Background: an optimization exercise with open tools, aiming at small area, a short achievable clock period and few clock cycles. Do not read the settings as production practice.
Function was checked by simulation only, so behaviour that the tests miss may differ from the original.
Not every run is shown, and edits may drop behaviour that the tests do not exercise.

Figure 1. Clock distribution (run 1).
Bar = 200 µm.
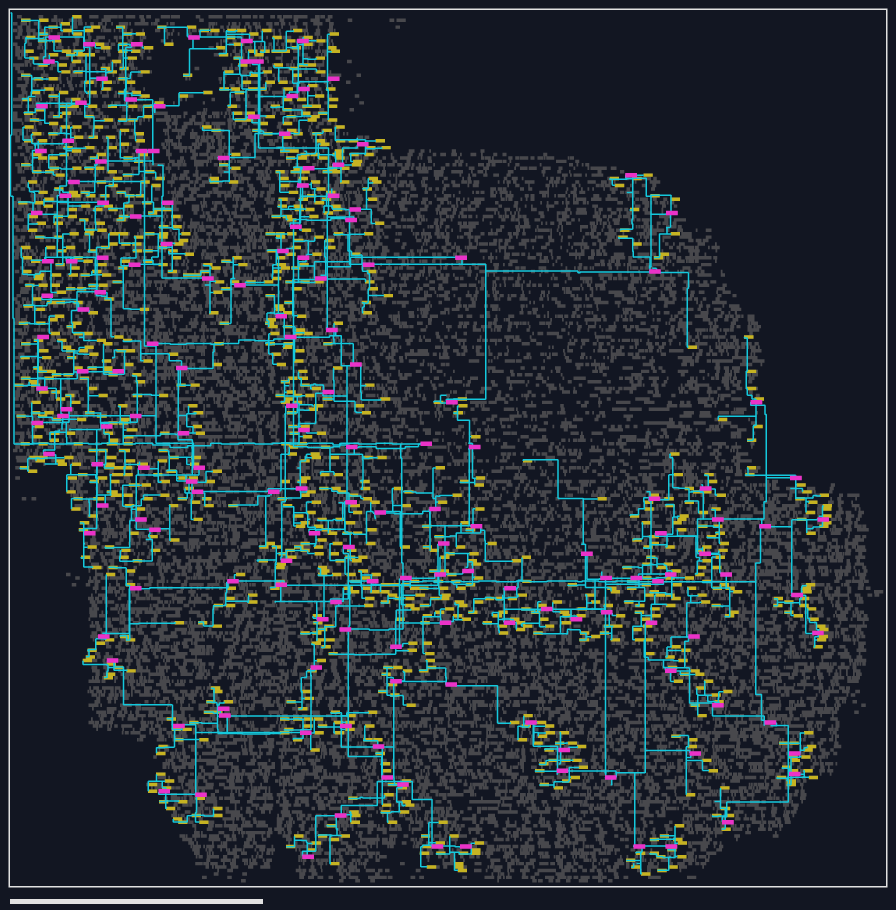
Figure 2. Full-chip view from the flow's report step (run 1).
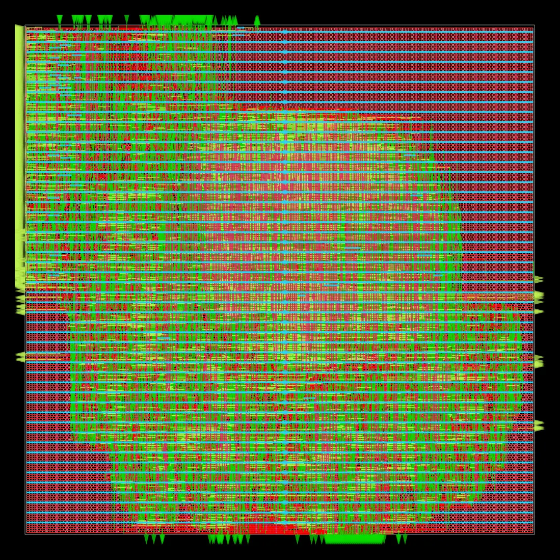
Figure 3. Port wiring (run 1).
Bar = 200 µm.
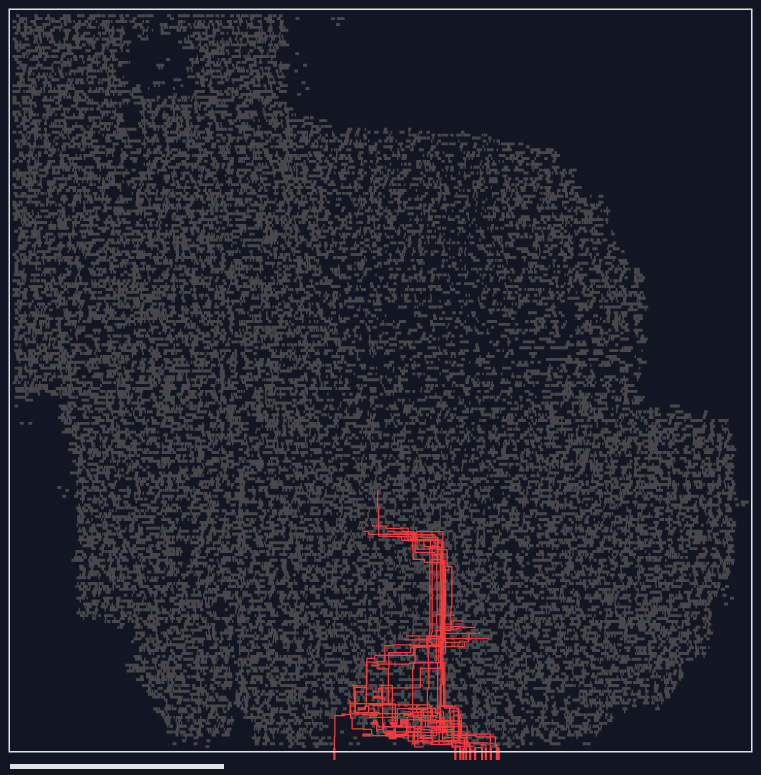
<file path="flow/design.v">
`timescale 1ns / 1ps
module d_partial_FFM_gate_6b
(
	input  wire [5:0]  i_a,  
	input  wire [5:0]  i_b,  
	output wire [10:0] o_r   
);
	assign o_r[10] = (i_a[5]&i_b[5]);
	assign o_r[ 9] = (i_a[4]&i_b[5]) ^ (i_a[5]&i_b[4]);
	assign o_r[ 8] = (i_a[3]&i_b[5]) ^ (i_a[4]&i_b[4]) ^ (i_a[5]&i_b[3]);
	assign o_r[ 7] = (i_a[2]&i_b[5]) ^ (i_a[3]&i_b[4]) ^ (i_a[4]&i_b[3]) ^ (i_a[5]&i_b[2]);
	assign o_r[ 6] = (i_a[1]&i_b[5]) ^ (i_a[2]&i_b[4]) ^ (i_a[3]&i_b[3]) ^ (i_a[4]&i_b[2]) ^ (i_a[5]&i_b[1]);
	assign o_r[ 5] = (i_a[0]&i_b[5]) ^ (i_a[1]&i_b[4]) ^ (i_a[2]&i_b[3]) ^ (i_a[3]&i_b[2]) ^ (i_a[4]&i_b[1]) ^ (i_a[5]&i_b[0]);
	assign o_r[ 4] = (i_a[0]&i_b[4]) ^ (i_a[1]&i_b[3]) ^ (i_a[2]&i_b[2]) ^ (i_a[3]&i_b[1]) ^ (i_a[4]&i_b[0]);
	assign o_r[ 3] = (i_a[0]&i_b[3]) ^ (i_a[1]&i_b[2]) ^ (i_a[2]&i_b[1]) ^ (i_a[3]&i_b[0]);
	assign o_r[ 2] = (i_a[0]&i_b[2]) ^ (i_a[1]&i_b[1]) ^ (i_a[2]&i_b[0]);
	assign o_r[ 1] = (i_a[0]&i_b[1]) ^ (i_a[1]&i_b[0]);
	assign o_r[ 0] = (i_a[0]&i_b[0]);
endmodule
`timescale 1ns / 1ps
module d_parallel_FFM_gate_GF12
(
	input  wire [11: 0] i_poly_form_A,      
	input  wire [11: 0] i_poly_form_B,      
	output wire [11: 0] o_poly_form_result  
);
	wire [11: 6] w_p_A1;  
	wire [ 5: 0] w_p_A0;  
	wire [11: 6] w_p_B1;  
	wire [ 5: 0] w_p_B0;  
	wire [16: 6] w_p_r_A1_B0;  
	wire [10: 0] w_p_r_A0_B0;  
	wire [22:12] w_p_r_A1_B1;  
	wire [16: 6] w_p_r_A0_B1;  
	wire [22: 0] w_p_r_sum;  
	assign w_p_A1[11: 6] = i_poly_form_A[11: 6];
	assign w_p_A0[ 5: 0] = i_poly_form_A[ 5: 0];
	assign w_p_B1[11: 6] = i_poly_form_B[11: 6];
	assign w_p_B0[ 5: 0] = i_poly_form_B[ 5: 0];
	d_partial_FFM_gate_6b p_mul_A1_B0 (
    .i_a(w_p_A1[11: 6]), 
    .i_b(w_p_B0[ 5: 0]), 
    .o_r(w_p_r_A1_B0[16: 6]));
	d_partial_FFM_gate_6b p_mul_A0_B0 (
    .i_a(w_p_A0[ 5: 0]), 
    .i_b(w_p_B0[ 5: 0]), 
    .o_r(w_p_r_A0_B0[10: 0]));
	d_partial_FFM_gate_6b p_mul_A1_B1 (
    .i_a(w_p_A1[11: 6]), 
    .i_b(w_p_B1[11: 6]), 
    .o_r(w_p_r_A1_B1[22:12]));
	d_partial_FFM_gate_6b p_mul_A0_B1 (
    .i_a(w_p_A0[ 5: 0]), 
    .i_b(w_p_B1[11: 6]), 
    .o_r(w_p_r_A0_B1[16: 6]));
	assign w_p_r_sum[22:17] = w_p_r_A1_B1[22:17];
	assign w_p_r_sum[16:12] = w_p_r_A1_B1[16:12] ^ w_p_r_A0_B1[16:12] ^ w_p_r_A1_B0[16:12];
	assign w_p_r_sum[11]    = w_p_r_A0_B1[11]    ^ w_p_r_A1_B0[11];
	assign w_p_r_sum[10: 6] = w_p_r_A0_B1[10: 6] ^ w_p_r_A1_B0[10: 6] ^ w_p_r_A0_B0[10: 6];
	assign w_p_r_sum[ 5: 0] = w_p_r_A0_B0[ 5: 0];
	assign o_poly_form_result[11] = w_p_r_sum[11] ^ w_p_r_sum[16] ^ w_p_r_sum[19] ^ w_p_r_sum[20] ^ w_p_r_sum[21];
	assign o_poly_form_result[10] = w_p_r_sum[10] ^ w_p_r_sum[15] ^ w_p_r_sum[18] ^ w_p_r_sum[19] ^ w_p_r_sum[20] ^ w_p_r_sum[22];
	assign o_poly_form_result[ 9] = w_p_r_sum[ 9] ^ w_p_r_sum[14] ^ w_p_r_sum[17] ^ w_p_r_sum[18] ^ w_p_r_sum[19] ^ w_p_r_sum[21];
	assign o_poly_form_result[ 8] = w_p_r_sum[ 8] ^ w_p_r_sum[13] ^ w_p_r_sum[16] ^ w_p_r_sum[17] ^ w_p_r_sum[18] ^ w_p_r_sum[20];
	assign o_poly_form_result[ 7] = w_p_r_sum[ 7] ^ w_p_r_sum[12] ^ w_p_r_sum[15] ^ w_p_r_sum[16] ^ w_p_r_sum[17] ^ w_p_r_sum[19] ^ w_p_r_sum[22];
	assign o_poly_form_result[ 6] = w_p_r_sum[ 6] ^ w_p_r_sum[14] ^ w_p_r_sum[15] ^ w_p_r_sum[18] ^ w_p_r_sum[19] ^ w_p_r_sum[20] ^ w_p_r_sum[22];
	assign o_poly_form_result[ 5] = w_p_r_sum[ 5] ^ w_p_r_sum[13] ^ w_p_r_sum[14] ^ w_p_r_sum[17] ^ w_p_r_sum[18] ^ w_p_r_sum[19] ^ w_p_r_sum[21] ^ w_p_r_sum[22];
	assign o_poly_form_result[ 4] = w_p_r_sum[ 4] ^ w_p_r_sum[12] ^ w_p_r_sum[13] ^ w_p_r_sum[16] ^ w_p_r_sum[17] ^ w_p_r_sum[18] ^ w_p_r_sum[20] ^ w_p_r_sum[21];
	assign o_poly_form_result[ 3] = w_p_r_sum[ 3] ^ w_p_r_sum[12] ^ w_p_r_sum[15] ^ w_p_r_sum[17] ^ w_p_r_sum[21] ^ w_p_r_sum[22];
	assign o_poly_form_result[ 2] = w_p_r_sum[ 2] ^ w_p_r_sum[14] ^ w_p_r_sum[19] ^ w_p_r_sum[22];
	assign o_poly_form_result[ 1] = w_p_r_sum[ 1] ^ w_p_r_sum[13] ^ w_p_r_sum[18] ^ w_p_r_sum[21] ^ w_p_r_sum[22];
	assign o_poly_form_result[ 0] = w_p_r_sum[ 0] ^ w_p_r_sum[12] ^ w_p_r_sum[17] ^ w_p_r_sum[20] ^ w_p_r_sum[21] ^ w_p_r_sum[22];
endmodule
`timescale 1ns / 1ps
module d_KES_PE_DC_2MAXodr  
(
	input  wire                       i_clk,
	input  wire                       i_RESET_KES,
	input  wire						  i_stop_dec,
	input  wire                       i_EXECUTE_PE_DC,
	input  wire [12-1:0] i_S_in,
    input  wire [12-1:0] i_v_2i_X,
    output wire  [12-1:0] o_coef_2ip1
);
	parameter [11:0] D_KES_VALUE_ZERO = 12'b0000_0000_0000;
	parameter [11:0] D_KES_VALUE_ONE = 12'b0000_0000_0001;
	parameter PE_DC_RST = 2'b01;  
	parameter PE_DC_INP = 2'b10;  
	reg [1:0] r_cur_state;
	reg [1:0] r_nxt_state;
	reg  [12-1:0] r_S_in_b;
    reg  [12-1:0] r_v_2i_X_b;
	wire [12-1:0] w_coef_term;
	always @ (posedge i_clk)
	begin
		if ((i_RESET_KES) || (i_stop_dec)) begin
			r_cur_state <= PE_DC_RST;
		end else begin
			r_cur_state <= r_nxt_state;
		end
	end
	always @ ( * )
	begin
		case (r_cur_state)
		PE_DC_RST: begin
			r_nxt_state <= (i_EXECUTE_PE_DC)? (PE_DC_INP):(PE_DC_RST);
		end
		PE_DC_INP: begin
			r_nxt_state <= PE_DC_RST;
		end
		default: begin
			r_nxt_state <= PE_DC_RST;
		end
		endcase
	end
	always @ (posedge i_clk)
	begin
		if ((i_RESET_KES) || (i_stop_dec)) begin  
			r_S_in_b <= 0;
			r_v_2i_X_b <= 0;
		end
		else begin		
			case (r_nxt_state)
			PE_DC_RST: begin  
				r_S_in_b <= r_S_in_b;
				r_v_2i_X_b <= r_v_2i_X_b;
			end
			PE_DC_INP: begin  
				r_S_in_b <= i_S_in;
				r_v_2i_X_b <= i_v_2i_X;
			end
			default: begin
				r_S_in_b <= r_S_in_b;
				r_v_2i_X_b <= r_v_2i_X_b;
			end
			endcase
		end
	end	
	d_parallel_FFM_gate_GF12 d_S_in_FFM_v_2i_X (
    .i_poly_form_A     (r_S_in_b[12-1:0]), 
    .i_poly_form_B     (r_v_2i_X_b[12-1:0]), 
    .o_poly_form_result(w_coef_term[12-1:0]));
	assign o_coef_2ip1 = w_coef_term;
endmodule
`timescale 1ns / 1ps
module d_KES_PE_DC_NMLodr  
(
	input  wire                       i_clk,
	input  wire                       i_RESET_KES,
	input  wire						  i_stop_dec,
	input  wire                       i_EXECUTE_PE_DC,
	input  wire [12-1:0] i_S_in,
    input  wire [12-1:0] i_v_2i_X,
	output wire [12-1:0] o_S_out,
    output wire  [12-1:0] o_coef_2ip1
);
	parameter [11:0] D_KES_VALUE_ZERO = 12'b0000_0000_0000;
	parameter [11:0] D_KES_VALUE_ONE = 12'b0000_0000_0001;
	parameter PE_DC_RST = 2'b01;  
	parameter PE_DC_INP = 2'b10;  
	reg [1:0] r_cur_state;
	reg [1:0] r_nxt_state;
	reg  [12-1:0] r_S_in_b;
    reg  [12-1:0] r_v_2i_X_b;
	wire [12-1:0] w_coef_term;
	always @ (posedge i_clk)
	begin
		if ((i_RESET_KES) || (i_stop_dec)) begin
			r_cur_state <= PE_DC_RST;
		end else begin
			r_cur_state <= r_nxt_state;
		end
	end
	always @ ( * )
	begin
		case (r_cur_state)
		PE_DC_RST: begin
			r_nxt_state <= (i_EXECUTE_PE_DC)? (PE_DC_INP):(PE_DC_RST);
		end
		PE_DC_INP: begin
			r_nxt_state <= PE_DC_RST;
		end
		default: begin
			r_nxt_state <= PE_DC_RST;
		end
		endcase
	end
	always @ (posedge i_clk)
	begin
		if ((i_RESET_KES) || (i_stop_dec)) begin  
			r_S_in_b <= 0;
			r_v_2i_X_b <= 0;
		end
		else begin		
			case (r_nxt_state)
			PE_DC_RST: begin  
				r_S_in_b <= r_S_in_b;
				r_v_2i_X_b <= r_v_2i_X_b;
			end
			PE_DC_INP: begin  
				r_S_in_b <= i_S_in;
				r_v_2i_X_b <= i_v_2i_X;
			end
			default: begin
				r_S_in_b <= r_S_in_b;
				r_v_2i_X_b <= r_v_2i_X_b;
			end
			endcase
		end
	end	
	d_parallel_FFM_gate_GF12 d_S_in_FFM_v_2i_X (
    .i_poly_form_A     (r_S_in_b[12-1:0]), 
    .i_poly_form_B     (r_v_2i_X_b[12-1:0]), 
    .o_poly_form_result(w_coef_term[12-1:0]));
	assign o_S_out[12-1:0] = r_S_in_b[12-1:0];
    assign o_coef_2ip1 = w_coef_term;
endmodule
`timescale 1ns / 1ps
module d_KES_PE_ELU_MINodr  
(
	input  wire                       i_clk,
	input  wire                       i_RESET_KES,
	input  wire						  i_stop_dec,
	input  wire                       i_EXECUTE_PE_ELU,
	input  wire [12-1:0] i_delta_2im2,
	output reg  [12-1:0] o_v_2i_X,
	output reg                        o_v_2i_X_deg_chk_bit,
    output reg  [12-1:0] o_k_2i_X
);
	parameter [11:0] D_KES_VALUE_ZERO = 12'b0000_0000_0000;
	parameter [11:0] D_KES_VALUE_ONE = 12'b0000_0000_0001;
	parameter PE_ELU_RST = 2'b01;  
	parameter PE_ELU_OUT = 2'b10;  
	reg [1:0] r_cur_state;
	reg [1:0] r_nxt_state;
	wire [12-1:0] w_v_2ip2_X_term_A;
	wire [12-1:0] w_v_2ip2_X;
	wire [12-1:0] w_k_2ip2_X;
	always @ (posedge i_clk)
	begin
		if ((i_RESET_KES) || (i_stop_dec)) begin
			r_cur_state <= PE_ELU_RST;
		end else begin
			r_cur_state <= r_nxt_state;
		end
	end
	always @ ( * )
	begin
		case (r_cur_state)
		PE_ELU_RST: begin
			r_nxt_state <= (i_EXECUTE_PE_ELU)? (PE_ELU_OUT):(PE_ELU_RST);
		end
		PE_ELU_OUT: begin
			r_nxt_state <= PE_ELU_RST;
		end
		default: begin
			r_nxt_state <= PE_ELU_RST;
		end
		endcase
	end
	always @ (posedge i_clk)
	begin
		if ((i_RESET_KES) || (i_stop_dec)) begin  
			o_v_2i_X[12-1:0] <= D_KES_VALUE_ONE[12-1:0];
			o_v_2i_X_deg_chk_bit <= 1;
			o_k_2i_X[12-1:0] <= D_KES_VALUE_ONE[12-1:0];
		end
		else begin		
			case (r_nxt_state)
			PE_ELU_RST: begin  
				o_v_2i_X[12-1:0] <= o_v_2i_X[12-1:0];
				o_v_2i_X_deg_chk_bit <= o_v_2i_X_deg_chk_bit;
				o_k_2i_X[12-1:0] <= o_k_2i_X[12-1:0];
			end
			PE_ELU_OUT: begin  
				o_v_2i_X[12-1:0] <= w_v_2ip2_X[12-1:0];
				o_v_2i_X_deg_chk_bit <= |(w_v_2ip2_X[12-1:0]);
				o_k_2i_X[12-1:0] <= w_k_2ip2_X[12-1:0];
			end
			default: begin
				o_v_2i_X[12-1:0] <= o_v_2i_X[12-1:0];
				o_v_2i_X_deg_chk_bit <= o_v_2i_X_deg_chk_bit;
				o_k_2i_X[12-1:0] <= o_k_2i_X[12-1:0];
			end
			endcase
		end
	end
    d_parallel_FFM_gate_GF12 d_delta_2im2_FFM_v_2i_X (
    .i_poly_form_A     (i_delta_2im2[12-1:0]), 
    .i_poly_form_B     (o_v_2i_X[12-1:0]), 
    .o_poly_form_result(w_v_2ip2_X_term_A[12-1:0]));
	assign w_v_2ip2_X[12-1:0] = w_v_2ip2_X_term_A[12-1:0];
	assign w_k_2ip2_X[12-1:0] = D_KES_VALUE_ZERO[12-1:0];
endmodule
`timescale 1ns / 1ps
module d_KES_PE_ELU_sMINodr  
(
	input  wire                       i_clk,
	input  wire                       i_RESET_KES,
	input  wire						  i_stop_dec,
	input  wire                       i_EXECUTE_PE_ELU,
	input  wire [12-1:0] i_v_2i_Xm1,
    input  wire [12-1:0] i_k_2i_Xm1,
    input  wire [12-1:0] i_d_2i,
    input  wire [12-1:0] i_delta_2im2,
    input  wire                       i_condition_2i,
	output reg  [12-1:0] o_v_2i_X,
	output reg                        o_v_2i_X_deg_chk_bit,
    output reg  [12-1:0] o_k_2i_X
);
	parameter [11:0] D_KES_VALUE_ZERO = 12'b0000_0000_0000;
	parameter [11:0] D_KES_VALUE_ONE = 12'b0000_0000_0001;
	parameter PE_ELU_RST = 2'b01;  
	parameter PE_ELU_OUT = 2'b10;  
	reg  [1:0] r_cur_state;
	reg  [1:0] r_nxt_state;
	wire [12-1:0] w_v_2ip2_X_term_A;
	wire [12-1:0] w_v_2ip2_X_term_B;
	wire [12-1:0] w_v_2ip2_X;
	wire [12-1:0] w_k_2ip2_X;
	always @ (posedge i_clk)
	begin
		if ((i_RESET_KES) || (i_stop_dec)) begin
			r_cur_state <= PE_ELU_RST;
		end else begin
			r_cur_state <= r_nxt_state;
		end
	end
	always @ ( * )
	begin
		case (r_cur_state)
		PE_ELU_RST: begin
			r_nxt_state <= (i_EXECUTE_PE_ELU)? (PE_ELU_OUT):(PE_ELU_RST);
		end
		PE_ELU_OUT: begin
			r_nxt_state <= PE_ELU_RST;
		end
		default: begin
			r_nxt_state <= PE_ELU_RST;
		end
		endcase
	end
	always @ (posedge i_clk)
	begin
		if ((i_RESET_KES) || (i_stop_dec)) begin  
			o_v_2i_X[12-1:0] <= D_KES_VALUE_ZERO[12-1:0];
			o_v_2i_X_deg_chk_bit <= 0;
			o_k_2i_X[12-1:0] <= D_KES_VALUE_ZERO[12-1:0];
		end
		else begin		
			case (r_nxt_state)
			PE_ELU_RST: begin  
				o_v_2i_X[12-1:0] <= o_v_2i_X[12-1:0];
				o_v_2i_X_deg_chk_bit <= o_v_2i_X_deg_chk_bit;
				o_k_2i_X[12-1:0] <= o_k_2i_X[12-1:0];
			end
			PE_ELU_OUT: begin  
				o_v_2i_X[12-1:0] <= w_v_2ip2_X[12-1:0];
				o_v_2i_X_deg_chk_bit <= |(w_v_2ip2_X[12-1:0]);
				o_k_2i_X[12-1:0] <= w_k_2ip2_X[12-1:0];
			end
			default: begin
				o_v_2i_X[12-1:0] <= o_v_2i_X[12-1:0];
				o_v_2i_X_deg_chk_bit <= o_v_2i_X_deg_chk_bit;
				o_k_2i_X[12-1:0] <= o_k_2i_X[12-1:0];
			end
			endcase
		end
	end
	d_parallel_FFM_gate_GF12 d_delta_2im2_FFM_v_2i_X (
    .i_poly_form_A     (i_delta_2im2[12-1:0]), 
    .i_poly_form_B     (o_v_2i_X[12-1:0]), 
    .o_poly_form_result(w_v_2ip2_X_term_A[12-1:0]));
	d_parallel_FFM_gate_GF12 d_d_2i_FFM_k_2i_Xm1 (
    .i_poly_form_A     (i_d_2i[12-1:0]), 
    .i_poly_form_B     (i_k_2i_Xm1[12-1:0]), 
    .o_poly_form_result(w_v_2ip2_X_term_B[12-1:0]));
	assign w_v_2ip2_X[12-1:0] = w_v_2ip2_X_term_A[12-1:0] ^ w_v_2ip2_X_term_B[12-1:0];
	assign w_k_2ip2_X[12-1:0] = (i_condition_2i)? (i_v_2i_Xm1[12-1:0]):(D_KES_VALUE_ZERO[12-1:0]);
endmodule
`timescale 1ns / 1ps
module d_KES_PE_ELU_NMLodr  
(
	input  wire                       i_clk,
	input  wire                       i_RESET_KES,
	input  wire						  i_stop_dec,
	input  wire                       i_EXECUTE_PE_ELU,
	input  wire [12-1:0] i_v_2i_Xm1,
    input  wire [12-1:0] i_k_2i_Xm1,
    input  wire [12-1:0] i_k_2i_Xm2,
    input  wire [12-1:0] i_d_2i,
    input  wire [12-1:0] i_delta_2im2,
    input  wire                       i_condition_2i,
	output reg  [12-1:0] o_v_2i_X,
	output reg                        o_v_2i_X_deg_chk_bit,
    output reg  [12-1:0] o_k_2i_X
);
	parameter [11:0] D_KES_VALUE_ZERO = 12'b0000_0000_0000;
	parameter [11:0] D_KES_VALUE_ONE = 12'b0000_0000_0001;
	parameter PE_ELU_RST = 2'b01;  
	parameter PE_ELU_OUT = 2'b10;  
	reg  [1:0] r_cur_state;
	reg  [1:0] r_nxt_state;
	wire [12-1:0] w_v_2ip2_X_term_A;
	wire [12-1:0] w_v_2ip2_X_term_B;
	wire [12-1:0] w_v_2ip2_X;
	wire [12-1:0] w_k_2ip2_X;
	always @ (posedge i_clk)
	begin
		if ((i_RESET_KES) || (i_stop_dec)) begin
			r_cur_state <= PE_ELU_RST;
		end else begin
			r_cur_state <= r_nxt_state;
		end
	end
	always @ ( * )
	begin
		case (r_cur_state)
		PE_ELU_RST: begin
			r_nxt_state <= (i_EXECUTE_PE_ELU)? (PE_ELU_OUT):(PE_ELU_RST);
		end
		PE_ELU_OUT: begin
			r_nxt_state <= PE_ELU_RST;
		end
		default: begin
			r_nxt_state <= PE_ELU_RST;
		end
		endcase
	end
	always @ (posedge i_clk)
	begin
		if ((i_RESET_KES) || (i_stop_dec)) begin  
			o_v_2i_X[12-1:0] <= D_KES_VALUE_ZERO[12-1:0];
			o_v_2i_X_deg_chk_bit <= 0;
			o_k_2i_X[12-1:0] <= D_KES_VALUE_ZERO[12-1:0];
		end
		else begin		
			case (r_nxt_state)
			PE_ELU_RST: begin  
				o_v_2i_X[12-1:0] <= o_v_2i_X[12-1:0];
				o_v_2i_X_deg_chk_bit <= o_v_2i_X_deg_chk_bit;
				o_k_2i_X[12-1:0] <= o_k_2i_X[12-1:0];
			end
			PE_ELU_OUT: begin  
				o_v_2i_X[12-1:0] <= w_v_2ip2_X[12-1:0];
				o_v_2i_X_deg_chk_bit <= |(w_v_2ip2_X[12-1:0]);
				o_k_2i_X[12-1:0] <= w_k_2ip2_X[12-1:0];
			end
			default: begin
				o_v_2i_X[12-1:0] <= o_v_2i_X[12-1:0];
				o_v_2i_X_deg_chk_bit <= o_v_2i_X_deg_chk_bit;
				o_k_2i_X[12-1:0] <= o_k_2i_X[12-1:0];
			end
			endcase
		end
	end	
	d_parallel_FFM_gate_GF12 d_delta_2im2_FFM_v_2i_X (
    .i_poly_form_A     (i_delta_2im2[12-1:0]), 
    .i_poly_form_B     (o_v_2i_X[12-1:0]), 
    .o_poly_form_result(w_v_2ip2_X_term_A[12-1:0]));
	d_parallel_FFM_gate_GF12 d_d_2i_FFM_k_2i_Xm1 (
    .i_poly_form_A     (i_d_2i[12-1:0]), 
    .i_poly_form_B     (i_k_2i_Xm1[12-1:0]), 
    .o_poly_form_result(w_v_2ip2_X_term_B[12-1:0]));
	assign w_v_2ip2_X[12-1:0] = w_v_2ip2_X_term_A[12-1:0] ^ w_v_2ip2_X_term_B[12-1:0];
	assign w_k_2ip2_X[12-1:0] = (i_condition_2i)? (i_v_2i_Xm1[12-1:0]):(i_k_2i_Xm2[12-1:0]);
endmodule
`timescale 1ns / 1ps
module d_KES_PE_ELU_eMAXodr  
(
	input  wire                       i_clk,
	input  wire                       i_RESET_KES,
	input  wire						  i_stop_dec,
	input  wire                       i_EXECUTE_PE_ELU,
    input  wire [12-1:0] i_k_2i_Xm1,
    input  wire [12-1:0] i_d_2i,
    input  wire [12-1:0] i_delta_2im2,
	output reg                        o_v_2i_X_deg_chk_bit
);
	parameter [11:0] D_KES_VALUE_ZERO = 12'b0000_0000_0000;
	parameter [11:0] D_KES_VALUE_ONE = 12'b0000_0000_0001;
	parameter PE_ELU_RST = 2'b01;  
	parameter PE_ELU_OUT = 2'b10;  
	reg  [1:0] r_cur_state;
	reg  [1:0] r_nxt_state;
	wire [12-1:0] w_v_2ip2_X_term_A;
	wire [12-1:0] w_v_2ip2_X_term_B;
	wire [12-1:0] w_v_2ip2_X;
	reg  [12-1:0] r_v_2i_X;
	always @ (posedge i_clk)
	begin
		if ((i_RESET_KES) || (i_stop_dec)) begin
			r_cur_state <= PE_ELU_RST;
		end else begin
			r_cur_state <= r_nxt_state;
		end
	end
	always @ ( * )
	begin
		case (r_cur_state)
		PE_ELU_RST: begin
			r_nxt_state <= (i_EXECUTE_PE_ELU)? (PE_ELU_OUT):(PE_ELU_RST);
		end
		PE_ELU_OUT: begin
			r_nxt_state <= PE_ELU_RST;
		end
		default: begin
			r_nxt_state <= PE_ELU_RST;
		end
		endcase
	end
	always @ (posedge i_clk)
	begin
		if ((i_RESET_KES) || (i_stop_dec)) begin  
			r_v_2i_X[12-1:0] <= D_KES_VALUE_ZERO[12-1:0];
			o_v_2i_X_deg_chk_bit <= 0;
		end
		else begin		
			case (r_nxt_state)
			PE_ELU_RST: begin  
				r_v_2i_X[12-1:0] <= r_v_2i_X[12-1:0];
				o_v_2i_X_deg_chk_bit <= o_v_2i_X_deg_chk_bit;
			end
			PE_ELU_OUT: begin  
				r_v_2i_X[12-1:0] <= w_v_2ip2_X[12-1:0];  
				o_v_2i_X_deg_chk_bit <= |(w_v_2ip2_X[12-1:0]);
			end
			default: begin
				r_v_2i_X[12-1:0] <= D_KES_VALUE_ZERO[12-1:0];
				o_v_2i_X_deg_chk_bit <= 0;
			end
			endcase
		end
	end
	d_parallel_FFM_gate_GF12 d_delta_2im2_FFM_v_2i_X (
    .i_poly_form_A     (i_delta_2im2[12-1:0]), 
    .i_poly_form_B     (r_v_2i_X[12-1:0]), 
    .o_poly_form_result(w_v_2ip2_X_term_A[12-1:0]));
	d_parallel_FFM_gate_GF12 d_d_2i_FFM_k_2i_Xm1 (
    .i_poly_form_A     (i_d_2i[12-1:0]), 
    .i_poly_form_B     (i_k_2i_Xm1[12-1:0]), 
    .o_poly_form_result(w_v_2ip2_X_term_B[12-1:0]));
	assign w_v_2ip2_X[12-1:0] = w_v_2ip2_X_term_A[12-1:0] ^ w_v_2ip2_X_term_B[12-1:0];
endmodule
`timescale 1ns / 1ps
module d_BCH_KES_top
(
	input  wire 						i_clk,
	input  wire 						i_RESET,
	input  wire							i_stop_dec,
    input  wire [3:0]                   i_channel_sel,
	input  wire 						i_execute_kes,
    input  wire                         i_data_fowarding,
	input  wire							i_buf_available,
	input  wire	     					i_chunk_number,
	input  wire							i_buf_sequence_end,
	output reg							o_kes_sequence_end,
	output wire							o_kes_fail,
	output wire							o_kes_available,
	output reg  [3:0]                   o_channel_sel,				
	output reg 	     					o_chunk_number,
	output reg							o_buf_sequence_end,
	output reg	[4-1:0]	o_error_count,
    input wire [12*(14*2-1)-1:0] i_syndromes,
    output wire [12-1:0] 	o_v_2i_000,
    output wire [12-1:0] 	o_v_2i_001,
    output wire [12-1:0] 	o_v_2i_002,
    output wire [12-1:0] 	o_v_2i_003,
    output wire [12-1:0] 	o_v_2i_004,
    output wire [12-1:0] 	o_v_2i_005,
    output wire [12-1:0] 	o_v_2i_006,
    output wire [12-1:0] 	o_v_2i_007,
    output wire [12-1:0] 	o_v_2i_008,
    output wire [12-1:0] 	o_v_2i_009,
    output wire [12-1:0] 	o_v_2i_010,
    output wire [12-1:0] 	o_v_2i_011,
    output wire [12-1:0] 	o_v_2i_012,
    output wire [12-1:0] 	o_v_2i_013,
    output wire [12-1:0] 	o_v_2i_014
);
	parameter [11:0] D_KES_VALUE_ZERO = 12'b0000_0000_0000;
	parameter [11:0] D_KES_VALUE_ONE = 12'b0000_0000_0001;
	parameter KES_FSM_BIT = 7;
	parameter KES_RESET = 7'b0000001;  
	parameter KES_START = 7'b0000010;  
	parameter KES_STEP1 = 7'b0000100; 
	parameter KES_STEP2 = 7'b0001000; 
    parameter KES_FWD   = 7'b0010000;
    parameter KES_PAUSE = 7'b0100000;
	parameter KES_OUT	= 7'b1000000;
	wire [12-1:0] w_coef_2ip1_000;
    wire [12-1:0] w_coef_2ip1_001;
    wire [12-1:0] w_coef_2ip1_002;
    wire [12-1:0] w_coef_2ip1_003;
    wire [12-1:0] w_coef_2ip1_004;
    wire [12-1:0] w_coef_2ip1_005;
    wire [12-1:0] w_coef_2ip1_006;
    wire [12-1:0] w_coef_2ip1_007;
    wire [12-1:0] w_coef_2ip1_008;
    wire [12-1:0] w_coef_2ip1_009;
    wire [12-1:0] w_coef_2ip1_010;
    wire [12-1:0] w_coef_2ip1_011;
    wire [12-1:0] w_coef_2ip1_012;
    wire [12-1:0] w_coef_2ip1_013;
    wire [12-1:0] w_coef_2ip1_014;
    wire w_v_2i_X_deg_chk_bit_000;  
    wire w_v_2i_X_deg_chk_bit_001;  
    wire w_v_2i_X_deg_chk_bit_002;  
    wire w_v_2i_X_deg_chk_bit_003;  
    wire w_v_2i_X_deg_chk_bit_004;  
    wire w_v_2i_X_deg_chk_bit_005;  
    wire w_v_2i_X_deg_chk_bit_006;  
    wire w_v_2i_X_deg_chk_bit_007;  
    wire w_v_2i_X_deg_chk_bit_008;  
    wire w_v_2i_X_deg_chk_bit_009;  
    wire w_v_2i_X_deg_chk_bit_010;  
    wire w_v_2i_X_deg_chk_bit_011;  
    wire w_v_2i_X_deg_chk_bit_012;  
    wire w_v_2i_X_deg_chk_bit_013;  
    wire w_v_2i_X_deg_chk_bit_014;  
    wire w_v_2i_X_deg_chk_bit_015;  
	reg [(14*2*12)-1:0] r_sdr_buffer;
	reg [KES_FSM_BIT-1:0] r_cur_state;
	reg [KES_FSM_BIT-1:0] r_nxt_state;
	reg [4-1:0] r_count_kes;  
	reg  r_RESET_kes_sequence;
	wire w_RESET_KES;
	wire w_last_interation;
	wire [14:0]	w_v_error;
	wire                       w_d_2i_ZERO_chk_bit;
    wire [12-1:0] w_d_2i;
	wire [12-1:0] w_delta_2i;
	reg  [12-1:0] r_delta_2im2;
	reg  [12-1:0] r_delta_2im2_d0;  
	wire w_condition_2i;
	reg r_EXECUTE_PE_DC;
	reg r_EXECUTE_PE_ELU;
	wire [14+1:0] w_v_2ip2_deg_info;
	reg  [14+1:0] r_v_2i_X_deg_chk_bit_b;
	reg r_ELP_degree_condition_violation;
	reg [4-1:0] r_v_2i_maximum_deg;
	reg r_v_2i_deg_condition;
	wire [12-1:0] w_sdr_to_DC_001;
	wire [12-1:0] w_sdr_to_DC_000;
	reg						   r_buf_sequence_end;
    reg                        r_data_fowarding;
	assign w_RESET_KES = (i_RESET) | (r_RESET_kes_sequence);	
	assign w_last_interation = (r_count_kes == 14);
	assign o_kes_fail = (o_error_count == 4'b1110);
	assign o_kes_available = (r_cur_state == KES_RESET);  
	assign w_delta_2i[12-1:0] = (w_condition_2i)? (w_d_2i[12-1:0]):(r_delta_2im2[12-1:0]);
	assign w_v_error[14:0] = { (|o_v_2i_000[12-1:0]) , (|o_v_2i_001[12-1:0]) , (|o_v_2i_002[12-1:0]) , (|o_v_2i_003[12-1:0]) , (|o_v_2i_004[12-1:0]) , (|o_v_2i_005[12-1:0]) , (|o_v_2i_006[12-1:0]) , (|o_v_2i_007[12-1:0]) , (|o_v_2i_008[12-1:0]) , (|o_v_2i_009[12-1:0]) , (|o_v_2i_010[12-1:0]) , (|o_v_2i_011[12-1:0]) , (|o_v_2i_012[12-1:0]) , (|o_v_2i_013[12-1:0]) , (|o_v_2i_014[12-1:0]) };
    assign w_d_2i = w_coef_2ip1_000[12-1:0]^ w_coef_2ip1_001[12-1:0]^ w_coef_2ip1_002[12-1:0]^ w_coef_2ip1_003[12-1:0]^ w_coef_2ip1_004[12-1:0]^ w_coef_2ip1_005[12-1:0]^ w_coef_2ip1_006[12-1:0]^ w_coef_2ip1_007[12-1:0]^ w_coef_2ip1_008[12-1:0]^ w_coef_2ip1_009[12-1:0]^ w_coef_2ip1_010[12-1:0]^ w_coef_2ip1_011[12-1:0]^ w_coef_2ip1_012[12-1:0]^ w_coef_2ip1_013[12-1:0]^ w_coef_2ip1_014[12-1:0] ;
    assign w_v_2ip2_deg_info[14+1:0] = { w_v_2i_X_deg_chk_bit_015, w_v_2i_X_deg_chk_bit_014, w_v_2i_X_deg_chk_bit_013, w_v_2i_X_deg_chk_bit_012, w_v_2i_X_deg_chk_bit_011, w_v_2i_X_deg_chk_bit_010, w_v_2i_X_deg_chk_bit_009, w_v_2i_X_deg_chk_bit_008, w_v_2i_X_deg_chk_bit_007, w_v_2i_X_deg_chk_bit_006, w_v_2i_X_deg_chk_bit_005, w_v_2i_X_deg_chk_bit_004, w_v_2i_X_deg_chk_bit_003, w_v_2i_X_deg_chk_bit_002, w_v_2i_X_deg_chk_bit_001, w_v_2i_X_deg_chk_bit_000};
	assign w_d_2i_ZERO_chk_bit = |(w_d_2i[12-1:0]);
	always @ ( r_v_2i_maximum_deg, r_count_kes )
	begin	
		if ( r_v_2i_maximum_deg > r_count_kes )	begin
			r_v_2i_deg_condition <= 1'b0;
		end	else begin
			r_v_2i_deg_condition <= 1'b1;
		end
	end
	assign w_condition_2i = (w_d_2i_ZERO_chk_bit) & (r_v_2i_deg_condition);
	assign w_sdr_to_DC_001[12-1:0] = r_sdr_buffer[(14*2  )*12-1:(14*2-1)*12];
	assign w_sdr_to_DC_000[12-1:0] = r_sdr_buffer[(14*2-1)*12-1:(14*2-2)*12];
	always @ (posedge i_clk)
	begin
		if ((i_RESET) || (i_stop_dec)) begin
			r_cur_state <= KES_RESET;
		end else begin
			r_cur_state <= r_nxt_state;
		end
	end
	always @ ( * )
	begin
		if (o_kes_fail) begin
			r_nxt_state <= KES_RESET;
		end	else begin
			case (r_cur_state)
			KES_RESET: begin
				r_nxt_state <= (i_execute_kes)? KES_START:KES_RESET;
			end
			KES_START: begin
				r_nxt_state <= (r_data_fowarding)? KES_FWD:KES_STEP1;
			end
			KES_STEP1: begin
				r_nxt_state <= KES_STEP2;
			end
			KES_STEP2: begin
				r_nxt_state <= (w_last_interation)? ((i_buf_available)? (KES_OUT): (KES_PAUSE)):(KES_STEP1);
			end
            KES_FWD: begin
                r_nxt_state <= (i_buf_available)? (KES_OUT): (KES_FWD);
            end
            KES_PAUSE: begin
                r_nxt_state <= (i_buf_available)? (KES_OUT): (KES_PAUSE);
            end
			KES_OUT: begin
				r_nxt_state <= KES_RESET;
			end
			default: begin
				r_nxt_state <= KES_RESET;
			end
			endcase
		end
	end
	always @ (posedge i_clk)
	begin
		if ((i_RESET) || (i_stop_dec)) 
			o_kes_sequence_end <= 0;
		else begin
			case (r_nxt_state)
			KES_OUT: 
				o_kes_sequence_end <= 1'b1;
			default: 
				o_kes_sequence_end <= 0;
			endcase
			end
	end
	always @ (posedge i_clk)
	begin
		if ((i_RESET) || (i_stop_dec)) begin
			r_count_kes <= 0;
			r_sdr_buffer[(14*2*12)-1:0] <= 0;
			r_RESET_kes_sequence <= 1;
			r_v_2i_X_deg_chk_bit_b <= 0;
			r_EXECUTE_PE_DC <= 0;
			r_EXECUTE_PE_ELU <= 0;
			r_delta_2im2[12-1:0] <= D_KES_VALUE_ONE[12-1:0];
			r_delta_2im2_d0[12-1:0] <= 0;
		end
		else begin		
			case (r_nxt_state)
			KES_RESET: begin
				r_count_kes <= 0;
				r_sdr_buffer[(14*2*12)-1:0] <= 0;
				r_RESET_kes_sequence <= 1;
				r_v_2i_X_deg_chk_bit_b <= 0;
				r_EXECUTE_PE_DC <= 0;
				r_EXECUTE_PE_ELU <= 0;
				r_delta_2im2[12-1:0] <= D_KES_VALUE_ONE[12-1:0];
				r_delta_2im2_d0[12-1:0] <= 0;
			end
			KES_START: begin
				r_count_kes <= 0;
				r_sdr_buffer[(14*2*12)-1:0] <= { D_KES_VALUE_ONE[12-1:0], i_syndromes[12*(14*2-1)-1:0] };
				r_RESET_kes_sequence <= 0;
				r_v_2i_X_deg_chk_bit_b[14+1:0] <= w_v_2ip2_deg_info[14+1:0];
				r_EXECUTE_PE_DC <= 1;
				r_EXECUTE_PE_ELU <= 0;
				r_delta_2im2[12-1:0] <= w_delta_2i[12-1:0];
                r_delta_2im2_d0[12-1:0] <= 0;
			end
			KES_STEP1: begin
				r_count_kes <= r_count_kes + 1;
				r_sdr_buffer[(14*2*12)-1:0] <= r_sdr_buffer[(14*2*12)-1:0];
				r_RESET_kes_sequence <= 0;
				r_v_2i_X_deg_chk_bit_b[14+1:0] <= w_v_2ip2_deg_info[14+1:0];
				r_EXECUTE_PE_DC <= 0;
				r_EXECUTE_PE_ELU <= 1;
				r_delta_2im2[12-1:0] <= w_delta_2i[12-1:0];
				r_delta_2im2_d0[12-1:0] <= r_delta_2im2[12-1:0];
			end
			KES_STEP2: begin
				r_count_kes <= r_count_kes;
				r_sdr_buffer[(14*2*12)-1:0] <= (r_sdr_buffer[(14*2*12)-1:0]) << (12*2);
				r_RESET_kes_sequence <= 0;
				r_v_2i_X_deg_chk_bit_b[14+1:0] <= w_v_2ip2_deg_info[14+1:0];
				r_EXECUTE_PE_DC <= 1;
				r_EXECUTE_PE_ELU <= 0;
				r_delta_2im2[12-1:0] <= w_delta_2i[12-1:0];
				r_delta_2im2_d0 <= 0;
			end
            KES_FWD: begin
                r_count_kes <= 0;
				r_sdr_buffer[(14*2*12)-1:0] <= 0;
				r_RESET_kes_sequence <= 1;
				r_v_2i_X_deg_chk_bit_b <= 0;
				r_EXECUTE_PE_DC <= 0;
				r_EXECUTE_PE_ELU <= 0;
				r_delta_2im2[12-1:0] <= D_KES_VALUE_ONE[12-1:0];
				r_delta_2im2_d0[12-1:0] <= 0;
            end
            KES_PAUSE: begin
                r_count_kes <= r_count_kes;
				r_sdr_buffer[(14*2*12)-1:0] <= r_sdr_buffer[(14*2*12)-1:0];
				r_RESET_kes_sequence <= 0;
				r_v_2i_X_deg_chk_bit_b[14+1:0] <= r_v_2i_X_deg_chk_bit_b[14+1:0];
				r_EXECUTE_PE_DC <= 0;
				r_EXECUTE_PE_ELU <= 0;
				r_delta_2im2[12-1:0] <= r_delta_2im2[12-1:0];
				r_delta_2im2_d0 <= 0;
            end
			KES_OUT: begin
				r_count_kes <= r_count_kes;
				r_sdr_buffer[(14*2*12)-1:0] <= r_sdr_buffer[(14*2*12)-1:0];
				r_RESET_kes_sequence <= 1;  
				r_v_2i_X_deg_chk_bit_b[14+1:0] <= r_v_2i_X_deg_chk_bit_b[14+1:0];
				r_EXECUTE_PE_DC <= 0;
				r_EXECUTE_PE_ELU <= 0;
				r_delta_2im2[12-1:0] <= r_delta_2im2[12-1:0];
				r_delta_2im2_d0 <= 0;
			end
			default: begin
			end
			endcase
		end
	end
	always @ (posedge i_clk)
	begin
		if ((i_RESET) || (i_stop_dec)) begin
            r_data_fowarding <= 0;
			o_chunk_number <= 0;
            o_channel_sel <= 0;
			o_buf_sequence_end <= 0;
			r_buf_sequence_end <= 0;
			end
		else begin
			case (r_nxt_state)
				KES_RESET: begin
                    r_data_fowarding <= 0;
					o_chunk_number <= 0;
                    o_channel_sel <= o_channel_sel;
					o_buf_sequence_end <= 0;
					r_buf_sequence_end <= 0;
					end
				KES_START: begin
                    r_data_fowarding <= i_data_fowarding;
					o_chunk_number <= i_chunk_number;
                    o_channel_sel <= i_channel_sel;
					o_buf_sequence_end <= 0;
					r_buf_sequence_end <= i_buf_sequence_end;
					end
				KES_OUT: begin
                    r_data_fowarding <= r_data_fowarding;
					o_chunk_number <= o_chunk_number;
                    o_channel_sel <= o_channel_sel;
					o_buf_sequence_end <= r_buf_sequence_end;
					r_buf_sequence_end <= r_buf_sequence_end;
					end
				default: begin
                    r_data_fowarding <= r_data_fowarding;
					o_chunk_number <= o_chunk_number;
                    o_channel_sel <= o_channel_sel;
					o_buf_sequence_end <= 0;
					r_buf_sequence_end <= r_buf_sequence_end;
					end
			endcase
			end
	end
	always @ (posedge i_clk)
	begin
		if ((i_RESET) || (i_stop_dec)) begin
			o_error_count <= 0;
			end
		else
			case (r_nxt_state)
				KES_OUT: begin
					casez (w_v_error[14:0])
						15'b1?????????????1: begin
							o_error_count <= 4'b1110;
						end
						15'b1????????????10: begin
							o_error_count <= 4'b1101;
						end
						15'b1???????????100: begin
							o_error_count <= 4'b1100;
						end
						15'b1??????????1000: begin
							o_error_count <= 4'b1011;
						end
						15'b1?????????10000: begin
							o_error_count <= 4'b1010;
						end
						15'b1????????100000: begin
							o_error_count <= 4'b1001;
						end
						15'b1???????1000000: begin
							o_error_count <= 4'b1000;
						end
						15'b1??????10000000: begin
							o_error_count <= 4'b0111;
						end
						15'b1?????100000000: begin
							o_error_count <= 4'b0110;
						end
						15'b1????1000000000: begin
							o_error_count <= 4'b0101;
						end
						15'b1???10000000000: begin
							o_error_count <= 4'b0100;
						end
						15'b1??100000000000: begin
							o_error_count <= 4'b0011;
						end
						15'b1?1000000000000: begin
							o_error_count <= 4'b0010;
						end
						15'b110000000000000: begin
							o_error_count <= 4'b0001;
						end
						default: begin
							o_error_count <= 4'b0000;
						end
						endcase
					end
			default:
				o_error_count <= 0;
			endcase
	end
	always @ (posedge i_clk)
	begin
		if ((w_RESET_KES) || (i_stop_dec)) begin
			r_ELP_degree_condition_violation <= 0;
			r_v_2i_maximum_deg[4-1:0] <= 0;
		end	else begin			
			r_ELP_degree_condition_violation <= (w_last_interation)? r_v_2i_X_deg_chk_bit_b[14+1]:1'b0;
            casez (r_v_2i_X_deg_chk_bit_b[14+1:0])
            16'b000000000000000?: begin
                r_v_2i_maximum_deg[4 - 1:0] <= 4'b0000;
            end
            16'b000000000000001?: begin
                r_v_2i_maximum_deg[4 - 1:0] <= 4'b0001;
            end
            16'b00000000000001??: begin
                r_v_2i_maximum_deg[4 - 1:0] <= 4'b0010;
            end
            16'b0000000000001???: begin
                r_v_2i_maximum_deg[4 - 1:0] <= 4'b0011;
            end
            16'b000000000001????: begin
                r_v_2i_maximum_deg[4 - 1:0] <= 4'b0100;
            end
            16'b00000000001?????: begin
                r_v_2i_maximum_deg[4 - 1:0] <= 4'b0101;
            end
            16'b0000000001??????: begin
                r_v_2i_maximum_deg[4 - 1:0] <= 4'b0110;
            end
            16'b000000001???????: begin
                r_v_2i_maximum_deg[4 - 1:0] <= 4'b0111;
            end
            16'b00000001????????: begin
                r_v_2i_maximum_deg[4 - 1:0] <= 4'b1000;
            end
            16'b0000001?????????: begin
                r_v_2i_maximum_deg[4 - 1:0] <= 4'b1001;
            end
            16'b000001??????????: begin
                r_v_2i_maximum_deg[4 - 1:0] <= 4'b1010;
            end
            16'b00001???????????: begin
                r_v_2i_maximum_deg[4 - 1:0] <= 4'b1011;
            end
            16'b0001????????????: begin
                r_v_2i_maximum_deg[4 - 1:0] <= 4'b1100;
            end
            16'b001?????????????: begin
                r_v_2i_maximum_deg[4 - 1:0] <= 4'b1101;
            end
            16'b01??????????????: begin
                r_v_2i_maximum_deg[4 - 1:0] <= 4'b1110;
            end
            16'b1???????????????: begin
                r_v_2i_maximum_deg[4 - 1:0] <= 4'b1111;
            end
            default: begin
                r_v_2i_maximum_deg[4 - 1:0] <= 4'b0000;
            end
            endcase
		end
	end
    wire [12-1:0] w_sdr_from_DC_012_to_DC_014;
    wire [12-1:0] w_sdr_from_DC_011_to_DC_013;
    wire [12-1:0] w_sdr_from_DC_010_to_DC_012;
    wire [12-1:0] w_sdr_from_DC_009_to_DC_011;
    wire [12-1:0] w_sdr_from_DC_008_to_DC_010;
    wire [12-1:0] w_sdr_from_DC_007_to_DC_009;
    wire [12-1:0] w_sdr_from_DC_006_to_DC_008;
    wire [12-1:0] w_sdr_from_DC_005_to_DC_007;
    wire [12-1:0] w_sdr_from_DC_004_to_DC_006;
    wire [12-1:0] w_sdr_from_DC_003_to_DC_005;
    wire [12-1:0] w_sdr_from_DC_002_to_DC_004;
    wire [12-1:0] w_sdr_from_DC_001_to_DC_003;
    wire [12-1:0] w_sdr_from_DC_000_to_DC_002;
    d_KES_PE_DC_2MAXodr DC_014 (
    .i_clk(i_clk),
    .i_RESET_KES(w_RESET_KES),
	.i_stop_dec(i_stop_dec),
    .i_EXECUTE_PE_DC(r_EXECUTE_PE_DC),
    .i_S_in(w_sdr_from_DC_012_to_DC_014[12 - 1:0]),
    .i_v_2i_X(o_v_2i_014[12-1:0]),
    .o_coef_2ip1(w_coef_2ip1_014[12 - 1:0]));
    d_KES_PE_DC_2MAXodr DC_013 (
    .i_clk(i_clk),
    .i_RESET_KES(w_RESET_KES),
	.i_stop_dec(i_stop_dec),
    .i_EXECUTE_PE_DC(r_EXECUTE_PE_DC),
    .i_S_in(w_sdr_from_DC_011_to_DC_013[12 - 1:0]),
    .i_v_2i_X(o_v_2i_013[12-1:0]),
    .o_coef_2ip1(w_coef_2ip1_013[12 - 1:0]));
    d_KES_PE_DC_NMLodr DC_012 (
    .i_clk(i_clk),
    .i_RESET_KES(w_RESET_KES),
	.i_stop_dec(i_stop_dec),
    .i_EXECUTE_PE_DC(r_EXECUTE_PE_DC),
    .i_S_in(w_sdr_from_DC_010_to_DC_012[12 - 1:0]),
    .i_v_2i_X(o_v_2i_012[12-1:0]),
    .o_S_out(w_sdr_from_DC_012_to_DC_014[12 - 1:0]),
    .o_coef_2ip1(w_coef_2ip1_012[12 - 1:0]));
    d_KES_PE_DC_NMLodr DC_011 (
    .i_clk(i_clk),
    .i_RESET_KES(w_RESET_KES),
	.i_stop_dec(i_stop_dec),
    .i_EXECUTE_PE_DC(r_EXECUTE_PE_DC),
    .i_S_in(w_sdr_from_DC_009_to_DC_011[12 - 1:0]),
    .i_v_2i_X(o_v_2i_011[12-1:0]),
    .o_S_out(w_sdr_from_DC_011_to_DC_013[12 - 1:0]),
    .o_coef_2ip1(w_coef_2ip1_011[12 - 1:0]));
    d_KES_PE_DC_NMLodr DC_010 (
    .i_clk(i_clk),
    .i_RESET_KES(w_RESET_KES),
	.i_stop_dec(i_stop_dec),
    .i_EXECUTE_PE_DC(r_EXECUTE_PE_DC),
    .i_S_in(w_sdr_from_DC_008_to_DC_010[12 - 1:0]),
    .i_v_2i_X(o_v_2i_010[12-1:0]),
    .o_S_out(w_sdr_from_DC_010_to_DC_012[12 - 1:0]),
    .o_coef_2ip1(w_coef_2ip1_010[12 - 1:0]));
    d_KES_PE_DC_NMLodr DC_009 (
    .i_clk(i_clk),
    .i_RESET_KES(w_RESET_KES),
	.i_stop_dec(i_stop_dec),
    .i_EXECUTE_PE_DC(r_EXECUTE_PE_DC),
    .i_S_in(w_sdr_from_DC_007_to_DC_009[12 - 1:0]),
    .i_v_2i_X(o_v_2i_009[12-1:0]),
    .o_S_out(w_sdr_from_DC_009_to_DC_011[12 - 1:0]),
    .o_coef_2ip1(w_coef_2ip1_009[12 - 1:0]));
    d_KES_PE_DC_NMLodr DC_008 (
    .i_clk(i_clk),
    .i_RESET_KES(w_RESET_KES),
	.i_stop_dec(i_stop_dec),
    .i_EXECUTE_PE_DC(r_EXECUTE_PE_DC),
    .i_S_in(w_sdr_from_DC_006_to_DC_008[12 - 1:0]),
    .i_v_2i_X(o_v_2i_008[12-1:0]),
    .o_S_out(w_sdr_from_DC_008_to_DC_010[12 - 1:0]),
    .o_coef_2ip1(w_coef_2ip1_008[12 - 1:0]));
    d_KES_PE_DC_NMLodr DC_007 (
    .i_clk(i_clk),
    .i_RESET_KES(w_RESET_KES),
	.i_stop_dec(i_stop_dec),
    .i_EXECUTE_PE_DC(r_EXECUTE_PE_DC),
    .i_S_in(w_sdr_from_DC_005_to_DC_007[12 - 1:0]),
    .i_v_2i_X(o_v_2i_007[12-1:0]),
    .o_S_out(w_sdr_from_DC_007_to_DC_009[12 - 1:0]),
    .o_coef_2ip1(w_coef_2ip1_007[12 - 1:0]));
    d_KES_PE_DC_NMLodr DC_006 (
    .i_clk(i_clk),
    .i_RESET_KES(w_RESET_KES),
	.i_stop_dec(i_stop_dec),
    .i_EXECUTE_PE_DC(r_EXECUTE_PE_DC),
    .i_S_in(w_sdr_from_DC_004_to_DC_006[12 - 1:0]),
    .i_v_2i_X(o_v_2i_006[12-1:0]),
    .o_S_out(w_sdr_from_DC_006_to_DC_008[12 - 1:0]),
    .o_coef_2ip1(w_coef_2ip1_006[12 - 1:0]));
    d_KES_PE_DC_NMLodr DC_005 (
    .i_clk(i_clk),
    .i_RESET_KES(w_RESET_KES),
	.i_stop_dec(i_stop_dec),
    .i_EXECUTE_PE_DC(r_EXECUTE_PE_DC),
    .i_S_in(w_sdr_from_DC_003_to_DC_005[12 - 1:0]),
    .i_v_2i_X(o_v_2i_005[12-1:0]),
    .o_S_out(w_sdr_from_DC_005_to_DC_007[12 - 1:0]),
    .o_coef_2ip1(w_coef_2ip1_005[12 - 1:0]));
    d_KES_PE_DC_NMLodr DC_004 (
    .i_clk(i_clk),
    .i_RESET_KES(w_RESET_KES),
	.i_stop_dec(i_stop_dec),
    .i_EXECUTE_PE_DC(r_EXECUTE_PE_DC),
    .i_S_in(w_sdr_from_DC_002_to_DC_004[12 - 1:0]),
    .i_v_2i_X(o_v_2i_004[12-1:0]),
    .o_S_out(w_sdr_from_DC_004_to_DC_006[12 - 1:0]),
    .o_coef_2ip1(w_coef_2ip1_004[12 - 1:0]));
    d_KES_PE_DC_NMLodr DC_003 (
    .i_clk(i_clk),
    .i_RESET_KES(w_RESET_KES),
	.i_stop_dec(i_stop_dec),
    .i_EXECUTE_PE_DC(r_EXECUTE_PE_DC),
    .i_S_in(w_sdr_from_DC_001_to_DC_003[12 - 1:0]),
    .i_v_2i_X(o_v_2i_003[12-1:0]),
    .o_S_out(w_sdr_from_DC_003_to_DC_005[12 - 1:0]),
    .o_coef_2ip1(w_coef_2ip1_003[12 - 1:0]));
    d_KES_PE_DC_NMLodr DC_002 (
    .i_clk(i_clk),
    .i_RESET_KES(w_RESET_KES),
	.i_stop_dec(i_stop_dec),
    .i_EXECUTE_PE_DC(r_EXECUTE_PE_DC),
    .i_S_in(w_sdr_from_DC_000_to_DC_002[12 - 1:0]),
    .i_v_2i_X(o_v_2i_002[12-1:0]),
    .o_S_out(w_sdr_from_DC_002_to_DC_004[12 - 1:0]),
    .o_coef_2ip1(w_coef_2ip1_002[12 - 1:0]));
    d_KES_PE_DC_NMLodr DC_001 (
    .i_clk(i_clk),
    .i_RESET_KES(w_RESET_KES),
	.i_stop_dec(i_stop_dec),
    .i_EXECUTE_PE_DC(r_EXECUTE_PE_DC),
    .i_S_in(w_sdr_to_DC_001[12 - 1:0]),
    .i_v_2i_X(o_v_2i_001[12-1:0]),
    .o_S_out(w_sdr_from_DC_001_to_DC_003[12 - 1:0]),
    .o_coef_2ip1(w_coef_2ip1_001[12 - 1:0]));
    d_KES_PE_DC_NMLodr DC_000 (
    .i_clk(i_clk),
    .i_RESET_KES(w_RESET_KES),
	.i_stop_dec(i_stop_dec),
    .i_EXECUTE_PE_DC(r_EXECUTE_PE_DC),
    .i_S_in(w_sdr_to_DC_000[12 - 1:0]),
    .i_v_2i_X(o_v_2i_000[12-1:0]),
    .o_S_out(w_sdr_from_DC_000_to_DC_002[12 - 1:0]),
    .o_coef_2ip1(w_coef_2ip1_000[12 - 1:0]));
    wire [12-1:0] w_k_014;
    wire [12-1:0] w_k_013;
    wire [12-1:0] w_k_012;
    wire [12-1:0] w_k_011;
    wire [12-1:0] w_k_010;
    wire [12-1:0] w_k_009;
    wire [12-1:0] w_k_008;
    wire [12-1:0] w_k_007;
    wire [12-1:0] w_k_006;
    wire [12-1:0] w_k_005;
    wire [12-1:0] w_k_004;
    wire [12-1:0] w_k_003;
    wire [12-1:0] w_k_002;
    wire [12-1:0] w_k_001;
    wire [12-1:0] w_k_000;
    d_KES_PE_ELU_eMAXodr ELU_015 (
    .i_clk(i_clk),
    .i_RESET_KES(w_RESET_KES),
    .i_stop_dec(i_stop_dec),
    .i_EXECUTE_PE_ELU(r_EXECUTE_PE_ELU),
    .i_k_2i_Xm1(w_k_014[12-1:0]),
    .i_d_2i(w_d_2i[12-1:0]),
    .i_delta_2im2(r_delta_2im2_d0[12-1:0]),
    .o_v_2i_X_deg_chk_bit(w_v_2i_X_deg_chk_bit_015));
    d_KES_PE_ELU_NMLodr ELU_014 (
    .i_clk(i_clk),
    .i_RESET_KES(w_RESET_KES),
    .i_stop_dec(i_stop_dec),
    .i_EXECUTE_PE_ELU(r_EXECUTE_PE_ELU),
    .i_v_2i_Xm1(o_v_2i_013[12-1:0]),
    .i_k_2i_Xm1(w_k_013[12-1:0]),
    .i_k_2i_Xm2(w_k_012[12-1:0]),
    .i_d_2i(w_d_2i[12-1:0]),
    .i_delta_2im2(r_delta_2im2_d0[12-1:0]),
    .i_condition_2i(w_condition_2i),
    .o_v_2i_X(o_v_2i_014[12-1:0]),
    .o_v_2i_X_deg_chk_bit(w_v_2i_X_deg_chk_bit_014),
    .o_k_2i_X(w_k_014[12-1:0]));
    d_KES_PE_ELU_NMLodr ELU_013 (
    .i_clk(i_clk),
    .i_RESET_KES(w_RESET_KES),
    .i_stop_dec(i_stop_dec),
    .i_EXECUTE_PE_ELU(r_EXECUTE_PE_ELU),
    .i_v_2i_Xm1(o_v_2i_012[12-1:0]),
    .i_k_2i_Xm1(w_k_012[12-1:0]),
    .i_k_2i_Xm2(w_k_011[12-1:0]),
    .i_d_2i(w_d_2i[12-1:0]),
    .i_delta_2im2(r_delta_2im2_d0[12-1:0]),
    .i_condition_2i(w_condition_2i),
    .o_v_2i_X(o_v_2i_013[12-1:0]),
    .o_v_2i_X_deg_chk_bit(w_v_2i_X_deg_chk_bit_013),
    .o_k_2i_X(w_k_013[12-1:0]));
    d_KES_PE_ELU_NMLodr ELU_012 (
    .i_clk(i_clk),
    .i_RESET_KES(w_RESET_KES),
    .i_stop_dec(i_stop_dec),
    .i_EXECUTE_PE_ELU(r_EXECUTE_PE_ELU),
    .i_v_2i_Xm1(o_v_2i_011[12-1:0]),
    .i_k_2i_Xm1(w_k_011[12-1:0]),
    .i_k_2i_Xm2(w_k_010[12-1:0]),
    .i_d_2i(w_d_2i[12-1:0]),
    .i_delta_2im2(r_delta_2im2_d0[12-1:0]),
    .i_condition_2i(w_condition_2i),
    .o_v_2i_X(o_v_2i_012[12-1:0]),
    .o_v_2i_X_deg_chk_bit(w_v_2i_X_deg_chk_bit_012),
    .o_k_2i_X(w_k_012[12-1:0]));
    d_KES_PE_ELU_NMLodr ELU_011 (
    .i_clk(i_clk),
    .i_RESET_KES(w_RESET_KES),
    .i_stop_dec(i_stop_dec),
    .i_EXECUTE_PE_ELU(r_EXECUTE_PE_ELU),
    .i_v_2i_Xm1(o_v_2i_010[12-1:0]),
    .i_k_2i_Xm1(w_k_010[12-1:0]),
    .i_k_2i_Xm2(w_k_009[12-1:0]),
    .i_d_2i(w_d_2i[12-1:0]),
    .i_delta_2im2(r_delta_2im2_d0[12-1:0]),
    .i_condition_2i(w_condition_2i),
    .o_v_2i_X(o_v_2i_011[12-1:0]),
    .o_v_2i_X_deg_chk_bit(w_v_2i_X_deg_chk_bit_011),
    .o_k_2i_X(w_k_011[12-1:0]));
    d_KES_PE_ELU_NMLodr ELU_010 (
    .i_clk(i_clk),
    .i_RESET_KES(w_RESET_KES),
    .i_stop_dec(i_stop_dec),
    .i_EXECUTE_PE_ELU(r_EXECUTE_PE_ELU),
    .i_v_2i_Xm1(o_v_2i_009[12-1:0]),
    .i_k_2i_Xm1(w_k_009[12-1:0]),
    .i_k_2i_Xm2(w_k_008[12-1:0]),
    .i_d_2i(w_d_2i[12-1:0]),
    .i_delta_2im2(r_delta_2im2_d0[12-1:0]),
    .i_condition_2i(w_condition_2i),
    .o_v_2i_X(o_v_2i_010[12-1:0]),
    .o_v_2i_X_deg_chk_bit(w_v_2i_X_deg_chk_bit_010),
    .o_k_2i_X(w_k_010[12-1:0]));
    d_KES_PE_ELU_NMLodr ELU_009 (
    .i_clk(i_clk),
    .i_RESET_KES(w_RESET_KES),
    .i_stop_dec(i_stop_dec),
    .i_EXECUTE_PE_ELU(r_EXECUTE_PE_ELU),
    .i_v_2i_Xm1(o_v_2i_008[12-1:0]),
    .i_k_2i_Xm1(w_k_008[12-1:0]),
    .i_k_2i_Xm2(w_k_007[12-1:0]),
    .i_d_2i(w_d_2i[12-1:0]),
    .i_delta_2im2(r_delta_2im2_d0[12-1:0]),
    .i_condition_2i(w_condition_2i),
    .o_v_2i_X(o_v_2i_009[12-1:0]),
    .o_v_2i_X_deg_chk_bit(w_v_2i_X_deg_chk_bit_009),
    .o_k_2i_X(w_k_009[12-1:0]));
    d_KES_PE_ELU_NMLodr ELU_008 (
    .i_clk(i_clk),
    .i_RESET_KES(w_RESET_KES),
    .i_stop_dec(i_stop_dec),
    .i_EXECUTE_PE_ELU(r_EXECUTE_PE_ELU),
    .i_v_2i_Xm1(o_v_2i_007[12-1:0]),
    .i_k_2i_Xm1(w_k_007[12-1:0]),
    .i_k_2i_Xm2(w_k_006[12-1:0]),
    .i_d_2i(w_d_2i[12-1:0]),
    .i_delta_2im2(r_delta_2im2_d0[12-1:0]),
    .i_condition_2i(w_condition_2i),
    .o_v_2i_X(o_v_2i_008[12-1:0]),
    .o_v_2i_X_deg_chk_bit(w_v_2i_X_deg_chk_bit_008),
    .o_k_2i_X(w_k_008[12-1:0]));
    d_KES_PE_ELU_NMLodr ELU_007 (
    .i_clk(i_clk),
    .i_RESET_KES(w_RESET_KES),
    .i_stop_dec(i_stop_dec),
    .i_EXECUTE_PE_ELU(r_EXECUTE_PE_ELU),
    .i_v_2i_Xm1(o_v_2i_006[12-1:0]),
    .i_k_2i_Xm1(w_k_006[12-1:0]),
    .i_k_2i_Xm2(w_k_005[12-1:0]),
    .i_d_2i(w_d_2i[12-1:0]),
    .i_delta_2im2(r_delta_2im2_d0[12-1:0]),
    .i_condition_2i(w_condition_2i),
    .o_v_2i_X(o_v_2i_007[12-1:0]),
    .o_v_2i_X_deg_chk_bit(w_v_2i_X_deg_chk_bit_007),
    .o_k_2i_X(w_k_007[12-1:0]));
    d_KES_PE_ELU_NMLodr ELU_006 (
    .i_clk(i_clk),
    .i_RESET_KES(w_RESET_KES),
    .i_stop_dec(i_stop_dec),
    .i_EXECUTE_PE_ELU(r_EXECUTE_PE_ELU),
    .i_v_2i_Xm1(o_v_2i_005[12-1:0]),
    .i_k_2i_Xm1(w_k_005[12-1:0]),
    .i_k_2i_Xm2(w_k_004[12-1:0]),
    .i_d_2i(w_d_2i[12-1:0]),
    .i_delta_2im2(r_delta_2im2_d0[12-1:0]),
    .i_condition_2i(w_condition_2i),
    .o_v_2i_X(o_v_2i_006[12-1:0]),
    .o_v_2i_X_deg_chk_bit(w_v_2i_X_deg_chk_bit_006),
    .o_k_2i_X(w_k_006[12-1:0]));
    d_KES_PE_ELU_NMLodr ELU_005 (
    .i_clk(i_clk),
    .i_RESET_KES(w_RESET_KES),
    .i_stop_dec(i_stop_dec),
    .i_EXECUTE_PE_ELU(r_EXECUTE_PE_ELU),
    .i_v_2i_Xm1(o_v_2i_004[12-1:0]),
    .i_k_2i_Xm1(w_k_004[12-1:0]),
    .i_k_2i_Xm2(w_k_003[12-1:0]),
    .i_d_2i(w_d_2i[12-1:0]),
    .i_delta_2im2(r_delta_2im2_d0[12-1:0]),
    .i_condition_2i(w_condition_2i),
    .o_v_2i_X(o_v_2i_005[12-1:0]),
    .o_v_2i_X_deg_chk_bit(w_v_2i_X_deg_chk_bit_005),
    .o_k_2i_X(w_k_005[12-1:0]));
    d_KES_PE_ELU_NMLodr ELU_004 (
    .i_clk(i_clk),
    .i_RESET_KES(w_RESET_KES),
    .i_stop_dec(i_stop_dec),
    .i_EXECUTE_PE_ELU(r_EXECUTE_PE_ELU),
    .i_v_2i_Xm1(o_v_2i_003[12-1:0]),
    .i_k_2i_Xm1(w_k_003[12-1:0]),
    .i_k_2i_Xm2(w_k_002[12-1:0]),
    .i_d_2i(w_d_2i[12-1:0]),
    .i_delta_2im2(r_delta_2im2_d0[12-1:0]),
    .i_condition_2i(w_condition_2i),
    .o_v_2i_X(o_v_2i_004[12-1:0]),
    .o_v_2i_X_deg_chk_bit(w_v_2i_X_deg_chk_bit_004),
    .o_k_2i_X(w_k_004[12-1:0]));
    d_KES_PE_ELU_NMLodr ELU_003 (
    .i_clk(i_clk),
    .i_RESET_KES(w_RESET_KES),
    .i_stop_dec(i_stop_dec),
    .i_EXECUTE_PE_ELU(r_EXECUTE_PE_ELU),
    .i_v_2i_Xm1(o_v_2i_002[12-1:0]),
    .i_k_2i_Xm1(w_k_002[12-1:0]),
    .i_k_2i_Xm2(w_k_001[12-1:0]),
    .i_d_2i(w_d_2i[12-1:0]),
    .i_delta_2im2(r_delta_2im2_d0[12-1:0]),
    .i_condition_2i(w_condition_2i),
    .o_v_2i_X(o_v_2i_003[12-1:0]),
    .o_v_2i_X_deg_chk_bit(w_v_2i_X_deg_chk_bit_003),
    .o_k_2i_X(w_k_003[12-1:0]));
    d_KES_PE_ELU_NMLodr ELU_002 (
    .i_clk(i_clk),
    .i_RESET_KES(w_RESET_KES),
    .i_stop_dec(i_stop_dec),
    .i_EXECUTE_PE_ELU(r_EXECUTE_PE_ELU),
    .i_v_2i_Xm1(o_v_2i_001[12-1:0]),
    .i_k_2i_Xm1(w_k_001[12-1:0]),
    .i_k_2i_Xm2(w_k_000[12-1:0]),
    .i_d_2i(w_d_2i[12-1:0]),
    .i_delta_2im2(r_delta_2im2_d0[12-1:0]),
    .i_condition_2i(w_condition_2i),
    .o_v_2i_X(o_v_2i_002[12-1:0]),
    .o_v_2i_X_deg_chk_bit(w_v_2i_X_deg_chk_bit_002),
    .o_k_2i_X(w_k_002[12-1:0]));
    d_KES_PE_ELU_sMINodr ELU_001 (
    .i_clk(i_clk),
    .i_RESET_KES(w_RESET_KES),
    .i_stop_dec(i_stop_dec),
    .i_EXECUTE_PE_ELU(r_EXECUTE_PE_ELU),
    .i_v_2i_Xm1(o_v_2i_000[12-1:0]),
    .i_k_2i_Xm1(w_k_000[12-1:0]),
    .i_d_2i(w_d_2i[12-1:0]),
    .i_delta_2im2(r_delta_2im2_d0[12-1:0]),
    .i_condition_2i(w_condition_2i),
    .o_v_2i_X(o_v_2i_001[12-1:0]),
    .o_v_2i_X_deg_chk_bit(w_v_2i_X_deg_chk_bit_001),
    .o_k_2i_X(w_k_001[12-1:0]));
    d_KES_PE_ELU_MINodr ELU_000 (
    .i_clk(i_clk),
    .i_RESET_KES(w_RESET_KES),
    .i_stop_dec(i_stop_dec),
    .i_EXECUTE_PE_ELU(r_EXECUTE_PE_ELU),
    .i_delta_2im2(r_delta_2im2_d0[12-1:0]),
    .o_v_2i_X(o_v_2i_000[12-1:0]),
    .o_v_2i_X_deg_chk_bit(w_v_2i_X_deg_chk_bit_000),
    .o_k_2i_X(w_k_000[12-1:0]));
endmodule
</file>
<file path="flow/run.sh">
#!/bin/bash
# synth_recipe.tcl (not shown) runs the flow's synth.tcl, then flattens the netlist and writes it again
# the make line also repeats each setting of config.mk as NAME=value (left out here)
make -C /OpenROAD-flow-scripts/flow DESIGN_CONFIG=/design/flow/config.mk WORK_HOME=/design/flow/orfs CLKGATE_MAP_FILE= SYNTH_SCRIPT=/design/flow/synth_recipe.tcl finish
</file>
<file path="flow/config.mk">
export PLATFORM = sky130hd
export DESIGN_NAME = d_BCH_KES_top
export DESIGN_NICKNAME = d_BCH_KES_top
export VERILOG_FILES = /design/flow/design.v
export SDC_FILE = /design/flow/constraint.sdc
export NUM_CORES = 4
export LEC_CHECK = 0
export CAP_MARGIN = 20
export CORE_MARGIN = 2
export CORE_UTILIZATION = 30
export PLACE_DENSITY = 0.5
export SLEW_MARGIN = 20
</file>
<file path="flow/constraint.sdc">
create_clock -name core_clock -period 8.5 [get_ports {i_clk}]
set_input_delay 1.7000 -clock core_clock [delete_from_list [all_inputs] [get_ports {i_clk}]]
set_output_delay 1.7000 -clock core_clock [all_outputs]
set_load 0.01 [all_outputs]
</file>
==> results.py, run 1 <==
metrics = {
    "placed_design": {
        "hpwl_um": 589000,
        "dp_cells": 26600,
        "gp_congestion": 1.11,
        "dp_slack_ps": 725,
        "place_area_mm2": 0.158,
    },
    "drt": {
        "first_pass_iters": 6,
        "drt_first_iter_violations": 18900,
        "wl_met2_um": 339000,
        "vias": 143000,
        "met3_length_um": 87500,
        "highest_layer": "met5",
        "route.layer.met1.wl_um": 327000,
        "route.detailed.drc": 0,
        "wl_per_cell_um": 30.0,
        "viasPerCell": 5.29,
        "ant_nets": 0,
        "routed_wl_um": 809000,
    },
    "cells_and_area": {
        "biggestCellCategory": "multi-input gates",
        "antenna_cells": 42,
        "final_cell_mix": "nand2_1, xnor2_1, xor2_1",
        "seq_area_mm2": 0.0242,
        "inv_count": 57,
        "syn_to_final_growth_pct": 15.3,
        "largest_register_ff_count": 336,
        "multiInputGateArea_mm2": 0.110,
        "buffer_area_frac": 0.0922,
        "nets": 20900,
        "seq_cell_count": 1204,
        "fillers": 50300,
        "final_area_mm2": 0.164,
        "clock_cell_area_share": 0.0362,
        "multi_input_area_share": 0.675,
        "num-nonclk-buffers": 1687,
        "reg.largest.list": "r_sdr_buffer (336), r_v_2i_X_deg_chk_bit_b (15)",
        "multi_input_cells": 17500,
        "drive_above_1_share": 0.0750,
        "seq_share": 0.148,
        "regMostFlops": "r_sdr_buffer",
        "final.clkbuf_count": 221,
        "final_common_cell": "nand2_1",
    },
    "min_path": {
        "holdPathStages": 2,
        "min_to": "r_delta_2im2[8]",
        "hp-start": "r_delta_2im2[8]",
        "hp-class": "flop to flop",
    },
    "yosys": {
        "synthXorXnorAreaFrac": 0.453,
        "seq_area_frac_synth": 0.170,
        "synth.most_common_cell": "nand2_1",
        "ys_ff_latch": 1204,
        "syn_avg_cell_area_um2": 6.89,
        "synth-async-reset-ratio": 0,
        "synth_compound_area_frac": 0.0659,
        "netlist_instances": 20600,
        "synth_ff_type": "dfxtp_1",
        "mappedNetlistNets": 21000,
        "synthAdderAreaFrac": 0.000528,
        "synth_top_family_by_area": "XOR/XNOR gates",
        "synth_cell_types": 70,
        "synthSimpleGateAreaFrac": 0.254,
        "synth.area.mux_share": 0.00279,
        "yosysTopAreaCell": "xnor2_1",
        "synth_edf_count": 0,
        "synth_common_cells": "nand2_1, xnor2_1, clkbuf_1",
        "synthesis.area_mm2": 0.142,
        "synth_top_area_frac": 0.294,
        "yosys_warnings": 7,
        "synth_area_leaders": "xnor2_1, nand2_1, dfxtp_1",
    },
    "global_routing": {
        "grtUsageTotal": 0.323,
        "grtUsageMet2": 0.484,
        "grt_start_max_net_pins": 206,
        "grt_first_pass_wirelength_um": 1100000,
        "top_usage_layer": "met2",
        "use_met1": 0.420,
        "antenna_found_initial": 94,
        "met3_usage": 0.0850,
        "grt_pass1_vias": 131000,
        "grt-ovfl-total": 0,
    },
    "clock_network": {
        "cts-root-buf": "clkbuf_16",
        "clock_path_buffers": 4,
        "cts-resized-gates": 0,
        "holdBufCountCts": 0,
        "postCtsSetupBuffers": 0,
        "cts_num_sinks": 1204,
        "cts_tree": "built",
        "htree_levels": 4,
        "clkTransAtPathRegs_ps": 60,
        "cts-buffers-inserted": 168,
    },
    "floorplanning": {
        "initial_core_util": 0.301,
        "die_x_um": 692,
        "nWellTaps": 6223,
        "rows": 252,
        "core_area_mm2": 0.471,
    },
    "sta": {
        "setup-tns-final_ps": 0,
        "fin_crit_sh": 0.954,
        "rsz0062_at_grt": "no",
        "setup_violations": 0,
        "fmax_mhz": 123,
        "whs_ps": 448,
        "worst-slew-pin-transition_ps": 1370,
        "final_hold_viol_count": 0,
        "finalWorstSetupSlack_ps": 389,
        "drv_slew": 0,
        "slew_headroom": 0.0845,
        "min_period_ps": 8110,
    },
    "worst_setup_path": {
        "ff2ff_setup_slack_ps": 390,
        "start_kind": "flop",
        "worst_ep_arrival_time_ps": 8900,
        "critPathKind": "flop to flop",
        "r2r_cells": 19,
        "end_kind": "flop",
        "slowest_stage": "xnor3_1",
        "crit_top_cell": "xnor3_1",
        "critPathMaxStageDelay_ps": 800,
        "rr_endpoint": "ELU_014.o_v_2i_X_deg_chk_bit",
        "endpoint": "ELU_014.o_v_2i_X_deg_chk_bit",
        "cp.buffers_inverters": 2,
        "rr_startpoint": "DC_013.r_v_2i_X_b[8]",
        "critPathTopFamily": "XOR/XNOR gates",
        "cp_max_fo": 18,
        "critPathLaunch": "DC_013.r_v_2i_X_b[8]",
        "worstPathRequired_ps": 9290,
        "cp_cell_sequence": "buf_4 -> nand2_1 -> xor2_1 -> xnor3_1 -> xnor2_1 -> xnor3_1 -> xnor2_1 -> xnor3_1 -> xnor3_1 -> xor3_4 -> buf_4 -> nand2_1 -> xnor3_1 -> xnor2_1 -> xor2_1 -> xnor2_1 -> or3_1 -> a211oi_1 -> a31oi_1",
        "cp.depth": 19,
    },
    "flow_run": {
        "maxCapViolCount": 0,
    },
    "status": {
        "status": "no timing/DRC/antenna violations",
    },
}
## Picture notes: Figure 1
[cyan] clock wires | length: 23.7 mm
[magenta] cells driving clock nets | count: 168
[yellow] flip-flops | count: 1204
routed clock nets: 169
flops lie: all over the die
Layout Skew: 120 ps
Clock Latency Late Sink: 990 ps

## Picture notes: Figure 2
Die Area: 0.479 mm²
Die Ht: 692 µm
fin cells: 27000
IO Pins: 529
final core utilization: 0.347

## Picture notes: Figure 3
| color | port | bits | direction | end cells | buffers | wire |
|---|---|---|---|---|---|---|
| red | o_v_2i_010 | 12 | output | 12 | 23 | 5570 µm |
# port buffers: 528

Figure 4. Where the registers sit (run 1).
Other sequential cells in the stronger gray, the rest of the logic in the fainter gray.
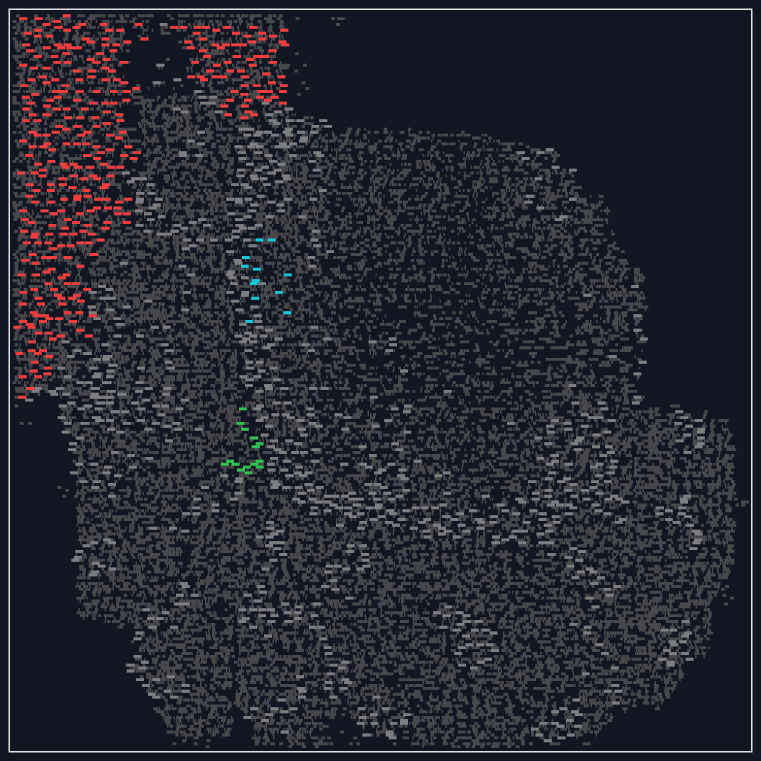

--- run 2: outline of the changes from run 1 ---
flow/design.v: 1348 -> 824 lines; modules unchanged: 0
  d_BCH_KES_top: edited, 803 -> 823 lines
  removed: d_partial_FFM_gate_6b, d_parallel_FFM_gate_GF12, d_KES_PE_DC_2MAXodr, d_KES_PE_DC_NMLodr, d_KES_PE_ELU_MINodr, d_KES_PE_ELU_sMINodr, d_KES_PE_ELU_NMLodr, d_KES_PE_ELU_eMAXodr
--- a/flow/config.mk
+++ b/flow/config.mk
@@ -6,7 +6,9 @@
 export NUM_CORES = 4
 export LEC_CHECK = 0
+export ABC_CLOCK_PERIOD_IN_PS = 3000
 export CAP_MARGIN = 20
 export CORE_MARGIN = 2
-export CORE_UTILIZATION = 30
-export PLACE_DENSITY = 0.5
+export CORE_UTILIZATION = 40
+export PLACE_DENSITY = 0.6
+export SETUP_SLACK_MARGIN = 5
 export SLEW_MARGIN = 20
Figure 5. Where the registers sit (run 2).
Other sequential cells in the stronger gray, the rest of the logic in the fainter gray.
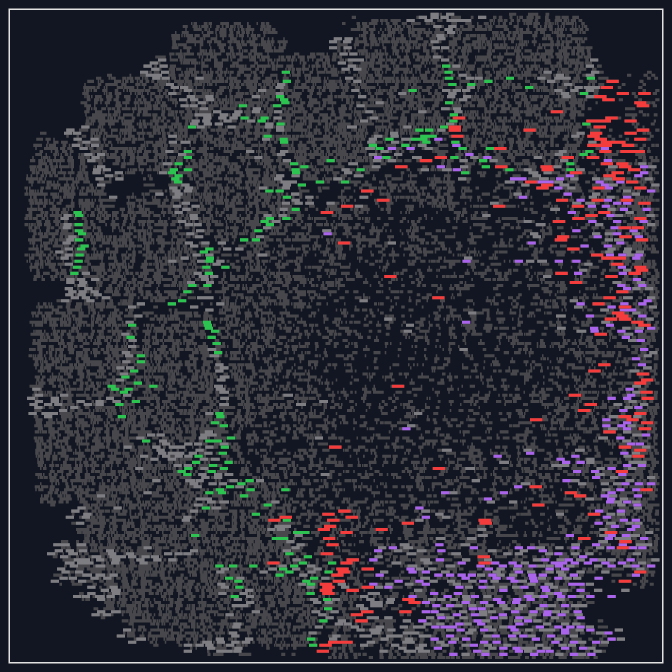
| color | name in the netlist | sequential cells |
|---|---|---|
| purple | b_t | 324 |
| green | b_v | 192 |
| red | r_v | 180 |
fraction of area in registers: 0.228
final core utilization: 0.468
register area: 0.0355 mm²

Figure 6. Wire density map (run 2).
Bar = 200 µm. The die is cut into 29 by 29 equal tiles; black is low, pale yellow is high, scaled to the fullest tile. Values are wire area over tile area, all layers added.
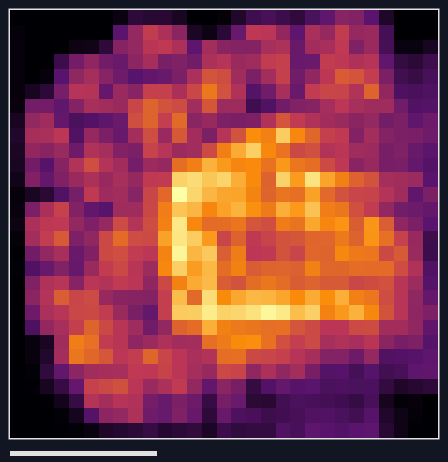
densest ninth of the die: middle
tiles over half the peak: 35%
emptiest ninth of the die: top left
WL final: 754000 µm
Total GRT Usage: 0.427

Figure 7. Full-chip view from the flow's report step (run 2).
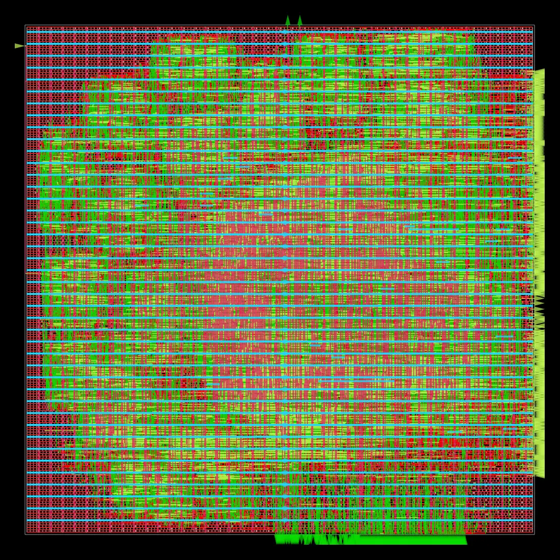
post-route cell area: 0.156 mm²
fin cells: 22100

==> run 2 against run 1 <==
Die area decreased by 29%. Via count fell by 12%. Highest routed layer unchanged.
==> results.py, run 2 <==
metrics = {
    "yosys": {
        "synthSimpleGateAreaFrac": 0.206,
        "synth-async-reset-ratio": 0,
        "yosysTopAreaCell": "xnor2_1",
        "synth.most_common_cell": "nand2_1",
        "yosys_warnings": 8,
        "seq_area_frac_synth": 0.263,
        "ys_ff_latch": 1658,
        "netlist_instances": 17300,
        "mappedNetlistNets": 17700,
        "synth_top_area_frac": 0.344,
        "syn_avg_cell_area_um2": 7.71,
        "synth_top_family_by_area": "XOR/XNOR gates",
        "synth_area_leaders": "xnor2_1, dfxtp_1, nand2_1",
        "synth_compound_area_frac": 0.00257,
        "synth_cell_types": 45,
    },
    "drt": {
        "highest_layer": "met5",
        "ant_nets": 0,
        "viasPerCell": 5.70,
        "wl_per_cell_um": 34.2,
        "route.detailed.drc": 0,
        "vias": 126000,
        "wl_met2_um": 299000,
    },
    "cells_and_area": {
        "drive_above_1_share": 0.106,
        "num-nonclk-buffers": 1204,
        "final_cell_mix": "nand2_1, xnor2_1, xor2_1",
        "multiInputGateArea_mm2": 0.0948,
        "seq_cell_count": 1658,
        "biggestCellCategory": "multi-input gates",
        "clock_cell_area_share": 0.0436,
        "antenna_cells": 92,
        "final.clkbuf_count": 244,
        "final_common_cell": "nand2_1",
    },
    "worst_setup_path": {
        "rr_endpoint": "b_d[4]",
        "critPathLaunch": "a_t[24][4]",
        "end_kind": "flop",
        "r2r_cells": 13,
        "cp_max_fo": 12,
        "endpoint": "b_d[4]",
    },
    "sta": {
        "final_hold_viol_count": 0,
        "finalWorstSetupSlack_ps": 4640,
        "slew_headroom": 0.198,
        "worst-slew-pin-transition_ps": 1200,
        "fmax_mhz": 259,
        "min_period_ps": 3860,
    },
    "global_routing": {
        "grt_pass1_vias": 112000,
        "top_usage_layer": "met2",
        "met3_usage": 0.149,
        "grtUsageMet2": 0.599,
    },
    "floorplanning": {
        "die_x_um": 582,
        "ios": 529,
    },
    "placed_design": {
        "hpwl_um": 461000,
        "dp_slack_ps": 3980,
    },
    "clock_network": {
        "htree_levels": 4,
        "clkTransAtPathRegs_ps": 70,
        "cts_num_sinks": 1658,
        "clkLatencyLatePin_ps": 970,
        "cts-resized-gates": 673,
    },
    "min_path": {
        "hp-class": "flop to flop",
        "min_to": "a_t[18][5]",
        "holdPathStages": 0,
        "hp-start": "b_t[20][5]",
    },
    "status": {
        "status": "no timing/DRC/antenna violations",
    },
    "flow_run": {
        "maxCapViolCount": 0,
    },
}
Testbench counts for the RTL of run 2, summed over its fixed seeds: cycles 17,936.

==> static timing again, ports no longer ideal <==
How much do the figures lean on ideal ports? The routed layouts below were timed once more, with nothing changed but the port constraints. Step 1, drivers: a clkbuf_16 drives i_clk and a buf_2 each remaining input, both assumed. Step 2 adds t to the input delays and takes it off the output delays; t is the mean of the earliest and latest rising clock arrival at the registers after step 1. Input paths then give back, and output paths get back, about the clock's delay inside the block. Slacks: ideal / step 1 / step 2; pairs: ideal / step 1.
run | t, ns | setup slack, ns | hold WS [ns] | worst data-port slew with drivers (ns) | cell pins on the clock port's net
run 1 | 1.077 | 0.389 / 0.389 / 0.389 | 0.448 / 0.448 / 0.448 | 0.23 | 1
run 2 | 1.034 | 4.635 / 4.635 / 4.635 | 0.307 / 0.307 / 0.307 | 0.11 | 1
After both steps every run listed still meets setup and hold.
